What follows belongs to an exercise in optimizing a design on an open flow for small area; a production flow would make more cautious choices. Function was checked by simulation only, so behaviour that the tests miss may differ from the original. The series may have gaps, and a smaller design here may also do less where the tests do not look. In runs 4 to 9 the design's own scripts or RTL, not TritonCTS, make the clock network. The clock input has no modelled driver; a real chip could not lean on it and would need a root buffer or a full tree.

**run.sh**
```bash
#!/bin/bash
# synth_recipe.tcl (not shown) runs the flow's synth.tcl, then flattens the netlist and writes it again
# the make line also repeats each setting of config.mk as NAME=value (left out here)
make -C /OpenROAD-flow-scripts/flow DESIGN_CONFIG=/design/flow/config.mk WORK_HOME=/design/flow/orfs CLKGATE_MAP_FILE= SYNTH_SCRIPT=/design/flow/synth_recipe.tcl finish
```
**config.mk**
```make
export PLATFORM = sky130hd
export DESIGN_NAME = Version_2_FINAL
export DESIGN_NICKNAME = Version_2_FINAL
export VERILOG_FILES = /design/flow/design.v
export SDC_FILE = /design/flow/constraint.sdc
export NUM_CORES = 4
export LEC_CHECK = 0
export ABC_AREA = 1
export CAP_MARGIN = 20
export CORE_MARGIN = 2
export CORE_UTILIZATION = 40
export SLEW_MARGIN = 20
```
**constraint.sdc**
```tcl
create_clock -name core_clock -period 10.0 [get_ports {clock}]
set_input_delay 2.0000 -clock core_clock [delete_from_list [all_inputs] [get_ports {clock}]]
set_output_delay 2.0000 -clock core_clock [all_outputs]
set_load 0.01 [all_outputs]
```
**design.v**
```verilog
module Version_2_FINAL (clock, reset_active_low, rotate, lcd_data, lcd_rw, lcd_en, lcd_rs, lcd_on, unused_pins);
input logic clock, reset_active_low, rotate;
output logic lcd_rw, lcd_en, lcd_rs, lcd_on; output logic [3:0] lcd_data; output logic [3:0] unused_pins;
logic started;
logic [1:0] scr;
logic ini, c;
logic [4:0] k;
logic [1:0] ph;
logic [16:0] cnt;
logic [3:0] dat;
assign lcd_rw = 1'b0;
assign lcd_on = 1'b1;
assign unused_pins = 4'b1111;
assign lcd_data = dat;
logic [7:0] ch;
logic [4:0] rc;
wire [6:0] sk = {scr, k};
assign ch[0] = (sk == 7'd0) | (sk == 7'd3) | (sk == 7'd5) | (sk == 7'd8) | (sk == 7'd12) | (sk == 7'd13) | (sk == 7'd17) | (sk == 7'd18) | (sk == 7'd19) | (sk == 7'd22) | (sk == 7'd24) | (sk == 7'd25) | (sk == 7'd26) | (sk == 7'd28) | (sk == 7'd29) | (sk == 7'd30) | (sk == 7'd31) | (sk == 7'd33) | (sk == 7'd34) | (sk == 7'd64) | (sk == 7'd65) | (sk == 7'd66) | (sk == 7'd67) | (sk == 7'd98);
assign ch[1] = (sk == 7'd4) | (sk == 7'd9) | (sk == 7'd11) | (sk == 7'd12) | (sk == 7'd14) | (sk == 7'd16) | (sk == 7'd18) | (sk == 7'd22) | (sk == 7'd24) | (sk == 7'd29) | (sk == 7'd32) | (sk == 7'd36) | (sk == 7'd38) | (sk == 7'd39) | (sk == 7'd67) | (sk == 7'd68) | (sk == 7'd69) | (sk == 7'd98) | (sk == 7'd99) | (sk == 7'd100) | (sk == 7'd101);
assign ch[2] = (sk == 7'd1) | (sk == 7'd2) | (sk == 7'd3) | (sk == 7'd7) | (sk == 7'd8) | (sk == 7'd12) | (sk == 7'd15) | (sk == 7'd16) | (sk == 7'd19) | (sk == 7'd21) | (sk == 7'd22) | (sk == 7'd25) | (sk == 7'd26) | (sk == 7'd29) | (sk == 7'd30) | (sk == 7'd33) | (sk == 7'd35) | (sk == 7'd64) | (sk == 7'd65) | (sk == 7'd66) | (sk == 7'd68) | (sk == 7'd97) | (sk == 7'd98) | (sk == 7'd100) | (sk == 7'd101);
assign ch[3] = (sk == 7'd1) | (sk == 7'd12) | (sk == 7'd16) | (sk == 7'd17) | (sk == 7'd22) | (sk == 7'd28) | (sk == 7'd29) | (sk == 7'd33) | (sk == 7'd34) | (sk == 7'd65) | (sk == 7'd66) | (sk == 7'd68) | (sk == 7'd96) | (sk == 7'd98) | (sk == 7'd100) | (sk == 7'd101);
assign ch[4] = (sk == 7'd2) | (sk == 7'd4) | (sk == 7'd9) | (sk == 7'd14) | (sk == 7'd21) | (sk == 7'd24) | (sk == 7'd28) | (sk == 7'd30) | (sk == 7'd32) | (sk == 7'd35) | (sk == 7'd36) | (sk == 7'd37) | (sk == 7'd38) | (sk == 7'd39) | (sk == 7'd65) | (sk == 7'd68) | (sk == 7'd69) | (sk == 7'd99);
assign ch[5] = (sk == 7'd1) | (sk == 7'd2) | (sk == 7'd3) | (sk == 7'd4) | (sk == 7'd5) | (sk == 7'd6) | (sk == 7'd9) | (sk == 7'd10) | (sk == 7'd12) | (sk == 7'd13) | (sk == 7'd14) | (sk == 7'd15) | (sk == 7'd17) | (sk == 7'd18) | (sk == 7'd19) | (sk == 7'd20) | (sk == 7'd22) | (sk == 7'd23) | (sk == 7'd25) | (sk == 7'd26) | (sk == 7'd27) | (sk == 7'd29) | (sk == 7'd30) | (sk == 7'd31) | (sk == 7'd36) | (sk == 7'd37) | (sk == 7'd38) | (sk == 7'd39) | (sk == 7'd65) | (sk == 7'd66) | (sk == 7'd67) | (sk == 7'd69) | (sk == 7'd98) | (sk == 7'd99);
assign ch[6] = (sk == 7'd0) | (sk == 7'd1) | (sk == 7'd2) | (sk == 7'd3) | (sk == 7'd4) | (sk == 7'd5) | (sk == 7'd7) | (sk == 7'd8) | (sk == 7'd11) | (sk == 7'd12) | (sk == 7'd13) | (sk == 7'd14) | (sk == 7'd15) | (sk == 7'd16) | (sk == 7'd17) | (sk == 7'd18) | (sk == 7'd19) | (sk == 7'd21) | (sk == 7'd22) | (sk == 7'd24) | (sk == 7'd25) | (sk == 7'd26) | (sk == 7'd28) | (sk == 7'd29) | (sk == 7'd30) | (sk == 7'd32) | (sk == 7'd33) | (sk == 7'd34) | (sk == 7'd35) | (sk == 7'd64) | (sk == 7'd66) | (sk == 7'd67) | (sk == 7'd68) | (sk == 7'd96) | (sk == 7'd97) | (sk == 7'd98) | (sk == 7'd99) | (sk == 7'd100) | (sk == 7'd101);
assign ch[7] = 1'b0;
assign rc[0] = (sk == 7'd1) | (sk == 7'd3) | (sk == 7'd5) | (sk == 7'd7) | (sk == 7'd9) | (sk == 7'd11) | (sk == 7'd13) | (sk == 7'd15) | (sk == 7'd17) | (sk == 7'd19) | (sk == 7'd21) | (sk == 7'd23) | (sk == 7'd25) | (sk == 7'd27) | (sk == 7'd29) | (sk == 7'd31) | (sk == 7'd33) | (sk == 7'd35) | (sk == 7'd37) | (sk == 7'd39) | (sk == 7'd67) | (sk == 7'd69) | (sk == 7'd97) | (sk == 7'd98) | (sk == 7'd101);
assign rc[1] = (sk == 7'd2) | (sk == 7'd3) | (sk == 7'd6) | (sk == 7'd7) | (sk == 7'd10) | (sk == 7'd11) | (sk == 7'd14) | (sk == 7'd15) | (sk == 7'd18) | (sk == 7'd19) | (sk == 7'd22) | (sk == 7'd23) | (sk == 7'd26) | (sk == 7'd27) | (sk == 7'd30) | (sk == 7'd31) | (sk == 7'd32) | (sk == 7'd33) | (sk == 7'd36) | (sk == 7'd37) | (sk == 7'd65) | (sk == 7'd68) | (sk == 7'd69) | (sk == 7'd98) | (sk == 7'd100) | (sk == 7'd101);
assign rc[2] = (sk == 7'd4) | (sk == 7'd5) | (sk == 7'd6) | (sk == 7'd7) | (sk == 7'd12) | (sk == 7'd13) | (sk == 7'd14) | (sk == 7'd15) | (sk == 7'd20) | (sk == 7'd21) | (sk == 7'd22) | (sk == 7'd23) | (sk == 7'd28) | (sk == 7'd29) | (sk == 7'd30) | (sk == 7'd31) | (sk == 7'd32) | (sk == 7'd33) | (sk == 7'd36) | (sk == 7'd37) | (sk == 7'd64) | (sk == 7'd65) | (sk == 7'd96) | (sk == 7'd97) | (sk == 7'd98);
assign rc[3] = (sk == 7'd8) | (sk == 7'd9) | (sk == 7'd10) | (sk == 7'd11) | (sk == 7'd12) | (sk == 7'd13) | (sk == 7'd14) | (sk == 7'd15) | (sk == 7'd24) | (sk == 7'd25) | (sk == 7'd26) | (sk == 7'd27) | (sk == 7'd28) | (sk == 7'd29) | (sk == 7'd30) | (sk == 7'd31) | (sk == 7'd34) | (sk == 7'd35) | (sk == 7'd38) | (sk == 7'd39) | (sk == 7'd66) | (sk == 7'd67) | (sk == 7'd68) | (sk == 7'd69) | (sk == 7'd99) | (sk == 7'd100) | (sk == 7'd101);
assign rc[4] = (sk == 7'd16) | (sk == 7'd17) | (sk == 7'd18) | (sk == 7'd19) | (sk == 7'd20) | (sk == 7'd21) | (sk == 7'd22) | (sk == 7'd23) | (sk == 7'd24) | (sk == 7'd25) | (sk == 7'd26) | (sk == 7'd27) | (sk == 7'd28) | (sk == 7'd29) | (sk == 7'd30) | (sk == 7'd31) | (sk == 7'd36) | (sk == 7'd37) | (sk == 7'd38) | (sk == 7'd39);
wire last = (sk == 7'd31) | (sk == 7'd39) | (sk == 7'd69) | (sk == 7'd101);
logic [3:0] ihi, ilo;
wire [3:0] k4 = k[3:0];
assign ihi[0] = (k4 == 4'd1) | (k4 == 4'd2) | (k4 == 4'd3);
assign ihi[1] = (k4 == 4'd1) | (k4 == 4'd2) | (k4 == 4'd3) | (k4 == 4'd4) | (k4 == 4'd5);
assign ihi[2] = 1'b0;
assign ihi[3] = 1'b0;
assign ilo[0] = (k4 == 4'd6) | (k4 == 4'd7);
assign ilo[1] = (k4 == 4'd6) | (k4 == 4'd8);
assign ilo[2] = (k4 == 4'd5) | (k4 == 4'd6) | (k4 == 4'd8);
assign ilo[3] = (k4 == 4'd5) | (k4 == 4'd6);
wire [3:0] hi = ini ? ihi : c ? ch[7:4] : {1'b1, rc[4], 2'b00};
wire [3:0] lo = ini ? ilo : c ? ch[3:0] : rc[3:0];
wire [16:0] lim =
  (ph == 2'd0 || ph == 2'd2) ? 17'd22 :
  (ph == 2'd1) ? 17'd60 :
  (ini && k4 == 4'd0) ? 17'd85000 :
  (ini && k4 == 4'd1) ? 17'd30500 :
  (ini && k4 == 4'd2) ? 17'd600 :
  (ini && k4 == 4'd7) ? 17'd9200 :
  (!ini && c && last) ? 17'd5000 : 17'd300;
wire run = ~started | ~rotate;
wire done = &(cnt | ~lim);
always_ff @(posedge clock)
  cnt <= (cnt + {16'd0, run}) & {17{reset_active_low & ~(run & done)}};
always_ff @(posedge clock) begin
  if (!reset_active_low) begin
    started <= 1'b0; scr <= 2'd0; ini <= 1'b1; k <= 5'd0; c <= 1'b0; ph <= 2'd3;
    lcd_en <= 1'b0; lcd_rs <= 1'b0; dat <= 4'd0;
  end else if (run) begin
    if (ph == 2'd0) begin
      lcd_en <= 1'b1; dat <= hi; lcd_rs <= ~ini & c;
      if (done) ph <= (ini & (k4 < 4'd5)) ? 2'd3 : 2'd1;
    end else if (ph == 2'd1) begin
      lcd_en <= 1'b0;
      if (done) begin lcd_en <= 1'b1; dat <= lo; ph <= 2'd2; end
    end else if (ph == 2'd2) begin
      if (done) begin lcd_en <= 1'b0; ph <= 2'd3; end
    end else begin
      lcd_en <= 1'b0;
      if (ini & (k4 == 4'd0)) lcd_rs <= 1'b0;
      if (done) begin
        ph <= 2'd0;
        if (ini) begin
          if (k4 == 4'd8) begin ini <= 1'b0; k <= 5'd0; c <= 1'b0; end
          else k <= k + 5'd1;
        end else if (!c) c <= 1'b1;
        else if (last) begin
          ini <= 1'b1; k <= 5'd0; c <= 1'b0; ph <= 2'd3; started <= 1'b1; scr <= scr + 2'd1;
        end else begin
          k <= k + 5'd1; c <= 1'b0;
        end
      end
    end
  end
end
endmodule
```
Figure 1. PDN straps and rails (run 1).
Scale: 4 px per um. Pins as bars on the die edge.
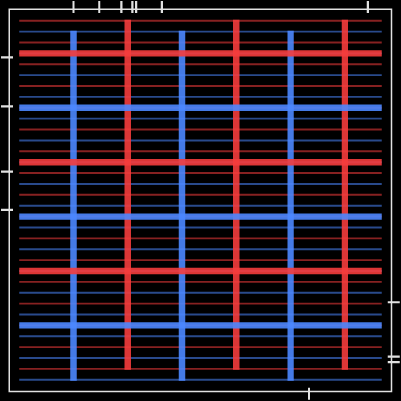
Red marks VDD. Blue marks VSS.
15 signal pins sit on the boundary. 6 straps on met4. The core has 33 rows. 6 straps on met5.

Figure 2. Placed cells, one colour a class (run 1).
Scale: 6 px per um.
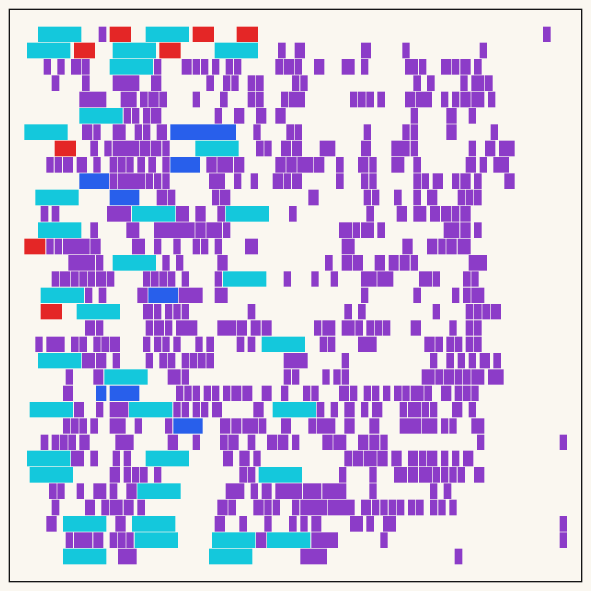
Purple marks remaining logic cells, cells 538, share of their area 74%. Red marks remaining buffers and delay cells, cells 8, share of their area 2.3%. Blue marks clock drivers and dummy loads, cells 8, share of their area 3.4%. Cyan marks sequential cells, cells 35, share of their area 20%.

Figure 3. Clock distribution (run 1).
Scale: 4 px per um.
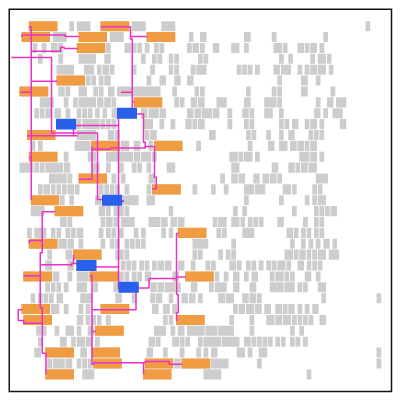
Magenta marks clock wires, length 506 um. Orange marks flip-flops, count 35. Blue marks clock-net drivers, count 5.
There are 6 routed clock nets.

-- run 1: cell families after synthesis --
logic type,after synthesis,share of synthesized area [%]
adder cells (fa/ha/maj),11,4.140
AO/OA/AOI/OAI,78,13.40
buffers and inverters,81,10.24
other,2,0.2259
AND/OR/NAND/NOR,369,48.81
XOR/XNOR,8,2.108
flip-flops,35,21.08
-- run 1: final cells by class --
| class | instances | area (um2) | share of cell area [%] |
|---|---|---|---|
| well taps | 105 | 131.4 | 3.674 |
| multi-input cells | 472 | 2298 | 64.28 |
| clock inverters | 2 | 35.03 | 0.9797 |
| inverters | 66 | 247.7 | 6.928 |
| clock buffers | 6 | 82.58 | 2.309 |
| flip-flops and latches | 35 | 700.7 | 19.59 |
| repair buffers | 8 | 80.08 | 2.239 |
-- run 1: sequential cells by signal (all words and copies together) (netlist names) --
register / count
k: 5
ph: 2
lcd_rs: 1
c: 1
dat: 4
lcd_en: 1
scr: 2
started: 1
ini: 1
cnt: 17
-- run 1: critical path: cells and delay by family --
kind / cells / cell delay (ns)
adder cells (fa/ha/maj): 2 / 0.38
XOR/XNOR: 1 / 0.13
buffers and inverters: 2 / 0.47
AND/OR/NAND/NOR: 11 / 1.63
-- run 1: metrics by stage --
stage               hold WS [ns]  setup slack, ns  utilization [%]
finish                    0.4631            5.570            43.96
CTS                       0.4682            5.586            43.96
detailed placement        0.4543            5.277            42.52
floorplan                 0.4303            5.990                -
global placement          0.4563            5.354            42.52
global route              0.4891            5.247            43.96
-- run 1: synth_stat cells, types with 6 or more instances --
cell type / count / area, um2
inv_1: 59 / 221.5
nor2_1: 115 / 431.7
o21ai_0: 23 / 115.1
dfxtp_1: 35 / 700.7
a21oi_1: 38 / 190.2
xor2_1: 8 / 70.07
nand3_1: 43 / 215.2
nand4_1: 15 / 93.84
ha_1: 11 / 137.6
buf_4: 7 / 52.55
nor3_1: 23 / 115.1
nand2_1: 141 / 529.3
nand2_2: 6 / 37.54
==> impl_metrics.env, run 1 <==
export IMPL_status="complete, no violations"
export IMPL_hold_path_depth=2
export IMPL_yosys_warnings=1
export IMPL_ant_nets=0
export IMPL_dpl_hpwl_um=9282
export IMPL_max_slew_margin_pct=55.75
export IMPL_nNetsFinal=602
export IMPL_grt_pass1_vias=3712
export IMPL_viasPerCell=5.537
export IMPL_hold_path_end="lcd_rs$_SDFFE_PN0P_"
export IMPL_coreArea_mm2=0.008134
export IMPL_critPathLaunchType="input pin"
export IMPL_slowest_stage="clkdlybuf4s50_1"
export IMPL_required_ns=10.18
export IMPL_drt_wl_total_um=11600
export IMPL_clock_latency_ns=0.29
export IMPL_grt_pass1_wl_um=18830
export IMPL_wl_met2_um=5637
export IMPL_cts_hold_buffers_added=0
export IMPL_die_x_um=95.17
export IMPL_crit_fanout=7
export IMPL_rsz0062_at_grt="false"
export IMPL_antenna_found_initial=0
export IMPL_drt_initial_drc_count=232
export IMPL_antenna_cells=0
export IMPL_grt_max_degree=19
export IMPL_period_minus_slack_ns=4.430
export IMPL_cts_buffer_depth=2
export IMPL_dp_cells=686
export IMPL_fp_dieH_um=95.17
export IMPL_cts_tree="built"
export IMPL_cts_root_buf="clkbuf_8"
export IMPL_dpl_cell_area_mm2=0.003458
export IMPL_critPathKind="in -> reg"
export IMPL_fillers=904
export IMPL_place_gp_congestion=0.9794
export IMPL_synth_cell_types=37
export IMPL_tns_ns=0
export IMPL_post_drt_wl_per_cell_um=16.72
export IMPL_min_from="lcd_rs$_SDFFE_PN0P_"
export IMPL_max_freq_ghz=0.2257
export IMPL_cts_setup_buffers=0
export IMPL_final_common_cell="nand2_1"
export IMPL_clk_pin_slew_ns=0.07
export IMPL_max_stage_delay_ns=0.40
export IMPL_dr_max_layer_used="met4"
export IMPL_cts_buffers=5
export IMPL_crit_chain="clkdlybuf4s50_1, nand2_1, ha_1, ha_1, nand2_1, inv_1, nand2_1, nor3_1, nand2_1, nor3b_1, nand3_1, nor2_1, and3_1, nand2_1, xor2_1, nor2_1"
export IMPL_initial_utilization_pct=40.87
--- run 2 (changed files replaced; the others as in run 1) ---
removed: run.sh
==> design.v <==
module Version_2_FINAL (clock, reset_active_low, rotate, lcd_data, lcd_rw, lcd_en, lcd_rs, lcd_on, unused_pins);
input logic clock, reset_active_low, rotate;
output logic lcd_rw, lcd_en, lcd_rs, lcd_on; output logic [3:0] lcd_data; output logic [3:0] unused_pins;
logic started;           
logic [1:0] scr;         
logic ini, c;
logic [4:0] k;
logic [1:0] ph;
logic [16:0] cnt;
assign lcd_rw = 1'b0;
assign lcd_on = 1'b1;
assign unused_pins = 4'b1111;
wire [3:0] k4 = k[3:0];
wire [6:0] sk = {scr, k};
wire last = (sk == 7'd31) | (sk == 7'd57) | (sk == 7'd75) | (sk == 7'd107);
wire [4:0] knext = (sk == 7'd41) ? 5'd22 : (sk == 7'd68) ? 5'd6 : (sk == 7'd70) ? 5'd8 : (sk == 7'd101) ? 5'd7 : (sk == 7'd104) ? 5'd10 :  k + 5'd1;
wire [4:0] kstart = (scr == 2'd1) ? 5'd6 : (scr == 2'd2) ? 5'd4 : (scr == 2'd3) ? 5'd4 :  5'd0;
wire [16:0] lim =
  (ph == 2'd0) ? 17'd22 :
  (ph == 2'd2) ? ((ini && k4 == 4'd0) ? 17'd0 : 17'd22) :
  (ph == 2'd1) ? 17'd60 :
  (ini && k4 == 4'd0) ? 17'd85000 :
  (ini && k4 == 4'd1) ? 17'd30500 :
  (ini && k4 == 4'd2) ? 17'd600 :
  (ini && k4 == 4'd7) ? 17'd9200 :
  (!ini && c && last) ? 17'd5000 : 17'd300;
wire run = ~(started | (ph == 2'd3 && !ini && c && last && done)) | ~rotate;
wire done = &(cnt | ~lim);
wire h = (ph == 2'd0) | ((ph == 2'd1) & ~done);    
assign lcd_en = (ph == 2'd0) | ((ph == 2'd1) & done) | ((ph == 2'd2) & ~done);
assign lcd_rs = ~ini & c;
logic [7:0] ch;
logic [3:0] inib;
assign ch[0] = (~scr[0] & k[3] & ~k[1] & ~k[0]) | (~scr[0] & k[4] & k[1] & ~k[0]) | (scr[1] & ~scr[0] & ~k[3]) | (~k[3] & ~k[2] & k[1] & k[0]) | (scr[0] & ~k[4] & k[2] & k[1] & k[0]) | (~scr[0] & k[4] & ~k[2] & ~k[1] & k[0]) | (~scr[1] & ~k[4] & ~k[2] & ~k[1] & ~k[0]) | (scr[1] & ~scr[0] & ~k[1]) | (k[4] & k[3] & k[2]) | (~scr[1] & ~k[4] & k[2] & ~k[1] & k[0]);
assign ch[1] = (scr[1] & ~k[2] & k[1]) | (k[4] & ~k[2] & ~k[1] & ~k[0]) | (k[4] & ~k[3] & k[1] & ~k[0]) | (~scr[0] & ~k[4] & k[3] & ~k[2] & k[0]) | (~k[4] & k[3] & k[2] & ~k[0]) | (scr[1] & scr[0] & k[3]) | (scr[0] & k[4] & k[3]) | (scr[0] & k[1] & ~k[0]) | (scr[1] & scr[0] & k[1]) | (k[4] & k[3] & k[2] & ~k[1] & k[0]) | (~scr[1] & ~k[4] & k[2] & ~k[1] & ~k[0]);
assign ch[2] = (scr[0] & ~k[4] & k[0]) | (scr[1] & ~scr[0] & ~k[0]) | (~k[4] & ~k[3] & ~k[2] & k[1]) | (k[4] & k[3] & k[1] & ~k[0]) | (k[4] & k[2] & ~k[1] & k[0]) | (~k[4] & k[2] & k[1] & k[0]) | (~scr[0] & ~k[4] & k[3] & ~k[1] & ~k[0]) | (scr[1] & scr[0] & k[1]) | (~k[4] & ~k[3] & ~k[2] & k[0]) | (~k[3] & ~k[2] & k[1] & k[0]) | (~scr[0] & k[4] & k[2] & k[1] & ~k[0]) | (k[4] & ~k[3] & ~k[2] & ~k[1] & ~k[0]) | (~scr[0] & k[4] & k[3] & ~k[1] & k[0]);
assign ch[3] = (scr[1] & k[1] & ~k[0]) | (k[3] & k[2] & ~k[1] & ~k[0]) | (k[4] & ~k[3] & ~k[2] & ~k[1]) | (scr[0] & k[2] & ~k[1] & ~k[0]) | (scr[1] & ~scr[0] & ~k[2] & ~k[0]) | (k[4] & k[3] & k[2] & ~k[1]) | (scr[0] & ~k[4] & k[1] & k[0]) | (~k[3] & ~k[2] & ~k[1] & k[0]) | (~scr[1] & scr[0] & ~k[4] & k[3] & ~k[0]) | (~scr[0] & k[4] & ~k[3] & k[2] & k[1] & ~k[0]);
assign ch[4] = (scr[0] & k[4]) | (scr[1] & ~scr[0] & k[1]) | (k[4] & k[3] & ~k[1] & ~k[0]) | (k[3] & k[2] & k[1] & ~k[0]) | (~scr[1] & ~k[4] & k[3] & ~k[2] & ~k[1] & k[0]) | (~scr[1] & scr[0] & k[1] & ~k[0]) | (scr[1] & scr[0] & k[3] & ~k[1]) | (k[4] & ~k[3] & k[2] & ~k[1] & k[0]) | (~k[4] & ~k[3] & ~k[2] & k[1] & ~k[0]) | (~scr[1] & ~k[4] & ~k[3] & k[2] & ~k[1] & ~k[0]);
assign ch[5] = (k[4] & k[1]) | (~scr[0] & k[3] & ~k[1] & k[0]) | (~scr[1] & ~scr[0] & k[1] & ~k[0]) | (~k[3] & ~k[2] & k[0]) | (~scr[1] & ~k[4] & k[2] & ~k[1]) | (scr[0] & k[4]) | (scr[1] & k[3] & ~k[1]) | (scr[1] & k[2] & k[1]) | (scr[1] & ~scr[0] & k[0]) | (k[3] & k[2] & k[1]) | (k[4] & ~k[3] & k[2] & ~k[0]);
assign ch[6] = (scr[0] & ~k[4]) | (~k[3] & ~k[2]) | (~k[4] & k[2] & ~k[1]) | (~scr[0] & k[3] & ~k[1] & ~k[0]) | (~scr[0] & k[4] & ~k[1] & k[0]) | (~scr[0] & k[4] & k[1] & ~k[0]) | (~scr[1] & ~k[4] & k[1] & k[0]) | (scr[1] & ~k[1]) | (scr[1] & ~k[2] & ~k[0]) | (k[3] & k[2] & ~k[0]);
assign ch[7] = 1'b0;
assign inib[0] = (~k[2] & k[0]) | (~h & k[1]) | (~k[2] & k[1]) | (~scr[1] & scr[0] & ~k[3] & ~k[2]);
assign inib[1] = (~k[2] & k[0]) | (~k[2] & k[1]) | (k[2] & ~k[1] & ~k[0]) | (h & ~k[1] & k[0]) | (~h & k[3]) | (~h & k[2] & ~k[0]) | (started & ~scr[0] & ~k[3] & ~k[2]) | (scr[1] & ~k[3] & ~k[2]);
assign inib[2] = (~h & k[3]) | (~h & k[2] & ~k[1] & k[0]) | (~h & k[2] & k[1] & ~k[0]) | (started & ~scr[1] & ~scr[0] & ~k[3] & ~k[2] & ~k[1] & ~k[0]);
assign inib[3] = (~h & k[2] & ~k[1] & k[0]) | (~h & k[2] & k[1] & ~k[0]) | (started & ~scr[1] & ~scr[0] & ~k[3] & ~k[2] & ~k[1] & ~k[0]);
assign lcd_data = ini ? inib : c ? (h ? ch[7:4] : ch[3:0]) : (h ? {1'b1, k[4], 2'b00} : k[3:0]);
always_ff @(posedge clock)
  cnt <= (cnt + {16'd0, run}) & {17{reset_active_low & ~(run & done)}};
always_ff @(posedge clock) begin
  if (!reset_active_low) begin
    started <= 1'b0; scr <= 2'd0; ini <= 1'b1; k <= 5'd0; c <= 1'b0; ph <= 2'd2;
  end else if (run & done) begin
    case (ph)
      2'd0: ph <= (ini & (k4 < 4'd5)) ? 2'd3 : 2'd1;
      2'd1: ph <= 2'd2;
      2'd2: ph <= 2'd3;
      default: begin
        ph <= 2'd0;
        if (ini) begin
          if (k4 == 4'd8) begin ini <= 1'b0; k <= kstart; end
          else k <= k + 5'd1;
        end else if (!c) c <= 1'b1;
        else if (last) begin
          ini <= 1'b1; k <= 5'd0; c <= 1'b0; ph <= 2'd3; started <= 1'b1; scr <= scr + 2'd1;
        end else begin
          k <= knext; c <= 1'b0;
        end
      end
    endcase
  end
end
endmodule
==> flow/run.sh <==
#!/bin/bash
# Layout flow: the standard ORFS flow, with an area-oriented synthesis.
#  - ABC maps the logic with flow/abc_area.script (area recovery, no buffering/upsizing)
#  - no half/full adder extraction before ABC
# Everything else (floorplan, power grid, placement, CTS, routing) is the standard flow.
set -euo pipefail
HERE=$(pwd)
rm -rf "$HERE/scripts_area"
cp -r "$FLOW_HOME/scripts" "$HERE/scripts_area"
cp "$HERE/flow/abc_area.script" "$HERE/scripts_area/abc_area.script"
export SCRIPTS_DIR="$HERE/scripts_area"
export ABC_AREA=1
export ADDER_MAP_FILE=
bash standard.sh > "$HERE/flow_make.log" 2>&1
==> flow/abc_area.script <==
strash; &get -n; &fraig -x; &put; scorr; dc2; balance -l; resub -K 6 -l; rewrite -l; resub -K 6 -N 2 -l; refactor -l; resub -K 8 -l; balance -l; resub -K 8 -N 2 -l; rewrite -l; resub -K 10 -l; rewrite -z -l; resub -K 10 -N 2 -l; balance -l; resub -K 12 -l; refactor -z -l; resub -K 12 -N 2 -l; rewrite -z -l; balance -l; balance -l; resub -K 6 -l; rewrite -l; resub -K 6 -N 2 -l; refactor -l; resub -K 8 -l; balance -l; resub -K 8 -N 2 -l; rewrite -l; resub -K 10 -l; rewrite -z -l; resub -K 10 -N 2 -l; balance -l; resub -K 12 -l; refactor -z -l; resub -K 12 -N 2 -l; rewrite -z -l; balance -l; dch -f; amap; topo
==> standard.sh <==
#!/bin/bash
# synth_recipe.tcl (not shown) runs the flow's synth.tcl, then flattens the netlist and writes it again
# the make line also repeats each setting of config.mk as NAME=value (left out here)
make -C /OpenROAD-flow-scripts/flow DESIGN_CONFIG=/design/flow/config.mk WORK_HOME=/design/flow/orfs CLKGATE_MAP_FILE= SYNTH_SCRIPT=/design/flow/synth_recipe.tcl "${@:-finish}"
==> config.mk <==
export PLATFORM = sky130hd
export DESIGN_NAME = Version_2_FINAL
export DESIGN_NICKNAME = Version_2_FINAL
export VERILOG_FILES = /design/flow/design.v
export SDC_FILE = /design/flow/constraint.sdc
export NUM_CORES = 4
export LEC_CHECK = 0
export CAP_MARGIN = 20
export CORE_MARGIN = 2
export CORE_UTILIZATION = 40
export SLEW_MARGIN = 20
Figure 4. PDN straps and rails (run 2).
Scale: 6 px per um. Pins as bars on the die edge.
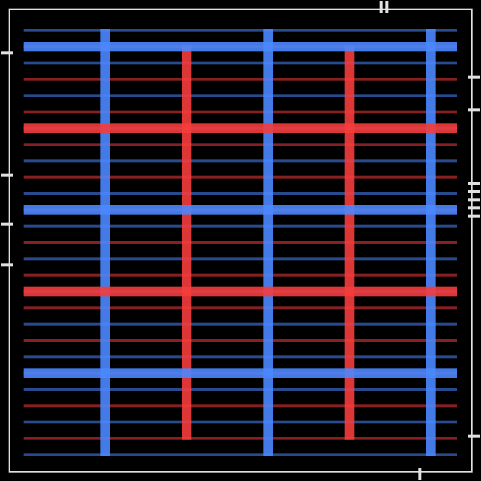
Blue marks VSS. Red marks VDD.
The core has 26 rows. 5 straps on met4. 5 straps on met5.

Figure 5. Placed cells, one colour a class (run 2).
Scale: 8 px per um.
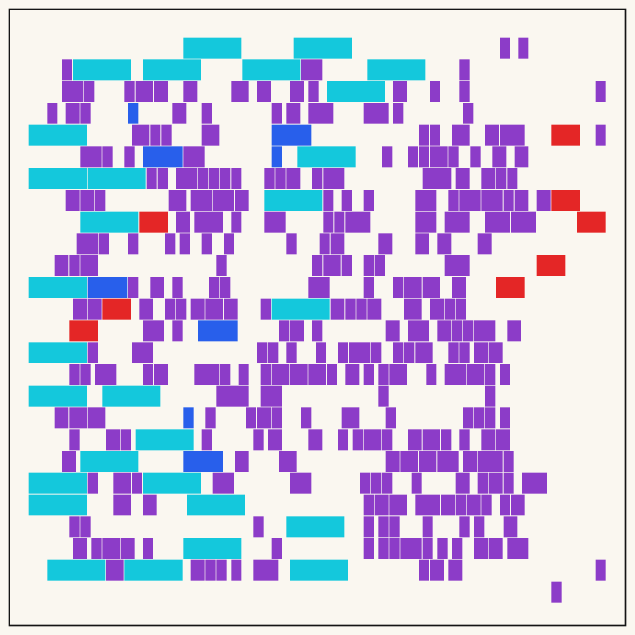
Red marks remaining buffers and delay cells, cells 8, share of their area 3.6%. Purple marks remaining logic cells, cells 307, share of their area 67%. Cyan marks sequential cells, cells 29, share of their area 26%. Blue marks clock drivers and dummy loads, cells 8, share of their area 3.6%.

Figure 6. Clock nets (run 2).
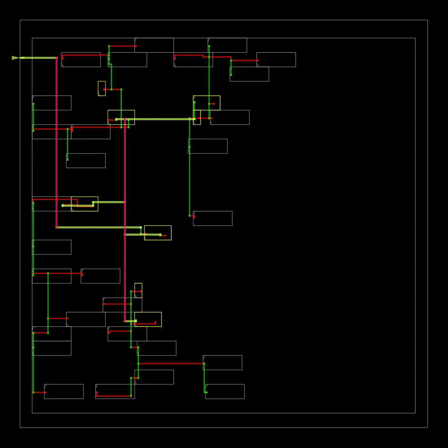
clk_skew: 0.001981 ns
Worst-Skew Late Latency: 0.28 ns

Figure 7. Clock distribution (run 2).
Scale: 4 px per um.
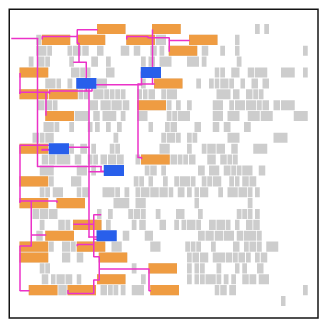
Blue marks clock-net drivers, count 5. Magenta marks clock wires, length 393 um. Orange marks flip-flops, count 29.
There are 6 routed clock nets.

==> run 2 against run 1 <==
  * Still clean
  * Core utilization up 1.8 points
  * Die area down 35%
  * Setup slack worse by 3.5 ns
  * Global-route usage down 2.7 points
  * First-iteration DRC count up 29%
  * Hold slack better by 0.0038 ns
  * Sequential share of layout area up 5.2 points
  * Critical path depth up 6
  * Critical path type is now reg -> out
==> impl_metrics.env, run 2 <==
export IMPL_coreArea_mm2=0.005107
export IMPL_finalMaxSlewViolations=0
export IMPL_fillers=561
export IMPL_dpl_hpwl_um=5377
export IMPL_cts_root_buf="clkbuf_8"
export IMPL_antenna_found_initial=0
export IMPL_nNetsFinal=354
export IMPL_synth_top_area_cell="dfxtp_1"
export IMPL_viasPerCell=6.014
export IMPL_largest_reg_flops=17
export IMPL_gr_usage_all_layers_pct=24.58
export IMPL_crit_chain="clkinv_1, nor2_1, clkinv_1, nor2_1, clkinv_1, nor2_1, nand2_1, o22ai_1, nand2_1, clkinv_1, nor2_1, nor2_1, nor3_1, o22ai_1, o211ai_1, o21ai_0, clkinv_1, nor2_1, clkinv_1, o22a_1, o221ai_1, clkdlybuf4s50_1"
export IMPL_drt_initial_drc_count=300
export IMPL_yosys_top_cells_count="nor2_1, clkinv_1, dfxtp_1, nand2_1, nor3_1"
export IMPL_cts_max_level=2
export IMPL_period_minus_slack_ns=7.923
export IMPL_synth_area_leaders="dfxtp_1, nor2_1, clkinv_1"
export IMPL_cts_hold_buffers_added=0
export IMPL_cts_buffers=5
export IMPL_initial_utilization_pct=41.55
export IMPL_crit_fanout=14
export IMPL_worst_slack_ns=2.077
export IMPL_port_buffers=8
export IMPL_drcViolationCount=0
export IMPL_ant_nets=0
export IMPL_layout_common_cells="nor2_1, clkinv_1, nand2_1, dfxtp_1, nor3_1"
export IMPL_crit_buf_inv=7
export IMPL_largest_register="cnt"
export IMPL_slowest_stage="dfxtp_1"
export IMPL_max_stage_delay_ns=0.67
export IMPL_cp_startpoint="k[0]$_SDFFE_PN0P_"
export IMPL_first_pass_iters=5
export IMPL_antenna_cells=0
export IMPL_grt_pass1_vias=2403
export IMPL_largestRegisters="cnt (17), k (5)"
export IMPL_die_x_um=76.84
export IMPL_post_drt_wl_per_cell_um=16.46
export IMPL_yosysMostFrequentCell="nor2_1"
export IMPL_fp_dieH_um=76.84
export IMPL_grt_max_degree=18
export IMPL_max_slew_margin_pct=49.69
export IMPL_final_common_cell="nor2_1"
export IMPL_grt_pass1_wl_um=11610
export IMPL_synthDominantCellAreaShare_pct=27.36
export IMPL_fin_crit_sh_pct=79.23
export IMPL_synthCells=338
export IMPL_place_gp_congestion=1.014
export IMPL_yosys_warnings=1
export IMPL_dpl_worst_slack_ns=2.550
export IMPL_cts_tree="built"
export IMPL_critPathLaunchType="register"
export IMPL_dp_cells=414
export IMPL_tns_ns=0
export IMPL_critPathTopFamily="buffers and inverters"
export IMPL_cts_buffer_depth=2
export IMPL_drt_wl_total_um=6945
export IMPL_min_from="cnt[1]$_DFF_P_"
export IMPL_critPathKind="reg -> out"
export IMPL_finalSetupViolCount=0
export IMPL_status="complete, no violations"
export IMPL_hold_path_class="reg -> reg"
export IMPL_syn_area_mm2=0.002122
export IMPL_clk_pin_slew_ns=0.06
export IMPL_synth_cell_types=34
export IMPL_setup_worst_path_end_class="output port"
export IMPL_rsz0062_at_grt="false"
export IMPL_required_ns=8.00
export IMPL_max_freq_ghz=0.1262
export IMPL_cts_setup_buffers=0
==> run 2: changes by cell type in the layout (fill, tap and decap cells not counted), moves of 12 or more <==
cell,before,now
a211oi_1,0,14
a21oi_1,38,20
clkinv_1,2,39
inv_1,59,0
nand2_1,141,29
nand3_1,43,4
nand4_1,15,3
nor2_1,115,86
==> run 2: logic make-up after synthesis <==
family | synth area share, %
AO/OA/AOI/OAI | 29.30
buffers and inverters | 9.021
flip-flops | 27.36
other | 0.3539
AND/OR/NAND/NOR | 33.96
==> run 2: layer usage <==
layer / vias to the layer above / global-route usage [%] / part of all wire (%)
met5: - / 0 / 0
met4: 0 / 14.73 / 4.6
met3: 31 / 4.118 / 5.6
met2: 120 / 41.40 / 47
met1: 1151 / 29.18 / 43
li1: 1236 / - / -
==> run 2: worst reg2reg max path, delay by kind of cell (launching register included) <==
kind                   cells  cell delay [ns]
AO/OA/AOI/OAI              4             1.00
buffers and inverters      4             0.96
flip-flops                 1             0.67
AND/OR/NAND/NOR           23             3.60
==> run 2: final cells by class <==
class | instances | area, um2 | share of cell area [%]
multi-input cells | 268 | 1365 | 58.34
inverters | 39 | 146.4 | 6.257
flip-flops and latches | 29 | 580.6 | 24.81
well taps | 70 | 87.58 | 3.743
repair buffers | 8 | 80.08 | 3.422
clock buffers | 8 | 80.08 | 3.422
==> run 2: final timing paths <==
path                            cells after the start         endpoint
worst min-delay path                                2   cnt[1]$_DFF_P_
worst min register to register                      2   cnt[1]$_DFF_P_
worst max-delay path                               22      lcd_data[2]
worst max register to register                     31  cnt[15]$_DFF_P_
==> run 2: stage by stage <==
stage | cell area, um2 | utilization (%) | hold slack (ns)
after floorplan | 2137 | - | 0.4383
after global placement | 2260 | 44.24 | 0.4605
after detailed placement | 2260 | 44.24 | 0.4606
after CTS | 2340 | 45.81 | 0.4698
after global routing | 2340 | 45.81 | 0.4963
final | 2340 | 45.81 | 0.4669
## Run 3: what changed since run 2
--- a/flow/run.sh
+++ b/flow/run.sh
@@ -4,2 +4,3 @@
 #  - no half/full adder extraction before ABC
+#  - port buffers are buf_1 cells; the clock tree has no dummy loads
 # Everything else (floorplan, power grid, placement, CTS, routing) is the standard flow.
@@ -13,2 +14,6 @@
 export ADDER_MAP_FILE=
+# port buffers: the smallest buffer (the standard flow picks a delay cell)
+export BUFFER_PORTS_ARGS="-buffer_cell sky130_fd_sc_hd__buf_1"
+# clock tree: one cluster for this small design, no dummy loads
+export CTS_ARGS="-sink_clustering_enable -repair_clock_nets -buf_list sky130_fd_sc_hd__clkbuf_8 -root_buf sky130_fd_sc_hd__clkbuf_8 -sink_clustering_size 40 -sink_clustering_max_diameter 300 -dont_use_dummy_load"
 bash standard.sh > "$HERE/flow_make.log" 2>&1
Figure 8. Worst path highlighted (run 3).
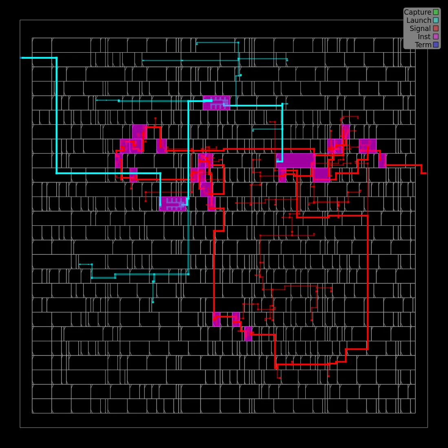
filler-free cell count of the finished design: 419
Sum Neg Setup Slack: 0 ns
final setup margin: 2.441 ns
Tmin final: 7.559 ns

Figure 9. Clock nets (run 3).
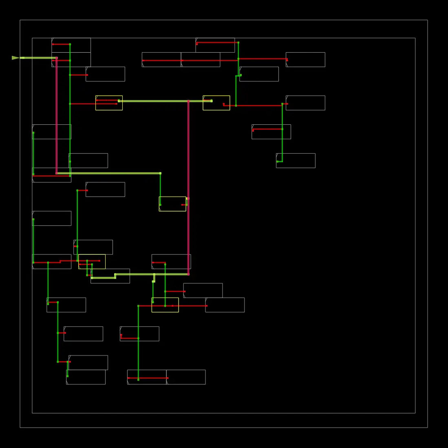
CLK BUF: 5
Seq cells: 29
total CTS buffers: 5
clock sinks: 29

Figure 10. Signal wires by layer (run 3).
Scale: 6 px per um. Two of the layers only.
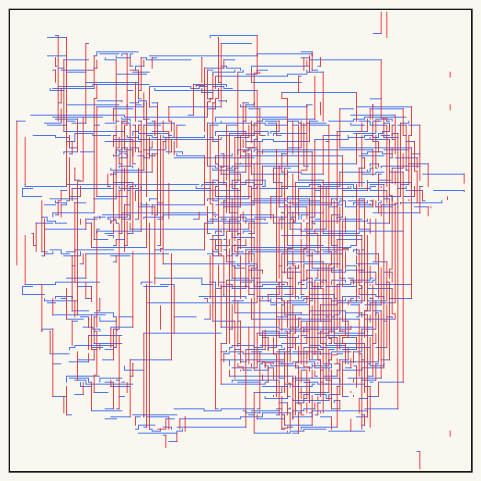
Red marks M2, wire length 3,080 um. Blue marks M1, wire length 2,810 um.
Vias: 2,564
WL/cell: 16.20 um
Global Route Usage Sum: 23.43%
WL final: 6788 um

Figure 11. Clock distribution (run 3).
Scale: 4 px per um.
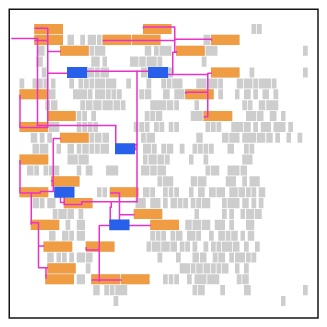
Orange marks flip-flops, count 29. Magenta marks clock wires, length 399 um. Blue marks clock-net drivers, count 5.
There are 6 routed clock nets.
clk_skew: 0.009989 ns

==> run 3 against run 2 <==
  * Core utilization shrank 1.2 points
  * Die area stayed put
  * Critical endpoint unchanged
  * Via count is 1.0% higher
  * First-iteration DRC count up 49%
  * Setup slack improved by 0.36 ns
  * Clock-buffer cell count down 3
==> impl_metrics.env, run 3 <==
export IMPL_critPathKind="reg -> out"
export IMPL_largest_reg_flops=17
export IMPL_max_freq_ghz=0.1323
export IMPL_viasPerCell=6.119
export IMPL_critPathTopFamily="buffers and inverters"
export IMPL_status="complete, no violations"
export IMPL_max_slew_margin_pct=43.94
export IMPL_rsz0062_at_grt="false"
export IMPL_nNetsFinal=354
export IMPL_synth_cell_types=34
export IMPL_yosys_top_cells_count="nor2_1, clkinv_1, dfxtp_1, nand2_1, nor3_1"
export IMPL_synth_mux_area_share_pct=0
export IMPL_fillers=549
export IMPL_antenna_found_initial=0
export IMPL_yosys_area_share_simple_pct=33.96
export IMPL_hold_path_class="reg -> reg"
export IMPL_cts_tree="built"
export IMPL_ff2ff_path_depth=31
export IMPL_cts_hold_buffers_added=0
export IMPL_largestRegisters="cnt (17), k (5)"
export IMPL_die_x_um=76.84
export IMPL_coreArea_mm2=0.005107
export IMPL_synth_compound_area_share_pct=29.30
export IMPL_clk_pin_slew_ns=0.06
export IMPL_cts_max_level=2
export IMPL_finalMaxSlewViolations=0
export IMPL_cts_buffer_depth=2
export IMPL_drt_initial_drc_count=446
export IMPL_synth_xor_area_share_pct=0
export IMPL_cts_root_buf="clkbuf_8"
export IMPL_first_pass_iters=5
export IMPL_finalSetupViolCount=0
export IMPL_drcViolationCount=0
export IMPL_hold_path_end="cnt[1]$_DFF_P_"
export IMPL_clock_latency_ns=0.28
export IMPL_final_area_mm2=0.002278
export IMPL_synthDominantCellAreaShare_pct=27.36
export IMPL_crit_buf_inv=7
export IMPL_final_util_pct=44.61
export IMPL_required_ns=8.00
export IMPL_synth_top_family_by_area="simple AND/OR/NAND/NOR gates"
export IMPL_hold_slack_ns=0.4672
export IMPL_slowest_stage="o21ai_0"
export IMPL_layout_common_cells="nor2_1, clkinv_1, nand2_1, dfxtp_1, nor3_1"
export IMPL_syn_area_mm2=0.002122
export IMPL_dpl_hpwl_um=5193
export IMPL_crit_chain="clkinv_1, nor2_1, clkinv_1, nor2_1, clkinv_1, nor2_1, nand2_1, o22ai_1, nand2_1, clkinv_1, nor2_1, nor2_1, nor3_1, o22ai_1, o211ai_1, o21ai_0, clkinv_1, nor2_1, clkinv_1, o22a_1, o221ai_1, buf_1"
export IMPL_ant_nets=0
export IMPL_grt_pass1_wl_um=11120
export IMPL_yosysMostFrequentCell="nor2_1"
export IMPL_largest_register="cnt"
export IMPL_final_common_cell="nor2_1"
export IMPL_cts_setup_buffers=0
export IMPL_max_stage_delay_ns=0.68
export IMPL_min_from="cnt[1]$_DFF_P_"
export IMPL_fp_dieH_um=76.84
export IMPL_fin_crit_sh_pct=75.59
export IMPL_hold_path_depth=2
export IMPL_synthCells=338
export IMPL_yosys_warnings=1
export IMPL_grt_max_degree=18
export IMPL_grt_pass1_vias=2351
export IMPL_dpl_cell_area_mm2=0.002210
==> run 3: cell counts after synthesis <==
Identical to the previous run, type by type.
==> run 3: how the worst max path moves through the flow <==
stage | slack (ns) | cells past startpoint | start | end
finish | 2.44 | 22 | k[0]$_SDFFE_PN0P_ | lcd_data[2]
CTS | 2.59 | 22 | k[0]$_SDFFE_PN0P_ | lcd_data[2]
global route | 1.76 | 22 | k[0]$_SDFFE_PN0P_ | lcd_data[3]
floorplan | 3.99 | 21 | k[0]$_SDFFE_PN0P_ | lcd_data[3]
detailed placement | 2.92 | 22 | k[0]$_SDFFE_PN0P_ | lcd_data[3]
global placement | 3.09 | 22 | k[0]$_SDFFE_PN0P_ | lcd_data[2]
==> run 3: tightest hold or removal path: stages (launching register included) <==
cell and delay [ns]:
dfxtp_1 0.31, clkinv_1 0.05, a211oi_1 0.05
==> run 3: kinds of logic after synthesis <==
group                  count (synthesis)
buffers and inverters                 45
AO/OA/AOI/OAI                         95
other                                  2
flip-flops                            29
AND/OR/NAND/NOR                      167
==> run 3: per-layer routing <==
layer | GRT usage (%) | part of all wire [%] | vias to the layer above
met2 | 39.56 | 45 | 157
met1 | 27.62 | 41 | 1143
met4 | 11.64 | 4.7 | 0
met5 | 0 | 0 | -
met3 | 5.647 | 8.5 | 36
li1 | - | - | 1228
==> run 3: final cells by class <==
type / instances / area (um2) / area share, %
well taps: 70 / 87.58 / 3.844
multi-input cells: 268 / 1365 / 59.91
repair buffers: 8 / 30.03 / 1.318
inverters: 39 / 146.4 / 6.425
clock buffers: 5 / 68.82 / 3.020
flip-flops and latches: 29 / 580.6 / 25.48
==> run 3: stage by stage <==
| step | cells | setup slack, ns |
|---|---|---|
| 6_report | 419 | 2.441 |
| 5_1_grt | 419 | 1.761 |
| 4_1_cts | 419 | 2.588 |
| 3_5_place_dp | 414 | 2.916 |
| 3_3_place_gp | 414 | 3.087 |
| 2_1_floorplan | 342 | 3.985 |
## Run 4: what changed since run 3
--- a/flow/run.sh
+++ b/flow/run.sh
@@ -16,4 +16,5 @@
 export BUFFER_PORTS_ARGS="-buffer_cell sky130_fd_sc_hd__buf_1"
-# clock tree: one cluster for this small design, no dummy loads
-export CTS_ARGS="-sink_clustering_enable -repair_clock_nets -buf_list sky130_fd_sc_hd__clkbuf_8 -root_buf sky130_fd_sc_hd__clkbuf_8 -sink_clustering_size 40 -sink_clustering_max_diameter 300 -dont_use_dummy_load"
+# clock tree: no dummy loads; flow/post_cts.tcl then merges the tree into its root buffer
+export CTS_ARGS="-sink_clustering_enable -repair_clock_nets -buf_list sky130_fd_sc_hd__clkbuf_8 -root_buf sky130_fd_sc_hd__clkbuf_16 -sink_clustering_size 40 -sink_clustering_max_diameter 300 -dont_use_dummy_load"
+export POST_CTS_TCL="$HERE/flow/post_cts.tcl"
 bash standard.sh > "$HERE/flow_make.log" 2>&1
==> flow/post_cts.tcl (new file) <==
# Collapse the clock tree into its root buffer: for this small design one
# buffer drives every register's clock pin (all registers see the same
# arrival). Runs at the end of the standard CTS step.
set block [ord::get_db_block]
set root ""
foreach it [[$block findNet clock] getITerms] { set root [$it getInst] }
set rootnet [[$root findITerm X] getNet]
set leaves {}
foreach it [$rootnet getITerms] {
  set inst [$it getInst]
  if { $inst != $root && [string match "sky130_fd_sc_hd__clkbuf_*" [[$inst getMaster] getName]] } {
    lappend leaves $inst
  }
}
foreach inst $leaves {
  set onet [[$inst findITerm X] getNet]
  set sinks {}
  foreach s [$onet getITerms] {
    if { [$s getInst] != $inst } { lappend sinks $s }
  }
  foreach s $sinks {
    $s disconnect
    $s connect $rootnet
  }
  [$inst findITerm A] disconnect
  [$inst findITerm X] disconnect
  odb::dbInst_destroy $inst
  odb::dbNet_destroy $onet
}
puts "post_cts: root [$root getName] ([[$root getMaster] getName]) now drives [llength [$rootnet getITerms]] pins; removed [llength $leaves] buffers"
estimate_parasitics -placement
report_clock_min_period
Figure 12. Placed cells, one colour a class (run 4).
Scale: 8 px per um.
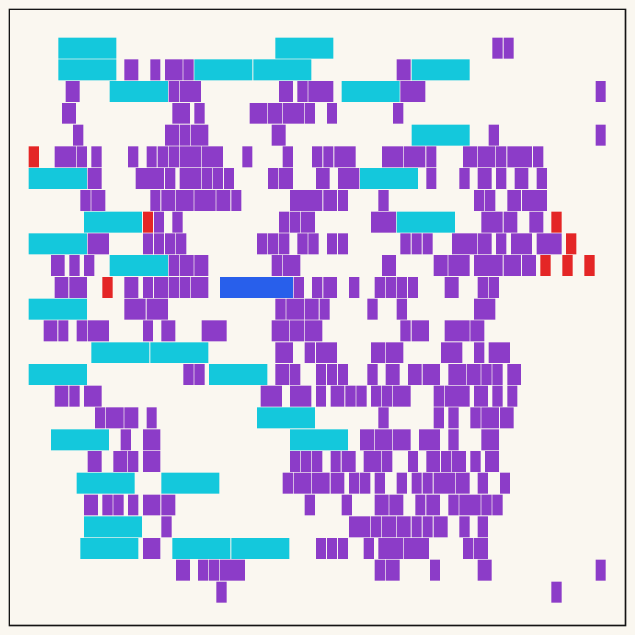
Blue marks clock-net drivers, cells 1, share of their area 1.2%. Cyan marks sequential cells, cells 29, share of their area 27%. Red marks remaining buffers and delay cells, cells 8, share of their area 1.4%. Purple marks remaining logic cells, cells 307, share of their area 70%.

Figure 13. Signal wires by layer (run 4).
Scale: 6 px per um. Two of the layers only.
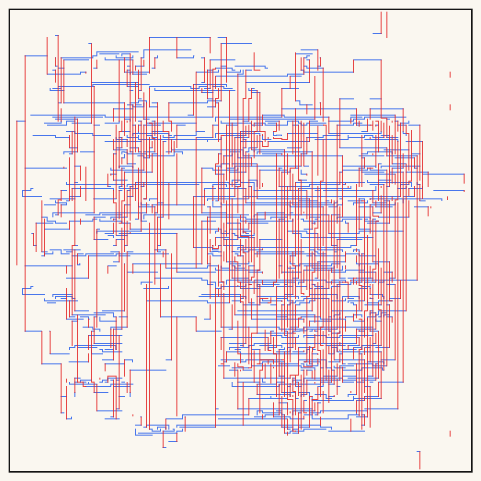
Blue marks M1, wire length 2,720 um. Red marks M2, wire length 3,160 um.

Figure 14. Worst path highlighted (run 4).
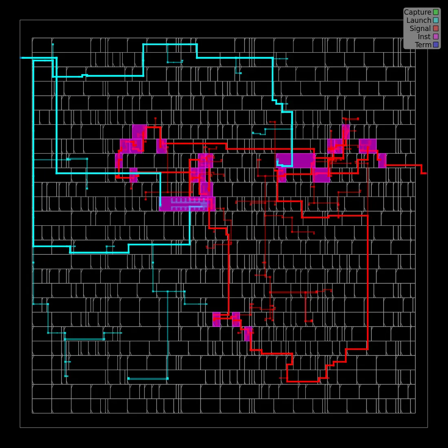
final setup margin: 2.577 ns
Tmin final: 7.423 ns
final core occ: 43.75%
filler-free cell count of the finished design: 415

Figure 15. Clock distribution (run 4).
Scale: 4 px per um.
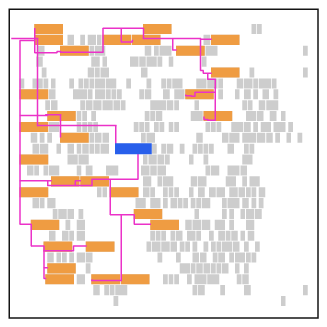
Blue marks clock-net drivers, count 1. Orange marks flip-flops, count 29. Magenta marks clock wires, length 350 um.
There are 2 routed clock nets.

==> run 4 against run 3 <==
  * Routed wire length is 0.91% lower
  * Flip-flop and latch count stayed put
  * Final area is 1.9% lower
  * Sequential share of layout area is 0.50 points higher
  * Synthesized area stayed put
  * Highest routed layer unchanged
  * Global-route usage is 1.1 points higher
==> impl_metrics.env, run 4 <==
export IMPL_antenna_cells=0
export IMPL_largestRegisters="cnt (17), k (5)"
export IMPL_port_buffers=8
export IMPL_rows=26
export IMPL_clock_latency_ns=0.17
export IMPL_worst_pin_slew_ns=0.8012
export IMPL_nNetsFinal=350
export IMPL_clk_pin_slew_ns=0.11
export IMPL_multi_input_area_mm2=0.001365
export IMPL_fillers=554
export IMPL_drive_above_1_share_pct=0.2899
export IMPL_syn_area_mm2=0.002122
export IMPL_crit_buf_inv=7
export IMPL_critPathTopFamily="buffers and inverters"
export IMPL_required_ns=8.00
export IMPL_largest_reg_flops=17
export IMPL_dpl_hpwl_um=5193
export IMPL_status="complete, no violations"
export IMPL_coreArea_mm2=0.005107
export IMPL_dp_cells=414
export IMPL_setup_worst_path_end_class="output port"
export IMPL_vias=2548
export IMPL_drt_initial_drc_count=496
export IMPL_max_stage_delay_ns=0.66
export IMPL_die_x_um=76.84
export IMPL_hold_viol=0
export IMPL_post_drt_wl_per_cell_um=16.21
export IMPL_drt_wl_total_um=6726
export IMPL_ant_nets=0
export IMPL_ff2ff_path_depth=31
export IMPL_critPathLaunchType="register"
export IMPL_max_freq_ghz=0.1347
export IMPL_areaGrowthSynthToFinish_pct=5.306
export IMPL_viasPerCell=6.140
export IMPL_globalRoute_totalOverflow=0
export IMPL_clkSinkCount=29
export IMPL_r2r_end="cnt[15]$_DFF_P_"
export IMPL_hold_path_class="reg -> reg"
export IMPL_grt_max_degree=30
export IMPL_first_pass_iters=5
export IMPL_critPathArrivalTime_ns=5.42
export IMPL_finalSetupViolCount=0
export IMPL_gr_usage_all_layers_pct=24.50
export IMPL_crit_fanout=14
export IMPL_yosys_register_bits=29
export IMPL_skew_ns=0.006911
export IMPL_fp_dieH_um=76.84
export IMPL_yosys_top_cells_count="nor2_1, clkinv_1, dfxtp_1, nand2_1, nor3_1"
export IMPL_die_area_mm2=0.005904
export IMPL_synth_cell_types=34
export IMPL_syn_area_per_cell_um2=6.278
export IMPL_crit_chain="clkinv_1, nor2_1, clkinv_1, nor2_1, clkinv_1, nor2_1, nand2_1, o22ai_1, nand2_1, clkinv_1, nor2_1, nor2_1, nor3_1, o22ai_1, o211ai_1, o21ai_0, clkinv_1, nor2_1, clkinv_1, o22a_1, o221ai_1, buf_1"
export IMPL_max_slew_margin_pct=46.02
export IMPL_synth_flop_cell="dfxtp_1"
export IMPL_min_from="cnt[1]$_DFF_P_"
export IMPL_synth_top_area_cell="dfxtp_1"
export IMPL_r2r_start="k[0]$_SDFFE_PN0P_"
export IMPL_slowest_stage="o21ai_0"
export IMPL_critPathKind="reg -> out"
export IMPL_regArea_um2=580.6
export IMPL_hold_path_end="cnt[1]$_DFF_P_"
export IMPL_antenna_found_initial=0
export IMPL_synthCells=338
export IMPL_place_gp_congestion=0.9454
export IMPL_synth_edf_count=0
export IMPL_grt_pass1_vias=2328
export IMPL_grt_pass1_wl_um=11070
export IMPL_rsz0062_at_grt="false"
export IMPL_seq_area_frac_synth_pct=27.36
export IMPL_hold_path_depth=2
export IMPL_initial_utilization_pct=41.55
export IMPL_synth_area_leaders="dfxtp_1, nor2_1, clkinv_1"
export IMPL_drv_cap=0
export IMPL_synthArstFlopShare_pct=0
export IMPL_drcViolationCount=0
export IMPL_pin_count=15
export IMPL_yosysMostFrequentCell="nor2_1"
export IMPL_rrSetupSlack_ns=3.83
export IMPL_largest_register="cnt"
export IMPL_fin_crit_sh_pct=74.23
export IMPL_layout_common_cells="nor2_1, clkinv_1, nand2_1, dfxtp_1, nor3_1"
export IMPL_synthDominantCellAreaShare_pct=27.36
export IMPL_tns_ns=0
export IMPL_finalMaxSlewViolations=0
export IMPL_yosys_warnings=1
export IMPL_final_common_cell="nor2_1"
==> run 4: cell count changes in the layout (fill, tap and decap cells not counted), sizes merged <==
cell and delta:
clkbuf -4
==> run 4: layer usage <==
layer | GRT usage (%) | wire (um)
met1 | 30.80 | 2722
met2 | 42.98 | 3156
met3 | 3.059 | 568
met4 | 8.364 | 278
met5 | 0 | 0
==> run 4: kinds of logic after synthesis <==
logic type | after synthesis | synth area share (%)
other cells | 2 | 0.3539
simple gates | 167 | 33.96
buf+inv | 45 | 9.021
flops | 29 | 27.36
compound gates | 95 | 29.30
==> run 4: worst min-delay path: cells and delay by family, from the launching register on <==
kind	cells	cell delay (ns)
DFF	1	0.33
buffers and inverters	1	0.05
AOI/OAI and AO/OA	1	0.05
==> run 4: how the worst max path moves through the flow <==
stage	startpoint	end	slack [ns]	cells past startpoint
after floorplan	k[0]$_SDFFE_PN0P_	lcd_data[3]	3.99	21
after global placement	k[0]$_SDFFE_PN0P_	lcd_data[2]	3.09	22
after detailed placement	k[0]$_SDFFE_PN0P_	lcd_data[3]	2.92	22
after global routing	k[0]$_SDFFE_PN0P_	lcd_data[3]	1.84	22
final	k[0]$_SDFFE_PN0P_	lcd_data[2]	2.58	22
==> run 4: per-stage QoR <==
| step | setup slack [ns] | cell area (um2) | hold WS [ns] |
|---|---|---|---|
| after global placement | 3.087 | 2210 | 0.4580 |
| after floorplan | 3.985 | 2137 | 0.4383 |
| final | 2.577 | 2235 | 0.4745 |
| after detailed placement | 2.916 | 2210 | 0.4602 |
| after global routing | 1.842 | 2235 | 0.4971 |
==> run 4: final cells by class <==
| class | instances | share of cell area (%) |
|---|---|---|
| multi-input cells | 268 | 61.09 |
| flip-flops and latches | 29 | 25.98 |
| inverters | 39 | 6.551 |
| well taps | 70 | 3.919 |
| repair buffers | 8 | 1.344 |
| clock buffers | 1 | 1.120 |
## Run 5: what changed since run 4
--- a/design.v
+++ b/design.v
@@ -8,3 +8,3 @@
 logic [1:0] ph;
-logic [16:0] cnt;
+logic [14:0] cnt;
 assign lcd_rw = 1'b0;
@@ -17,11 +17,12 @@
 wire [4:0] kstart = (scr == 2'd1) ? 5'd6 : (scr == 2'd2) ? 5'd4 : (scr == 2'd3) ? 5'd4 :  5'd0;
-wire [16:0] lim =
-  (ph == 2'd0) ? 17'd22 :
-  (ph == 2'd2) ? ((ini && k4 == 4'd0) ? 17'd0 : 17'd22) :
-  (ph == 2'd1) ? 17'd60 :
-  (ini && k4 == 4'd0) ? 17'd85000 :
-  (ini && k4 == 4'd1) ? 17'd30500 :
-  (ini && k4 == 4'd2) ? 17'd600 :
-  (ini && k4 == 4'd7) ? 17'd9200 :
-  (!ini && c && last) ? 17'd5000 : 17'd300;
+wire [1:0] nscr = (scr == 2'd0) ? 2'd1 : (scr == 2'd1) ? 2'd2 : (scr == 2'd2) ? 2'd3 :  2'd0;
+wire [14:0] lim =
+  (ph == 2'd0) ? 15'd22 :
+  (ph == 2'd2) ? ((ini && k4 == 4'd0) ? 15'd0 : 15'd22) :
+  (ph == 2'd1) ? 15'd60 :
+  (ini && (k4 == 4'd0 || k4 == 4'd1 || k4 == 4'd3)) ? 15'd30500 :
+  (ini && (k4 == 4'd2)) ? 15'd23998 :
+  (ini && (k4 == 4'd9)) ? 15'd9200 :
+  (ini && (k4 == 4'd4)) ? 15'd600 :
+  (!ini && c && last) ? 15'd5000 : 15'd300;
 wire run = ~(started | (ph == 2'd3 && !ini && c && last && done)) | ~rotate;
@@ -41,9 +42,9 @@
 assign ch[7] = 1'b0;
-assign inib[0] = (~k[2] & k[0]) | (~h & k[1]) | (~k[2] & k[1]) | (~scr[1] & scr[0] & ~k[3] & ~k[2]);
-assign inib[1] = (~k[2] & k[0]) | (~k[2] & k[1]) | (k[2] & ~k[1] & ~k[0]) | (h & ~k[1] & k[0]) | (~h & k[3]) | (~h & k[2] & ~k[0]) | (started & ~scr[0] & ~k[3] & ~k[2]) | (scr[1] & ~k[3] & ~k[2]);
-assign inib[2] = (~h & k[3]) | (~h & k[2] & ~k[1] & k[0]) | (~h & k[2] & k[1] & ~k[0]) | (started & ~scr[1] & ~scr[0] & ~k[3] & ~k[2] & ~k[1] & ~k[0]);
-assign inib[3] = (~h & k[2] & ~k[1] & k[0]) | (~h & k[2] & k[1] & ~k[0]) | (started & ~scr[1] & ~scr[0] & ~k[3] & ~k[2] & ~k[1] & ~k[0]);
+assign inib[0] = (k[2] & ~k[1]) | (~h & k[3] & ~k[1]) | (~k[2] & k[1] & k[0]) | (~scr[1] & scr[0] & ~k[3] & ~k[2]);
+assign inib[1] = (k[2] & ~k[0]) | (scr[1] & ~k[3] & ~k[2]) | (h & k[2]) | (~h & k[3] & ~k[0]) | (started & ~scr[0] & ~k[3] & ~k[2]) | (k[2] & ~k[1]) | (~k[2] & k[1] & k[0]);
+assign inib[2] = (~h & k[3] & ~k[0]) | (~h & k[2] & k[1] & k[0]) | (started & ~scr[1] & ~scr[0] & ~k[3] & ~k[2] & ~k[1]) | (started & ~scr[1] & ~scr[0] & ~k[3] & ~k[2] & ~k[0]);
+assign inib[3] = (~h & k[2] & k[1] & k[0]) | (~h & k[3] & ~k[1] & ~k[0]) | (started & ~scr[1] & ~scr[0] & ~k[3] & ~k[2] & ~k[1]) | (started & ~scr[1] & ~scr[0] & ~k[3] & ~k[2] & ~k[0]);
 assign lcd_data = ini ? inib : c ? (h ? ch[7:4] : ch[3:0]) : (h ? {1'b1, k[4], 2'b00} : k[3:0]);
 always_ff @(posedge clock)
-  cnt <= (cnt + {16'd0, run}) & {17{reset_active_low & ~(run & done)}};
+  cnt <= (cnt + {14'd0, run}) & {15{reset_active_low & ~(run & done)}};
 always_ff @(posedge clock) begin
@@ -53,3 +54,3 @@
     case (ph)
-      2'd0: ph <= (ini & (k4 < 4'd5)) ? 2'd3 : 2'd1;
+      2'd0: ph <= (ini & (k4 < 4'd7)) ? 2'd3 : 2'd1;
       2'd1: ph <= 2'd2;
@@ -57,5 +58,5 @@
       default: begin
-        ph <= 2'd0;
+        ph <= (ini & (k4 < 4'd2)) ? 2'd3 : 2'd0;
         if (ini) begin
-          if (k4 == 4'd8) begin ini <= 1'b0; k <= kstart; end
+          if (k4 == 4'd10) begin ini <= 1'b0; k <= kstart; end
           else k <= k + 5'd1;
@@ -63,3 +64,3 @@
         else if (last) begin
-          ini <= 1'b1; k <= 5'd0; c <= 1'b0; ph <= 2'd3; started <= 1'b1; scr <= scr + 2'd1;
+          ini <= 1'b1; k <= 5'd0; c <= 1'b0; ph <= 2'd3; started <= 1'b1; scr <= nscr;
         end else begin
--- a/flow/run.sh
+++ b/flow/run.sh
@@ -2,3 +2,3 @@
 # Layout flow: the standard ORFS flow, with an area-oriented synthesis.
-#  - ABC maps the logic with flow/abc_area.script (area recovery, no buffering/upsizing)
+#  - ABC maps the logic with flow/abc_area.script (deep AIG optimisation, area mapping, no buffering/upsizing)
 #  - no half/full adder extraction before ABC
==> flow/abc_area.script (replaced) <==
strash; &get -n; &fraig -x; &put; scorr; dc2; balance -l; resub -K 6 -l; rewrite -l; resub -K 6 -N 2 -l; refactor -l; resub -K 8 -l; balance -l; resub -K 8 -N 2 -l; rewrite -l; resub -K 10 -l; rewrite -z -l; resub -K 10 -N 2 -l; balance -l; resub -K 12 -l; refactor -z -l; resub -K 12 -N 2 -l; rewrite -z -l; balance -l; balance -l; resub -K 6 -l; rewrite -l; resub -K 6 -N 2 -l; refactor -l; resub -K 8 -l; balance -l; resub -K 8 -N 2 -l; rewrite -l; resub -K 10 -l; rewrite -z -l; resub -K 10 -N 2 -l; balance -l; resub -K 12 -l; refactor -z -l; resub -K 12 -N 2 -l; rewrite -z -l; balance -l; &get -n; &deepsyn -I 4 -T 60; &put; dch -f; amap; topo
Figure 16. PDN straps and rails (run 5).
Scale: 6 px per um. Pins as bars on the die edge.
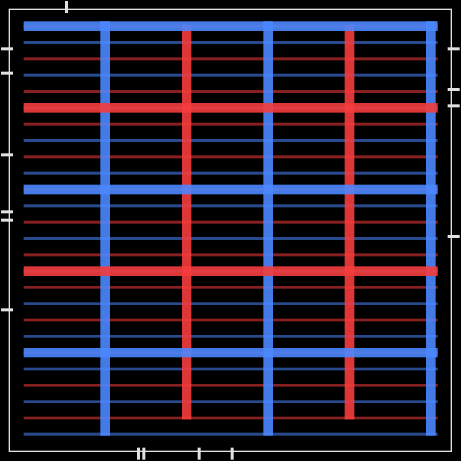
Red marks VDD. Blue marks VSS.
5 straps on met4. 5 straps on met5. 15 signal pins sit on the boundary.

Figure 17. Worst path highlighted (run 5).
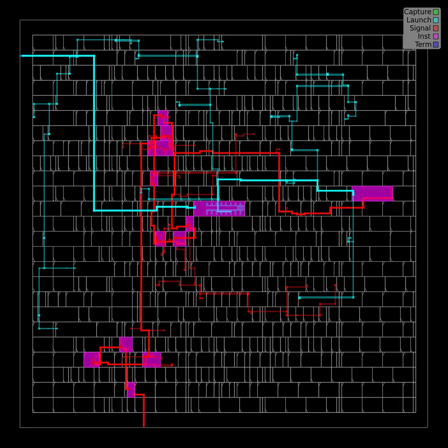
filler-free cell count of the finished design: 367
final core occ: 43.07%
Tmin final: 5.904 ns
final setup margin: 4.096 ns

Figure 18. Clock nets (run 5).
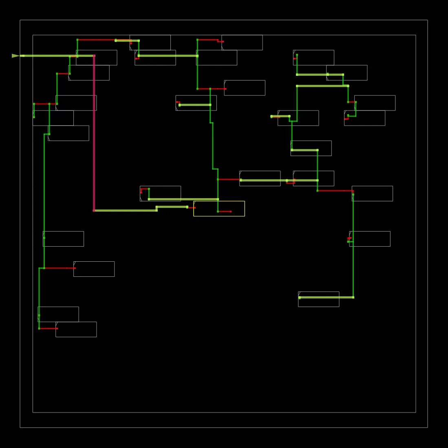
clock sinks: 27
Seq cells: 27
CLK BUF: 1

Figure 19. Clock distribution (run 5).
Scale: 4 px per um.
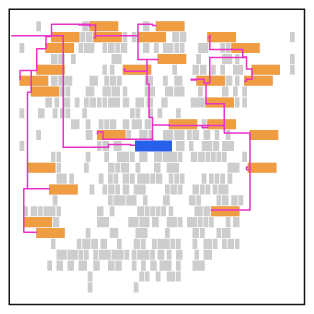
Orange marks flip-flops, count 27. Magenta marks clock wires, length 353 um. Blue marks clock-net drivers, count 1.
There are 2 routed clock nets.
clk_skew: 0.004541 ns
Worst-Skew Late Latency: 0.17 ns

==> run 5 against run 4 <==
  * Final cell count down 12%
  * Still clean
  * Critical path depth down 10
  * Fmax up 26%
  * Synthesized area down 9.1%
  * Critical endpoint is now lcd_data[1]
  * Die area down 8.7%
==> impl_metrics.env, run 5 <==
export IMPL_drive_above_1_share_pct=0.3195
export IMPL_synthCells=306
export IMPL_grt_pass1_wl_um=9701
export IMPL_antenna_found_initial=0
export IMPL_port_buffers=8
export IMPL_viasPerCell=6.207
export IMPL_seq_area_frac_synth_pct=28.03
export IMPL_synth_flop_cell="dfxtp_1"
export IMPL_final_common_cell="nor2_1"
export IMPL_layout_common_cells="nor2_1, clkinv_1, dfxtp_1"
export IMPL_largest_register="cnt"
export IMPL_hold_slack_ns=0.4842
export IMPL_first_pass_iters=6
export IMPL_syn_area_mm2=0.001928
export IMPL_worst_pin_slew_ns=0.6777
export IMPL_grt_pass1_vias=2025
export IMPL_drt_initial_drc_count=299
export IMPL_fin_crit_sh_pct=59.04
export IMPL_antenna_cells=0
export IMPL_min_from="cnt[11]$_DFF_P_"
export IMPL_max_stage_delay_ns=0.78
export IMPL_synth_edf_count=0
export IMPL_tns_ns=0
export IMPL_fp_dieH_um=73.43
export IMPL_nNetsFinal=318
export IMPL_crit_fanout=18
export IMPL_max_freq_ghz=0.1694
export IMPL_rows=25
export IMPL_grt_max_degree=28
export IMPL_gr_usage_all_layers_pct=24.64
export IMPL_rsz0062_at_grt="false"
export IMPL_synth_area_leaders="dfxtp_1, nor2_1, clkinv_1"
export IMPL_dpl_hpwl_um=4400
export IMPL_critPathLaunchType="register"
export IMPL_synth_cell_types=33
export IMPL_drcViolationCount=0
export IMPL_die_x_um=73.43
export IMPL_clk_pin_slew_ns=0.10
export IMPL_max_slew_margin_pct=53.65
export IMPL_die_area_mm2=0.005392
export IMPL_fillers=517
export IMPL_dp_cells=366
export IMPL_setup_worst_path_end_class="output port"
export IMPL_crit_chain="nor2_1, or3_1, nor3_1, nand2_1, o21ai_0, o311ai_0, nor4_1, nor2_1, a2111oi_0, o31ai_1, nor4_1, buf_1"
export IMPL_status="complete, no violations"
export IMPL_critPathArrivalTime_ns=3.90
export IMPL_yosys_top_cells_count="nor2_1, clkinv_1, dfxtp_1"
export IMPL_synth_top_area_cell="dfxtp_1"
export IMPL_drv_cap=0
export IMPL_yosys_warnings=1
export IMPL_critPathKind="reg -> out"
export IMPL_largestRegisters="cnt (15), k (5)"
export IMPL_syn_area_per_cell_um2=6.301
export IMPL_finalSetupViolCount=0
export IMPL_globalRoute_totalOverflow=0
export IMPL_ant_nets=0
export IMPL_coreArea_mm2=0.004692
export IMPL_initial_utilization_pct=41.09
export IMPL_r2r_start="scr[0]$_SDFFE_PN0P_"
export IMPL_areaGrowthSynthToFinish_pct=4.802
export IMPL_yosys_register_bits=27
export IMPL_cp_startpoint="k[0]$_SDFFE_PN0P_"
export IMPL_drt_wl_total_um=5887
export IMPL_required_ns=8.00
export IMPL_finalMaxSlewViolations=0
export IMPL_slowest_stage="dfxtp_1"
export IMPL_yosysMostFrequentCell="nor2_1"
export IMPL_largest_reg_flops=15
export IMPL_synthArstFlopShare_pct=0
export IMPL_pin_count=15
export IMPL_synthDominantCellAreaShare_pct=28.03
export IMPL_hold_path_class="reg -> reg"
export IMPL_place_gp_congestion=1.014
export IMPL_hold_viol=0
export IMPL_post_drt_wl_per_cell_um=16.04
export IMPL_dpl_worst_slack_ns=4.400
export IMPL_vias=2278
[run 5: logic make-up (layout without fill, tap and decap cells)]
family / Yosys count / in the layout / synth area share, %
AO/OA/AOI/OAI: 93 / 93 / 31.21
buffers and inverters: 44 / 47 / 9.734
flip-flops: 27 / 27 / 28.03
other: 2 / 6 / 0.3895
AND/OR/NAND/NOR: 140 / 140 / 30.63
[run 5: worst paths after layout]
path	to	cells past startpoint	slack, ns
worst min-delay path	cnt[11]$_DFF_P_	2	0.48
worst max register to register	cnt[14]$_DFF_P_	30	4.59
worst max-delay path	lcd_data[1]	12	4.10
worst min register to register	cnt[11]$_DFF_P_	2	0.48
[run 5: cell type report]
class	count	area (um2)	area share [%]
clock buffer	1	25.02	1.238
sequential	27	540.5	26.75
timing repair buffer	8	30.03	1.486
multi-input combinational	239	1215	60.12
inverter	38	142.6	7.059
tap	54	67.56	3.344
[run 5: per-layer routing]
layer	vias up	track usage, %	part of all wire [%]
li1	1084	-	-
met1	1005	37.33	45
met2	165	36.74	41
met3	24	2.743	11
met4	0	6.869	3.2
met5	-	0	0
[run 5: worst max-delay path, delay by kind of cell (launching register included)]
kind | cells | cell delay (ns)
DFF | 1 | 0.78
buffers and inverters | 1 | 0.18
AOI/OAI and AO/OA | 4 | 1.04
and+or+nand+nor | 7 | 1.71
[run 5: per-stage QoR]
step,utilization (%),instance area (um2)
floorplan,-,1943
global placement,42.53,1996
detailed placement,42.53,1996
global route,43.07,2021
finish,43.07,2021
## Run 6: files that changed since run 5, shown whole
==> design.v <==
module Version_2_FINAL (clock, reset_active_low, rotate, lcd_data, lcd_rw, lcd_en, lcd_rs, lcd_on, unused_pins);
input logic clock, reset_active_low, rotate;
output logic lcd_rw, lcd_en, lcd_rs, lcd_on; output logic [3:0] lcd_data; output logic [3:0] unused_pins;
logic started;           
logic [1:0] scr;         
logic ini, c;
logic [4:0] k;
logic [1:0] ph;
logic [14:0] cnt;
assign lcd_rw = 1'b0;
assign lcd_on = 1'b1;
assign unused_pins = 4'b1111;
wire [3:0] k4 = k[3:0];
wire [6:0] sk = {scr, k};
wire last = (sk == 7'd31) | (sk == 7'd39) | (sk == 7'd69) | (sk == 7'd101);
logic [4:0] rct;
assign rct[0] = (~scr[1] & k[0]) | (k[2] & k[0]) | (scr[0] & ~k[1] & k[0]) | (~scr[0] & k[1] & k[0]) | (scr[1] & scr[0] & k[1] & ~k[0]);
assign rct[1] = (k[2] & ~k[1]) | (~scr[1] & ~k[1]) | (~scr[0] & ~k[1] & k[0]) | (scr[1] & scr[0] & k[1] & ~k[0]);
assign rct[2] = (~k[2] & ~k[1]) | (~scr[1] & ~k[1]) | (scr[1] & scr[0] & ~k[2] & ~k[0]);
assign rct[3] = (scr[1] & k[2]) | (~scr[1] & k[1]) | (~scr[0] & k[1]) | (k[1] & k[0]);
assign rct[4] = (~scr[1] & k[2]);
wire [4:0] rc = (scr == 2'd0) ? k : rct;
wire [1:0] nscr = (scr == 2'd0) ? 2'd1 : (scr == 2'd1) ? 2'd2 : (scr == 2'd2) ? 2'd3 :  2'd0;
wire [14:0] lim =
  (ph == 2'd0) ? 15'd22 :
  (ph == 2'd2) ? ((ini && k == 5'd21) ? 15'd0 : 15'd22) :
  (ph == 2'd1) ? 15'd60 :
  (ini && (k == 5'd21 || k == 5'd22 || k == 5'd24)) ? 15'd30500 :
  (ini && (k == 5'd23)) ? 15'd23998 :
  (ini && (k == 5'd30)) ? 15'd9200 :
  (ini && (k == 5'd25)) ? 15'd600 :
  (!ini && c && last) ? 15'd5000 : 15'd300;
wire run = ~(started | (ph == 2'd3 && !ini && c && last && done)) | ~rotate;
wire done = &(cnt | ~lim);
wire h = (ph == 2'd0) | ((ph == 2'd1) & ~done);    
assign lcd_en = (ph == 2'd0) | ((ph == 2'd1) & done) | ((ph == 2'd2) & ~done);
assign lcd_rs = ~ini & c;
logic [7:0] ch;
logic [3:0] inib;
assign ch[0] = (k[3] & ~k[1] & ~k[0]) | (k[4] & k[1] & ~k[0]) | (scr[1] & ~scr[0] & ~k[2]) | (k[4] & k[3] & k[2]) | (scr[0] & ~k[2] & k[1] & ~k[0]) | (k[4] & ~k[3] & ~k[2] & k[0]) | (~scr[1] & ~scr[0] & ~k[4] & k[2] & ~k[1] & k[0]) | (k[4] & k[3] & ~k[1]) | (~scr[0] & ~k[3] & ~k[2] & k[1] & k[0]) | (~scr[0] & ~k[4] & ~k[2] & ~k[1] & ~k[0]) | (~scr[1] & scr[0] & ~k[2] & ~k[1] & k[0]);
assign ch[1] = (~k[4] & k[2] & ~k[1] & ~k[0]) | (scr[1] & k[2]) | (scr[1] & scr[0] & k[1]) | (scr[0] & k[2] & k[1]) | (k[4] & ~k[3] & k[1] & ~k[0]) | (~k[4] & k[3] & ~k[2] & k[0]) | (k[4] & ~k[2] & ~k[1] & ~k[0]) | (scr[1] & k[1] & k[0]) | (~scr[1] & scr[0] & ~k[1] & ~k[0]) | (~k[4] & k[3] & k[2] & ~k[0]) | (k[4] & k[3] & k[2] & ~k[1] & k[0]);
assign ch[2] = (~scr[1] & ~k[4] & ~k[3] & ~k[2] & k[0]) | (scr[1] & ~scr[0] & ~k[0]) | (scr[1] & scr[0] & k[2]) | (k[4] & k[2] & k[1] & ~k[0]) | (k[4] & k[2] & ~k[1] & k[0]) | (scr[1] & ~k[2] & ~k[1] & k[0]) | (~k[4] & k[3] & ~k[1] & ~k[0]) | (~scr[0] & ~k[4] & k[2] & k[1] & k[0]) | (scr[1] & k[1] & ~k[0]) | (k[4] & k[3] & k[1] & ~k[0]) | (k[4] & k[3] & ~k[1] & k[0]) | (k[4] & ~k[3] & ~k[2] & ~k[1] & ~k[0]) | (k[4] & ~k[3] & ~k[2] & k[1] & k[0]) | (~scr[1] & ~scr[0] & ~k[4] & ~k[3] & ~k[2] & k[1]);
assign ch[3] = (scr[1] & scr[0] & ~k[0]) | (~scr[0] & ~k[3] & ~k[2] & ~k[1] & k[0]) | (k[4] & k[3] & k[2] & ~k[1]) | (scr[1] & scr[0] & k[2]) | (scr[1] & k[2] & ~k[0]) | (scr[1] & k[1] & ~k[0]) | (k[4] & ~k[3] & ~k[2] & ~k[1]) | (scr[0] & ~k[2] & k[1] & ~k[0]) | (k[3] & k[2] & ~k[1] & ~k[0]) | (k[4] & ~k[3] & k[2] & k[1] & ~k[0]) | (~scr[1] & scr[0] & ~k[2] & ~k[1] & k[0]);
assign ch[4] = (~scr[1] & scr[0] & k[2]) | (scr[0] & k[1] & k[0]) | (k[4] & k[3] & ~k[1] & ~k[0]) | (k[3] & k[2] & k[1] & ~k[0]) | (scr[1] & ~scr[0] & ~k[1] & k[0]) | (~scr[1] & scr[0] & ~k[1] & ~k[0]) | (~k[4] & k[3] & ~k[2] & ~k[1] & k[0]) | (k[4] & ~k[3] & k[2] & ~k[1] & k[0]) | (~scr[0] & ~k[4] & ~k[3] & k[2] & ~k[1] & ~k[0]) | (~scr[1] & ~scr[0] & ~k[4] & ~k[3] & ~k[2] & k[1] & ~k[0]);
assign ch[5] = (~scr[0] & k[1] & ~k[0]) | (~scr[1] & ~k[4] & k[2] & ~k[1]) | (~scr[0] & ~k[3] & ~k[2] & k[0]) | (k[4] & k[3] & k[0]) | (scr[1] & k[1]) | (~scr[1] & scr[0] & k[2]) | (~scr[0] & ~k[4] & ~k[1] & k[0]) | (k[4] & k[1]) | (k[3] & k[2] & k[1]) | (k[4] & ~k[3] & k[2] & ~k[0]);
assign ch[6] = (~scr[1] & ~k[3] & ~k[2]) | (scr[1] & ~k[0]) | (k[3] & ~k[1] & ~k[0]) | (~scr[0] & ~k[4] & k[1] & k[0]) | (~scr[1] & ~scr[0] & k[2] & ~k[1] & k[0]) | (scr[1] & scr[0]) | (k[4] & k[1] & ~k[0]) | (k[4] & ~k[2] & ~k[1]) | (~k[4] & k[3] & k[2]) | (~scr[0] & ~k[4] & ~k[1] & ~k[0]);
assign ch[7] = 1'b0;
assign inib[0] = (~k[2] & ~k[1]) | (~k[2] & ~k[0]) | (~scr[1] & scr[0] & ~k[3]) | (~h & k[3] & k[1] & ~k[0]) | (~h & k[3] & ~k[1] & k[0]);
assign inib[1] = (~k[2]) | (scr[1] & ~k[3]) | (~h & k[3] & k[0]) | (started & ~scr[0] & ~k[3]) | (h & ~k[1] & ~k[0]);
assign inib[2] = (~h & k[3] & k[2] & k[0]) | (started & ~scr[1] & ~scr[0] & ~k[3]) | (~h & k[2] & ~k[1] & ~k[0]);
assign inib[3] = (~h & k[3] & k[2] & ~k[1]) | (started & ~scr[1] & ~scr[0] & ~k[3]);
assign lcd_data = ini ? inib : c ? (h ? ch[7:4] : ch[3:0]) : (h ? {1'b1, rc[4], 2'b00} : rc[3:0]);
always_ff @(posedge clock)
  cnt <= (cnt + {14'd0, run}) & {15{reset_active_low & ~(run & done)}};
always_ff @(posedge clock) begin
  if (!reset_active_low) begin
    started <= 1'b0; scr <= 2'd0; ini <= 1'b1; k <= 5'd21; c <= 1'b0; ph <= 2'd2;
  end else if (run & done) begin
    case (ph)
      2'd0: ph <= (ini & (k < 5'd28)) ? 2'd3 : 2'd1;
      2'd1: ph <= 2'd2;
      2'd2: ph <= 2'd3;
      default: begin
        ph <= (ini & (k < 5'd23)) ? 2'd3 : 2'd0;
        if (ini) begin
          if (k == 5'd31) ini <= 1'b0;
          k <= k + 5'd1;
        end else if (!c) c <= 1'b1;
        else if (last) begin
          ini <= 1'b1; k <= 5'd21; c <= 1'b0; ph <= 2'd3; started <= 1'b1; scr <= nscr;
        end else begin
          k <= k + 5'd1; c <= 1'b0;
        end
      end
    endcase
  end
end
endmodule
==> flow/abc_area.script <==
strash; &get -n; &fraig -x; &put; scorr; dc2; balance -l; resub -K 6 -l; rewrite -l; resub -K 6 -N 2 -l; refactor -l; resub -K 8 -l; balance -l; resub -K 8 -N 2 -l; rewrite -l; resub -K 10 -l; rewrite -z -l; resub -K 10 -N 2 -l; balance -l; resub -K 12 -l; refactor -z -l; resub -K 12 -N 2 -l; rewrite -z -l; balance -l; balance -l; resub -K 6 -l; rewrite -l; resub -K 6 -N 2 -l; refactor -l; resub -K 8 -l; balance -l; resub -K 8 -N 2 -l; rewrite -l; resub -K 10 -l; rewrite -z -l; resub -K 10 -N 2 -l; balance -l; resub -K 12 -l; refactor -z -l; resub -K 12 -N 2 -l; rewrite -z -l; balance -l; &get -n; &deepsyn -J 500; &put; dch -f; amap; strash; &get -n; &deepsyn -J 500; &put; dch -f; amap; topo
Figure 20. Worst path highlighted (run 6).
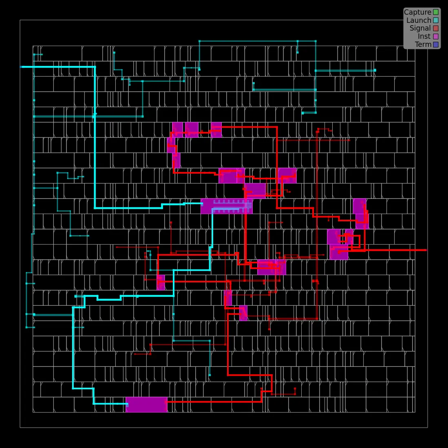
filler-free cell count of the finished design: 354
Tmin final: 6.710 ns
final setup margin: 3.290 ns

Figure 21. PDN straps and rails (run 6).
Scale: 6 px per um. Pins as bars on the die edge.
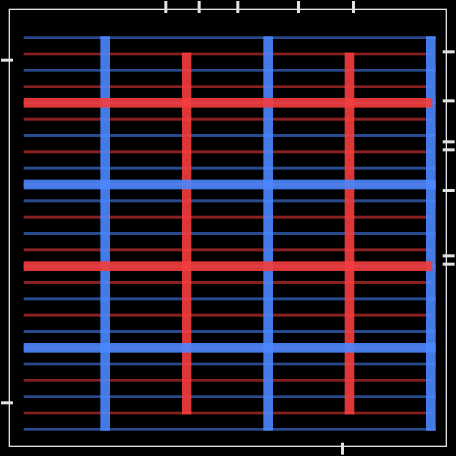
Red marks VDD. Blue marks VSS.
The core has 24 rows. 4 straps on met5. 25 met1 rails follow the rows. 15 signal pins sit on the boundary.

Figure 22. Signal wires by layer (run 6).
Scale: 6 px per um. Two of the layers only.
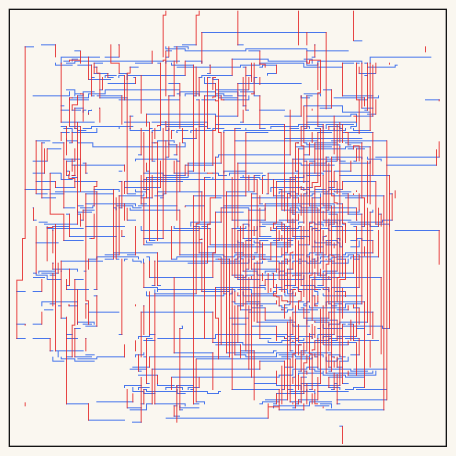
Blue marks M1, wire length 2,520 um. Red marks M2, wire length 2,780 um.

Figure 23. Clock nets (run 6).
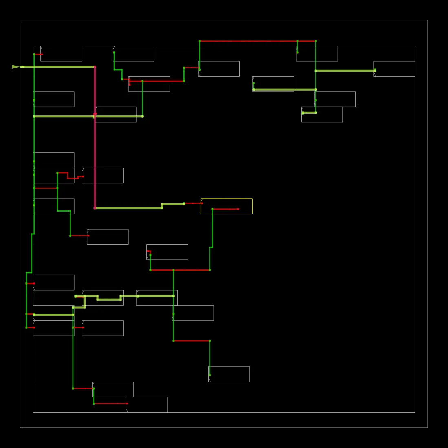
clk_skew: 0.006977 ns

==> run 6 against run 5 <==
  * Still clean
  * Non-clock buffer count unchanged
  * Sequential share of layout area is 0.64 points higher
  * Register-to-register slack worse by 0.83 ns
  * Synthesized area is 2.3% lower
  * Via count down 3.5%
  * First-iteration DRC count up 42%
  * Clock skew up 0.0024 ns
  * Synthesized cell count is 3.6% lower
  * Final area fell by 2.4%
  * Core utilization increased by 1.3 points
==> impl_metrics.env, run 6 <==
export IMPL_status="complete, no violations"
export IMPL_initial_utilization_pct=42.37
export IMPL_grt_pass1_vias=2020
export IMPL_grt_pass1_wl_um=9998
export IMPL_fp_dieH_um=72.61
export IMPL_dpl_cell_area_mm2=0.001948
export IMPL_grt_busiest_layer="met2"
export IMPL_finalMaxSlewViolations=0
export IMPL_port_buffers=8
export IMPL_crit_chain="clkinv_1, nor2_1, clkinv_1, nor3_1, a311oi_1, a32o_1, o311ai_0, nor2_1, a2111oi_0, nor2_1, nor2_1, a21oi_1, nor4_1, a21oi_1, a31oi_1, a31oi_1, o22a_1, a31oi_1, buf_1"
export IMPL_worst_pin_slew_ns=0.7296
export IMPL_hold_path_class="reg -> reg"
export IMPL_drt_initial_drc_count=425
export IMPL_synth_area_leaders="dfxtp_1, nor2_1, clkinv_1"
export IMPL_fillers=490
export IMPL_finalSetupViolCount=0
export IMPL_synthDominantCellAreaShare_pct=28.70
export IMPL_largestRegisters="cnt (15), k (5)"
export IMPL_slowest_stage="a2111oi_0"
export IMPL_synthCells=295
export IMPL_layout_common_cells="nor2_1, clkinv_1, dfxtp_1"
export IMPL_crit_fanout=10
export IMPL_critPathTopFamily="compound AO/OA/AOI/OAI gates"
export IMPL_max_stage_delay_ns=0.58
export IMPL_die_area_mm2=0.005272
export IMPL_crit_buf_inv=3
export IMPL_final_common_cell="nor2_1"
export IMPL_vias=2199
export IMPL_seq_area_frac_synth_pct=28.70
export IMPL_clock_latency_ns=0.17
export IMPL_dpl_hpwl_um=4645
export IMPL_synth_cell_types=36
export IMPL_max_freq_ghz=0.1490
export IMPL_drt_wl_total_um=5984
export IMPL_post_drt_wl_per_cell_um=16.90
export IMPL_drcViolationCount=0
export IMPL_met3_usage_pct=3.039
export IMPL_critPathArrivalTime_ns=4.71
export IMPL_clk_pin_slew_ns=0.11
export IMPL_synth_edf_count=0
export IMPL_drv_cap=0
export IMPL_antenna_found_initial=0
export IMPL_yosys_register_bits=27
export IMPL_grt_max_degree=28
export IMPL_max_slew_margin_pct=50.10
export IMPL_viasPerCell=6.212
export IMPL_use_met2_pct=42.73
export IMPL_final_area_mm2=0.001973
export IMPL_nNetsFinal=307
run 6: worst min-delay path, delay by kind of cell (launching register included):
kind	cells	cell delay, ns
buf+inv	1	0.05
compound gates	1	0.05
flops	1	0.33
run 6: cell families (layout without fill, tap and decap cells):
logic type / count (synthesis) / after routing / share of synthesized area (%)
AOI/OAI and AO/OA: 87 / 87 / 30.50
buffers and inverters: 45 / 48 / 10.17
DFF: 27 / 27 / 28.70
other: 2 / 6 / 0.3988
and+or+nand+nor: 134 / 134 / 30.23
run 6: final cells by class:
class	count	area, um2	share of cell area (%)
multi-input combinational	227	1166	59.10
inverter	39	146.4	7.419
clock buffer	1	25.02	1.268
timing repair buffer	8	30.03	1.522
tap	52	65.06	3.297
sequential	27	540.5	27.39
run 6: path summary, 6_finish.rpt:
| path | to | from | depth (start not counted) |
|---|---|---|---|
| worst max-delay path | lcd_data[0] | k[3]$_SDFFE_PN0P_ | 19 |
| worst min-delay path | cnt[13]$_DFF_P_ | cnt[13]$_DFF_P_ | 2 |
| worst max register to register | cnt[14]$_DFF_P_ | k[3]$_SDFFE_PN0P_ | 28 |
| worst min register to register | cnt[13]$_DFF_P_ | cnt[13]$_DFF_P_ | 2 |
run 6: stage by stage:
stage          util [%]
6_report          44.40
3_3_place_gp      43.83
2_1_floorplan         -
5_1_grt           44.40
3_5_place_dp      43.83
run 6: per-layer routing:
metal  vias to the layer above  routed length (um)
li1                       1056                   -
met1                       984                2515
met2                       125                2777
met3                        34                 433
met4                         0                 257
met5                         -                   0
## Run 7: what changed since run 6
--- a/design.v
+++ b/design.v
@@ -7,4 +7,3 @@
 logic [4:0] k;
-logic [1:0] ph;
-logic [14:0] cnt;
+logic [14:0] t;
 assign lcd_rw = 1'b0;
@@ -12,3 +11,2 @@
 assign unused_pins = 4'b1111;
-wire [3:0] k4 = k[3:0];
 wire [6:0] sk = {scr, k};
@@ -23,15 +21,20 @@
 wire [1:0] nscr = (scr == 2'd0) ? 2'd1 : (scr == 2'd1) ? 2'd2 : (scr == 2'd2) ? 2'd3 :  2'd0;
-wire [14:0] lim =
-  (ph == 2'd0) ? 15'd22 :
-  (ph == 2'd2) ? ((ini && k == 5'd21) ? 15'd0 : 15'd22) :
-  (ph == 2'd1) ? 15'd60 :
-  (ini && (k == 5'd21 || k == 5'd22 || k == 5'd24)) ? 15'd30500 :
-  (ini && (k == 5'd23)) ? 15'd23998 :
-  (ini && (k == 5'd30)) ? 15'd9200 :
-  (ini && (k == 5'd25)) ? 15'd600 :
-  (!ini && c && last) ? 15'd5000 : 15'd300;
-wire run = ~(started | (ph == 2'd3 && !ini && c && last && done)) | ~rotate;
-wire done = &(cnt | ~lim);
-wire h = (ph == 2'd0) | ((ph == 2'd1) & ~done);    
-assign lcd_en = (ph == 2'd0) | ((ph == 2'd1) & done) | ((ph == 2'd2) & ~done);
+wire [14:0] tend =
+  (ini && (k == 5'd24)) ? 15'd30523 :
+  (ini && (k == 5'd22 || k == 5'd23)) ? 15'd30500 :
+  (ini && (k == 5'd21)) ? 15'd23999 :
+  (ini && (k == 5'd30)) ? 15'd9307 :
+  (ini && (k == 5'd25)) ? 15'd623 :
+  (ini && (k == 5'd26 || k == 5'd27)) ? 15'd323 :
+  (!ini && c && last) ? 15'd5107 : 15'd407;
+wire done = &(t | ~tend);
+wire eos = !ini && c && last && done;        
+wire run = ~(started | eos) | ~rotate;
+wire hi7 = ~|t[14:7];
+wire strobe1 = hi7 && t[6:0] <= 7'd22;
+wire strobe2 = hi7 && t[6:0] >= 7'd83 && t[6:0] <= 7'd105;
+wire nib = ini && k >= 5'd24 && k < 5'd28;
+wire wt = ini && k < 5'd24;
+wire h = hi7 && t[6:0] <= 7'd82;                  
+assign lcd_en = ~wt & (strobe1 | (~nib & strobe2));
 assign lcd_rs = ~ini & c;
@@ -53,24 +56,18 @@
 always_ff @(posedge clock)
-  cnt <= (cnt + {14'd0, run}) & {15{reset_active_low & ~(run & done)}};
+  if (!reset_active_low) t <= 15'd0;
+  else if (run & done) t <= {14'd0, eos};
+  else t <= t + {14'd0, run};
 always_ff @(posedge clock) begin
   if (!reset_active_low) begin
-    started <= 1'b0; scr <= 2'd0; ini <= 1'b1; k <= 5'd21; c <= 1'b0; ph <= 2'd2;
+    started <= 1'b0; scr <= 2'd0; ini <= 1'b1; k <= 5'd21; c <= 1'b0;
   end else if (run & done) begin
-    case (ph)
-      2'd0: ph <= (ini & (k < 5'd28)) ? 2'd3 : 2'd1;
-      2'd1: ph <= 2'd2;
-      2'd2: ph <= 2'd3;
-      default: begin
-        ph <= (ini & (k < 5'd23)) ? 2'd3 : 2'd0;
-        if (ini) begin
-          if (k == 5'd31) ini <= 1'b0;
-          k <= k + 5'd1;
-        end else if (!c) c <= 1'b1;
-        else if (last) begin
-          ini <= 1'b1; k <= 5'd21; c <= 1'b0; ph <= 2'd3; started <= 1'b1; scr <= nscr;
-        end else begin
-          k <= k + 5'd1; c <= 1'b0;
-        end
-      end
-    endcase
+    if (ini) begin
+      if (k == 5'd31) ini <= 1'b0;
+      k <= k + 5'd1;
+    end else if (!c) c <= 1'b1;
+    else if (last) begin
+      ini <= 1'b1; k <= 5'd21; c <= 1'b0; started <= 1'b1; scr <= nscr;
+    end else begin
+      k <= k + 5'd1; c <= 1'b0;
+    end
   end
Figure 24. Signal wires by layer (run 7).
Scale: 6 px per um. Two of the layers only.
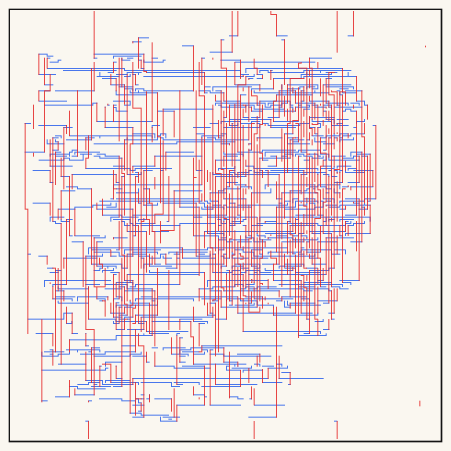
Red marks M2, wire length 2,590 um. Blue marks M1, wire length 2,370 um.
WL final: 5993 um
WL/cell: 16.69 um
Global Route Usage Sum: 26.02%

Figure 25. Clock nets (run 7).
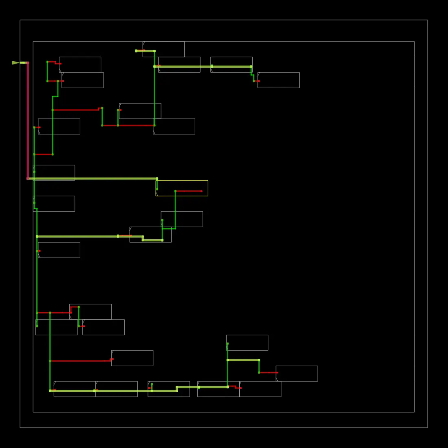
Worst-Skew Late Latency: 0.16 ns
Seq cells: 25
clock sinks: 25
clk_skew: 0.003158 ns

Figure 26. PDN straps and rails (run 7).
Scale: 6 px per um. Pins as bars on the die edge.
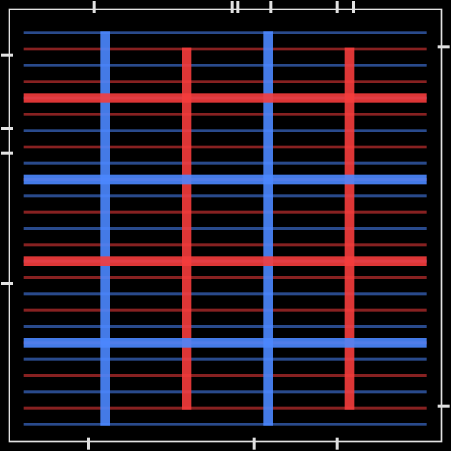
Blue marks VSS. Red marks VDD.
The core has 24 rows. 4 straps on met4. 4 straps on met5. 25 met1 rails follow the rows.
Die Ht: 71.79 um

Figure 27. Worst path highlighted (run 7).
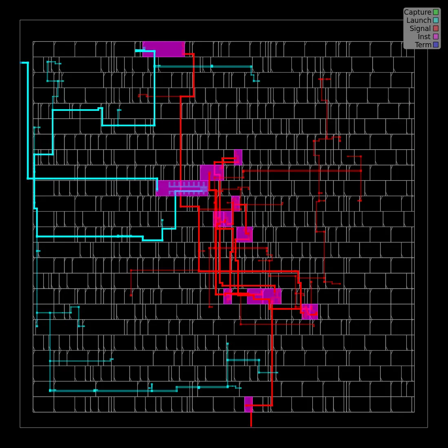
final setup margin: 4.597 ns
Tmin final: 5.403 ns

==> run 7 against run 6 <==
  * Register-to-register slack gained 0.98 ns
  * Die area shrank 2.3%
  * Final area shrank 2.3%
  * Critical path depth shrank 7
  * Hold slack gained 0.019 ns
  * Final cell count grew 1.4%
  * Clock skew shrank 0.0038 ns
  * Non-clock buffer count is the same
  * Largest cell class unchanged
==> impl_metrics.env, run 7 <==
export IMPL_initial_utilization_pct=41.92
export IMPL_antenna_found_initial=0
export IMPL_place_gp_congestion=1.027
export IMPL_dpl_hpwl_um=4588
export IMPL_status="complete, no violations"
export IMPL_port_buffers=8
export IMPL_synthCells=300
export IMPL_dpl_cell_area_mm2=0.001903
export IMPL_drt_initial_drc_count=353
export IMPL_viasPerCell=6.181
export IMPL_grt_max_degree=26
export IMPL_final_area_mm2=0.001928
export IMPL_critPathArrivalTime_ns=3.40
export IMPL_min_from="started$_SDFFE_PN0P_"
export IMPL_synthDominantCellAreaShare_pct=27.23
export IMPL_synth_cell_types=33
export IMPL_worst_pin_slew_ns=0.5755
export IMPL_synth_flop_cell="dfxtp_1"
export IMPL_syn_area_per_cell_um2=6.127
export IMPL_layout_common_cells="nor2_1, clkinv_1, o21ai_0"
export IMPL_final_common_cell="nor2_1"
export IMPL_die_area_mm2=0.005153
export IMPL_clk_pin_slew_ns=0.10
export IMPL_drcViolationCount=0
export IMPL_synth_area_leaders="dfxtp_1, nor2_1, clkinv_1"
export IMPL_yosys_register_bits=25
export IMPL_hold_path_class="reg -> reg"
export IMPL_vias=2219
export IMPL_seq_area_frac_synth_pct=27.23
export IMPL_fin_cells=359
export IMPL_nNetsFinal=312
export IMPL_cp_startpoint="k[2]$_SDFFE_PN1P_"
export IMPL_max_slew_margin_pct=60.64
export IMPL_ant_nets=0
export IMPL_largestRegisters="t (15), k (5), scr (2)"
export IMPL_antenna_cells=0
export IMPL_max_freq_ghz=0.1851
export IMPL_drv_cap=0
export IMPL_grt_pass1_wl_um=9784
export IMPL_finalSetupViolCount=0
export IMPL_finalMaxSlewViolations=0
export IMPL_crit_fanout=14
export IMPL_synth_edf_count=0
export IMPL_grt_pass1_vias=2052
export IMPL_r2r_start="k[2]$_SDFFE_PN1P_"
==> run 7: worst paths after layout <==
kind                                              to  slack (ns)  cells past startpoint
worst max-delay path                     lcd_data[1]        4.60                     12
worst min-delay path            started$_SDFFE_PN0P_        0.50                      2
worst max register to register      t[14]$_SDFF_PP0_        4.74                     24
worst min register to register  started$_SDFFE_PN0P_        0.50                      2
==> run 7: per-stage QoR <==
step	setup slack, ns	utilization, %
3_5_place_dp	4.849	43.41
6_report	4.597	43.98
2_1_floorplan	5.740	-
3_3_place_gp	4.671	43.41
5_1_grt	4.089	43.98
==> run 7: per-layer routing <==
metal / global-route usage (%) / wire length (um) / vias to the layer above
met1: 35.75 / 2368 / 937
met2: 39.51 / 2592 / 180
met4: 12.79 / 280 / 0
li1: - / - / 1063
met5: 0 / 0 / -
met3: 4.219 / 752 / 39
==> run 7: final cells by class <==
| cell class | instances | area (um2) |
|---|---|---|
| clock buffer | 1 | 25.02 |
| fill | 482 | 2456 |
| inverter | 40 | 150.1 |
| multi-input combinational | 233 | 1157 |
| sequential | 25 | 500.5 |
| tap | 52 | 65.06 |
| timing repair buffer | 8 | 30.03 |
==> run 7: kinds of logic (layout without fill, tap and decap cells) <==
group,after synthesis,count (layout),synth area share (%)
buf+inv,46,49,10.62
flops,25,25,27.23
other cells,2,6,0.4086
simple gates,142,142,31.72
compound gates,85,85,30.02
==> run 7: critical path, cell delays in order, from the launching register on <==
cell and delay (ns):
dfxtp_1 0.70, clkinv_1 0.47, nor2_1 0.34, nand2_1 0.16, a21oi_1 0.15, nor2_1 0.07, clkinv_1 0.08, a211oi_1 0.06
or4_1 0.47, o221a_1 0.23, nor2_1 0.16, o311ai_0 0.18, buf_1 0.16
## Run 8: what changed since run 7
--- a/flow/run.sh
+++ b/flow/run.sh
@@ -14,2 +14,3 @@
 export ADDER_MAP_FILE=
+export SKIP_REPAIR_TIE_FANOUT=1
 # port buffers: the smallest buffer (the standard flow picks a delay cell)
==> flow/abc_area.script (replaced) <==
strash; &get -n; &fraig -x; &put; scorr; dc2; balance -l; resub -K 6 -l; rewrite -l; resub -K 6 -N 2 -l; refactor -l; resub -K 8 -l; balance -l; resub -K 8 -N 2 -l; rewrite -l; resub -K 10 -l; rewrite -z -l; resub -K 10 -N 2 -l; balance -l; resub -K 12 -l; refactor -z -l; resub -K 12 -N 2 -l; rewrite -z -l; balance -l; balance -l; resub -K 6 -l; rewrite -l; resub -K 6 -N 2 -l; refactor -l; resub -K 8 -l; balance -l; resub -K 8 -N 2 -l; rewrite -l; resub -K 10 -l; rewrite -z -l; resub -K 10 -N 2 -l; balance -l; resub -K 12 -l; refactor -z -l; resub -K 12 -N 2 -l; rewrite -z -l; balance -l; dch -f; amap; topo
Figure 28. PDN straps and rails (run 8).
Scale: 6 px per um. Pins as bars on the die edge.
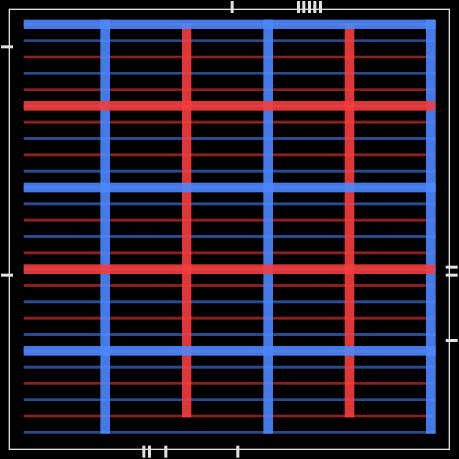
Blue marks VSS. Red marks VDD.
The core has 25 rows. 5 straps on met5.
Die Ht: 73.11 um
Die X-Extent: 73.11 um
area of the core: 0.004661 mm2

Figure 29. Signal wires by layer (run 8).
Scale: 6 px per um. Two of the layers only.
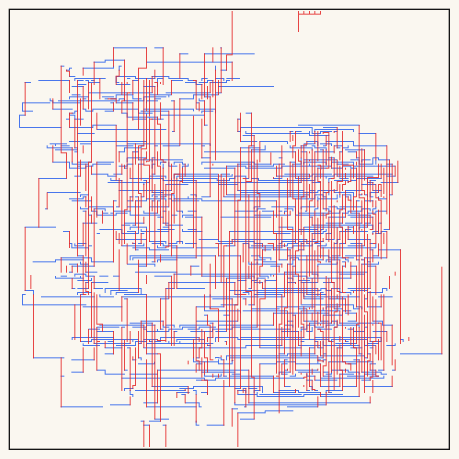
Red marks M2, wire length 2,660 um. Blue marks M1, wire length 2,570 um.
Vias: 2,306
Global Route Usage Sum: 24.86%
WL/cell: 16.69 um
WL final: 6060 um

Figure 30. Clock nets (run 8).
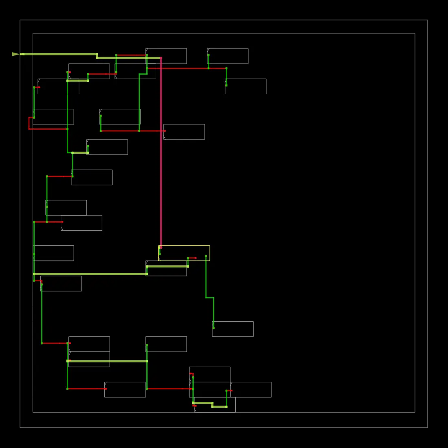
clk_skew: 0.006013 ns

Figure 31. Worst path highlighted (run 8).
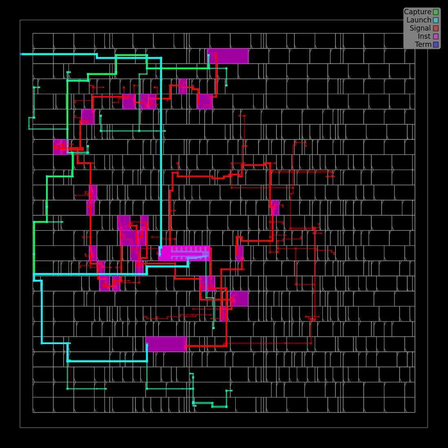
Tmin final: 5.417 ns
final core occ: 42.66%
final setup margin: 4.583 ns
filler-free cell count of the finished design: 363

==> run 8 against run 7 <==
  * Non-clock buffer count unchanged
  * Fmax fell by 0.26%
  * First-iteration DRC count rose by 1.1%
  * Clock skew up 0.0029 ns
  * Routed wire length increased by 1.1%
  * Final area increased by 3.1%
  * Core utilization is 1.3 points lower
  * Critical path type is now reg -> reg
  * Global-route usage down 1.2 points
  * Hold slack lost 0.012 ns
  * Flip-flop and latch count did not move
==> impl_metrics.env, run 8 <==
export IMPL_status="complete, no violations"
export IMPL_antenna_found_initial=0
export IMPL_rrSetupSlack_ns=4.58
export IMPL_critPathArrivalTime_ns=5.50
export IMPL_grt_pass1_vias=2044
export IMPL_critPathTopFamily="simple AND/OR/NAND/NOR gates"
export IMPL_grt_max_degree=26
export IMPL_crit_buf_inv=3
export IMPL_dpl_hpwl_um=4629
export IMPL_cpMostUsedCell="nor2_1"
export IMPL_viasPerCell=6.353
export IMPL_synthDominantCellAreaShare_pct=26.20
export IMPL_drt_initial_drc_count=357
export IMPL_die_area_mm2=0.005345
export IMPL_ant_nets=0
export IMPL_slowest_stage="dfxtp_1"
export IMPL_seq_area_frac_synth_pct=26.20
export IMPL_port_buffers=8
export IMPL_clk_pin_slew_ns=0.10
export IMPL_drcViolationCount=0
export IMPL_hold_path_class="reg -> reg"
export IMPL_max_slew_margin_pct=59.69
export IMPL_yosys_register_bits=25
export IMPL_dp_cells=362
export IMPL_finalSetupViolCount=0
export IMPL_layout_common_cells="nor2_1, clkinv_1, o21ai_0, dfxtp_1, nor3_1"
export IMPL_clkSinkCount=25
export IMPL_synth_area_leaders="dfxtp_1, nor2_1, clkinv_1"
export IMPL_synth_edf_count=0
export IMPL_synth_flop_cell="dfxtp_1"
export IMPL_antenna_cells=0
export IMPL_place_gp_congestion=1.007
export IMPL_syn_area_mm2=0.001911
export IMPL_crit_fanout=16
export IMPL_setup_worst_path_end_class="register"
export IMPL_synthCells=306
export IMPL_clock_latency_ns=0.16
export IMPL_worst_pin_slew_ns=0.6024
export IMPL_initial_utilization_pct=40.99
export IMPL_finalMaxSlewViolations=0
export IMPL_max_freq_ghz=0.1846
export IMPL_max_stage_delay_ns=0.59
export IMPL_nNetsFinal=314
export IMPL_drv_cap=0
export IMPL_final_common_cell="nor2_1"
export IMPL_grt_pass1_wl_um=9763
export IMPL_largestRegisters="t (15), k (5), scr (2)"
run 8: cell types whose count changed after synthesis, sizes merged, moves of 2 or more:
cell,change
nor3,+5
a32oi,+2
nand3,+3
a2111oi,-3
o21ai,-4
and2,+2
o221ai,+6
a21oi,+3
and3,+3
clkinv,-5
o32a,-2
nor2,-8
run 8: final cells by class:
class | count | area, um2 | share of cell area, %
multi-input combinational | 240 | 1234 | 62.05
sequential | 25 | 500.5 | 25.17
tap | 54 | 67.56 | 3.398
clock buffer | 1 | 25.02 | 1.259
inverter | 35 | 131.4 | 6.608
timing repair buffer | 8 | 30.03 | 1.510
run 8: worst paths after layout:
kind / from / endpoint / depth (start not counted)
max: k[1]$_SDFFE_PN0P_ / t[13]$_SDFF_PP0_ / 26
min: t[1]$_SDFF_PP0_ / t[1]$_SDFF_PP0_ / 2
max reg2reg: k[1]$_SDFFE_PN0P_ / t[13]$_SDFF_PP0_ / 26
min reg2reg: t[1]$_SDFF_PP0_ / t[1]$_SDFF_PP0_ / 2
run 8: stage by stage:
step / util [%] / setup WS [ns] / area (um2)
finish: 42.66 / 4.583 / 1988
global route: 42.66 / 3.884 / 1988
detailed placement: 42.12 / 4.729 / 1963
global placement: 42.12 / 4.780 / 1963
floorplan: - / 5.690 / 1911
run 8: cell families after synthesis:
| logic type | Yosys count | synth area share, % |
|---|---|---|
| AND/OR/NAND/NOR | 146 | 32.42 |
| AO/OA/AOI/OAI | 92 | 31.76 |
| buffers and inverters | 41 | 9.234 |
| flip-flops | 25 | 26.20 |
| other | 2 | 0.3931 |
run 8: layer usage:
metal  GRT usage, %  share of wire [%]  wire length [um]  up-vias
met2          39.84                 44              2656      153
met4          10.08                4.4               268        0
met5              0                  0                 0        -
met1          33.36                 42              2566     1002
met3          3.591                9.4               569       33
li1               -                  -                 -     1118
run 8: tightest hold or removal path, stage by stage (launching register included):
cell	delay, ns
dfxtp_1	0.32
clkinv_1	0.06
a211oi_1	0.06
## Run 9: what changed since run 8
--- a/flow/run.sh
+++ b/flow/run.sh
@@ -4,3 +4,4 @@
 #  - no half/full adder extraction before ABC
-#  - port buffers are buf_1 cells; the clock tree has no dummy loads
+#  - port buffers are buf_1 cells; the clock tree is one buffer
+#  - the constant outputs share one tie cell per value
 # Everything else (floorplan, power grid, placement, CTS, routing) is the standard flow.
@@ -14,2 +15,3 @@
 export ADDER_MAP_FILE=
+# constant outputs: one tie cell per value (no tie fanout repair)
 export SKIP_REPAIR_TIE_FANOUT=1
==> flow/abc_area.script (replaced) <==
strash; &get -n; &fraig -x; &put; scorr; dc2; balance -l; resub -K 6 -l; rewrite -l; resub -K 6 -N 2 -l; refactor -l; resub -K 8 -l; balance -l; resub -K 8 -N 2 -l; rewrite -l; resub -K 10 -l; rewrite -z -l; resub -K 10 -N 2 -l; balance -l; resub -K 12 -l; refactor -z -l; resub -K 12 -N 2 -l; rewrite -z -l; balance -l; balance -l; resub -K 6 -l; rewrite -l; resub -K 6 -N 2 -l; refactor -l; resub -K 8 -l; balance -l; resub -K 8 -N 2 -l; rewrite -l; resub -K 10 -l; rewrite -z -l; resub -K 10 -N 2 -l; balance -l; resub -K 12 -l; refactor -z -l; resub -K 12 -N 2 -l; rewrite -z -l; balance -l; &get -n; &deepsyn -J 500; &put; dch -f; amap; strash; &get -n; &deepsyn -J 500; &put; dch -f; amap; strash; &get -n; &deepsyn -J 500; &put; dch -f; amap; topo
Figure 32. Clock nets (run 9).
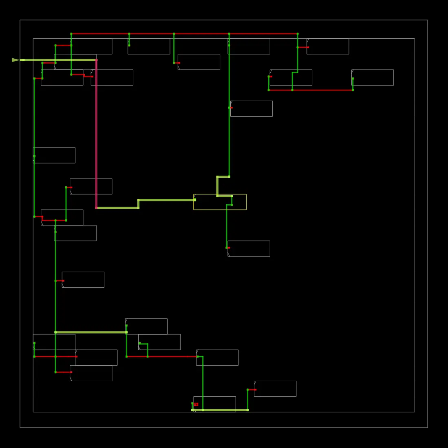
clk_skew: 0.01005 ns

Figure 33. Worst path highlighted (run 9).
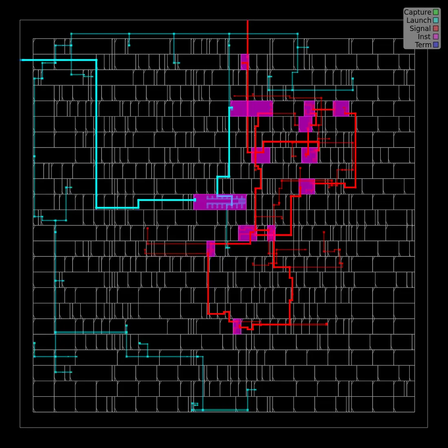
filler-free cell count of the finished design: 345
final core occ: 43.28%

Figure 34. Placed cells, one colour a class (run 9).
Scale: 8 px per um.
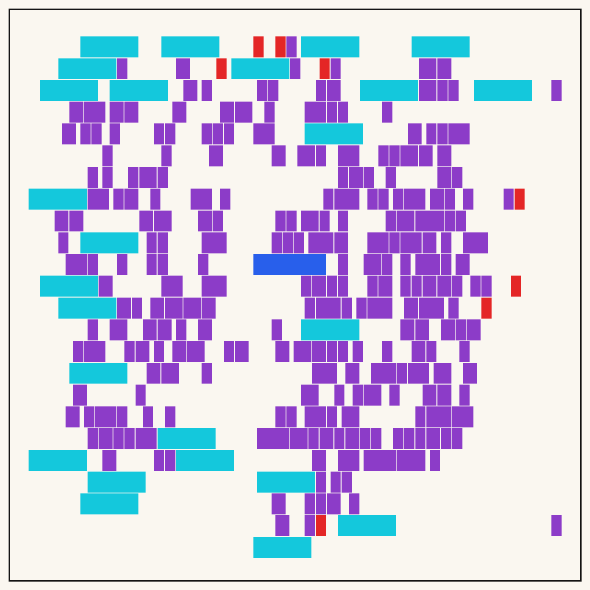
Cyan marks sequential cells, cells 25, share of their area 28%. Purple marks remaining logic cells, cells 259, share of their area 69%. Red marks remaining buffers and delay cells, cells 8, share of their area 1.7%. Blue marks clock-net drivers, cells 1, share of their area 1.4%.
fraction of area in registers: 26.56%
area of the core: 0.004354 mm2
Final Cell Area: 0.001884 mm2
row count: 24

Figure 35. Clock distribution (run 9).
Scale: 6 px per um.
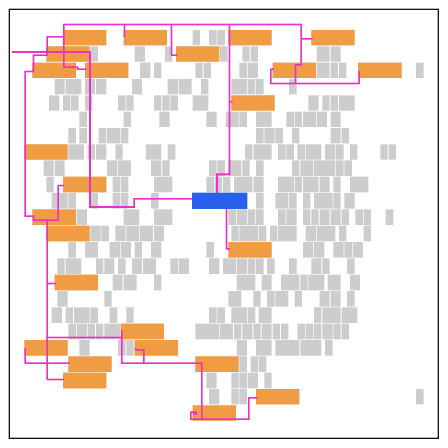
Blue marks clock-net drivers, count 1. Magenta marks clock wires, length 344 um. Orange marks flip-flops, count 25.
There are 2 routed clock nets.

==> run 9 against run 8 <==
  * Clock skew up 0.0040 ns
  * Fmax is 3.3% higher
==> impl_metrics.env, run 9 <==
export IMPL_dpl_cell_area_mm2=0.001859
export IMPL_finalSetupViolCount=0
export IMPL_max_slew_margin_pct=56.27
export IMPL_nNetsFinal=298
export IMPL_largestRegisters="t (15), k (5), scr (2)"
export IMPL_drv_cap=0
export IMPL_rsz0062_at_grt="false"
export IMPL_seq_area_frac_synth_pct=27.66
export IMPL_clock_latency_ns=0.16
export IMPL_largest_register="t"
export IMPL_grt_max_degree=26
export IMPL_synth_xor_area_share_pct=0
export IMPL_place_gp_congestion=0.9432
export IMPL_finalMaxSlewViolations=0
export IMPL_r2r_start="k[3]$_SDFFE_PN0P_"
export IMPL_post_drt_wl_per_cell_um=16.36
export IMPL_multi_input_area_mm2=0.001106
export IMPL_period_minus_slack_ns=5.244
export IMPL_min_from="started$_SDFFE_PN0P_"
export IMPL_worst_slack_ns=4.756
export IMPL_worst_pin_slew_ns=0.6477
export IMPL_fp_dieH_um=71.26
export IMPL_ant_nets=0
export IMPL_grt_pass1_wl_um=9177
export IMPL_syn_area_mm2=0.001809
export IMPL_regArea_um2=500.5
export IMPL_antenna_cells=0
export IMPL_synth_compound_area_share_pct=33.89
export IMPL_layout_common_cells="nor2_1, clkinv_1, o21ai_0"
export IMPL_dpl_worst_slack_ns=5.105
export IMPL_antenna_found_initial=0
export IMPL_drt_wl_total_um=5643
export IMPL_die_x_um=71.26
export IMPL_port_buffers=8
export IMPL_synth_fa_ha_area_share_pct=0
export IMPL_synth_edf_count=0
export IMPL_synth_top_family_by_area="compound AO/OA/AOI/OAI gates"
export IMPL_vias=2145
export IMPL_die_area_mm2=0.005077
export IMPL_status="complete, no violations"
export IMPL_drt_initial_drc_count=489
export IMPL_hold_path_class="reg -> reg"
export IMPL_critPathArrivalTime_ns=3.24
export IMPL_max_freq_ghz=0.1907
export IMPL_crit_fanout=14
export IMPL_synth_area_leaders="dfxtp_1, nor2_1, clkinv_1"
export IMPL_gr_usage_all_layers_pct=24.42
export IMPL_dpl_hpwl_um=4391
export IMPL_cp_startpoint="k[1]$_SDFFE_PN0P_"
export IMPL_yosys_register_bits=25
export IMPL_setup_worst_path_end_class="output port"
export IMPL_fillers=463
export IMPL_dp_cells=344
export IMPL_yosys_area_share_simple_pct=26.83
export IMPL_drcViolationCount=0
export IMPL_clk_pin_slew_ns=0.10
export IMPL_clkSinkCount=25
export IMPL_synthDominantCellAreaShare_pct=27.66
export IMPL_synthCells=290
export IMPL_initial_utilization_pct=41.55
## run 9: cell types whose count changed in the layout (fill, tap and decap cells not counted), sizes merged, moves of 3 or more
| cell | delta |
|---|---|
| nor3 | -14 |
| nor2 | -9 |
| clkinv | +7 |
| o221ai | -7 |
| a31oi | +6 |
| o21ai | +4 |
| a211oi | +3 |
| a32oi | -3 |
| and3 | -3 |
| o2111ai | +3 |
## run 9: layer usage
layer	vias up	global-route usage [%]	routed length (um)
li1	1025	-	-
met1	938	30.86	2225
met2	142	38.17	2506
met3	40	3.657	485
met4	0	16.98	425
met5	-	0	0
## run 9: final cells by class
class                           instances  area share (%)
Sequential cell                        25           26.56
Timing Repair Buffer                    8           1.594
Clock buffer                            1           1.328
Multi-Input combinational cell        217           58.70
Tap cell                               52           3.453
Inverter                               42           8.367
## run 9: critical path: stages (launching register included)
cell,delay (ns)
dfxtp_1,0.49
clkinv_1,0.45
nor2_1,0.41
clkinv_1,0.17
a221oi_1,0.46
a211oi_1,0.18
o21a_1,0.20
nor3_1,0.18
a31oi_1,0.06
o211ai_1,0.20
o2111ai_1,0.15
buf_1,0.15
## run 9: metrics by stage
step | hold slack [ns]
floorplan | 0.4321
global placement | 0.4761
detailed placement | 0.4792
global route | 0.5180
finish | 0.4967
## run 9: path summary, 6_finish.rpt
check	to	slack (ns)	cells after the start
worst max-delay path	lcd_data[1]	4.76	11
worst max register to register	t[14]$_SDFF_PP0_	5.20	26
worst min register to register	started$_SDFFE_PN0P_	0.50	2
worst min-delay path	started$_SDFFE_PN0P_	0.50	2
## run 9: logic make-up (layout without fill, tap and decap cells)
| logic type | Yosys count | count (layout) |
|---|---|---|
| compound gates | 96 | 96 |
| simple gates | 119 | 119 |
| buf+inv | 48 | 51 |
| other cells | 2 | 2 |
| flops | 25 | 25 |

==> notes/layouts.md <==
Pictures saved along the way, in no particular order.

Signal wires by layer.
shot_01.png
Scale: 6 px per um. Two of the layers only.
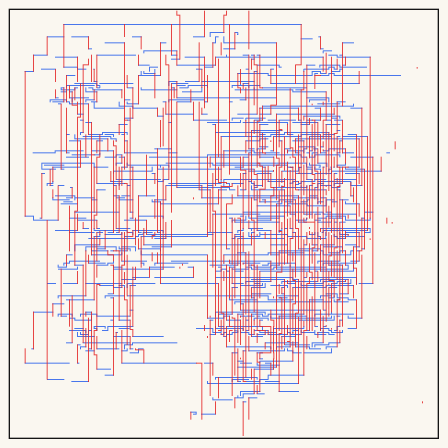
shot_02.png
Scale: 6 px per um. Two of the layers only.
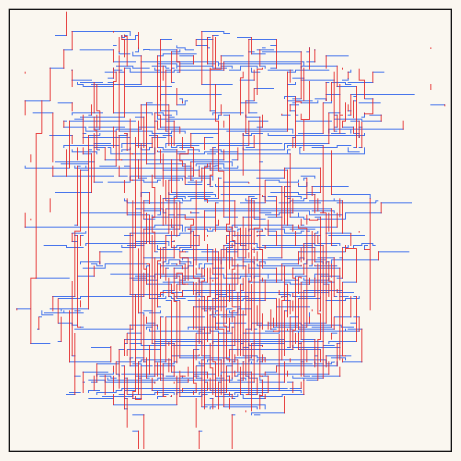
shot_03.png
Scale: 6 px per um. Two of the layers only.
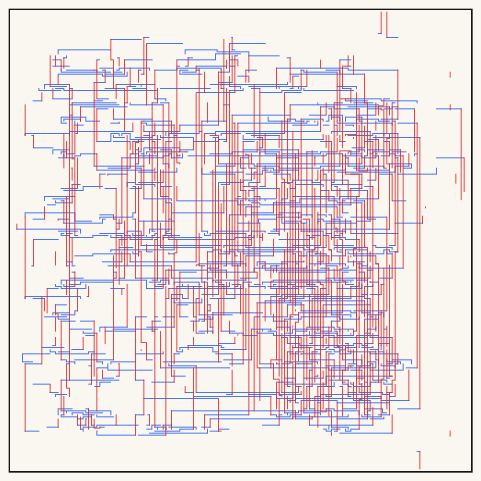
shot_04.png
Scale: 4 px per um. Two of the layers only.
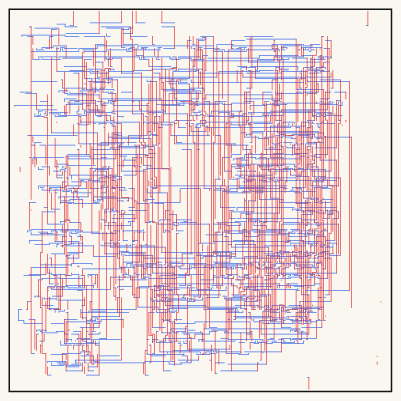
Run 2 is shot_03.png.
Run 9 is shot_01.png.
Run 5 is shot_02.png.
Run 1 is shot_04.png.

Key to shot_03.png:
Blue marks M1, wire length 3,000 um. Red marks M2, wire length 3,240 um.

[afterwards: timing with drivers on the ports]
How much do the figures lean on ideal ports? The routed layouts below were timed once more, with nothing changed but the port constraints. Step 1 sets driving cells, clkbuf_16 on the clock port and buf_2 on the other inputs (assumed; they add their load-dependent delay and slew). Step 2, shift: input delay + t, output delay - t, t = (earliest + latest rising clock arrival at the registers) / 2. This alone moves slack from input paths to output paths. Slacks: no drivers / after step 1 / after step 2; pairs: no drivers / after step 1.
run	shift t [ns]	setup slack, ns	worst data-port slew with drivers (ns)
run 1	0.312	5.570 / 5.575 / 5.263	0.03
run 2	0.301	2.077 / 2.050 / 2.351	0.03
run 3	0.298	2.441 / 2.415 / 2.713	0.03
run 4	0.197	2.577 / 2.547 / 2.744	0.03
run 5	0.196	4.096 / 4.065 / 4.260	0.03
run 6	0.198	3.290 / 3.258 / 3.456	0.03
run 7	0.186	4.597 / 4.568 / 4.742	0.03
run 8	0.188	4.583 / 4.583 / 4.583	0.03
run 9	0.189	4.756 / 4.725 / 4.914	0.03
After both steps setup and hold are still met in every run listed. For run 1, which loses most, drivers alone change the setup slack by +0.005 ns; drivers and shift together by -0.307 ns.
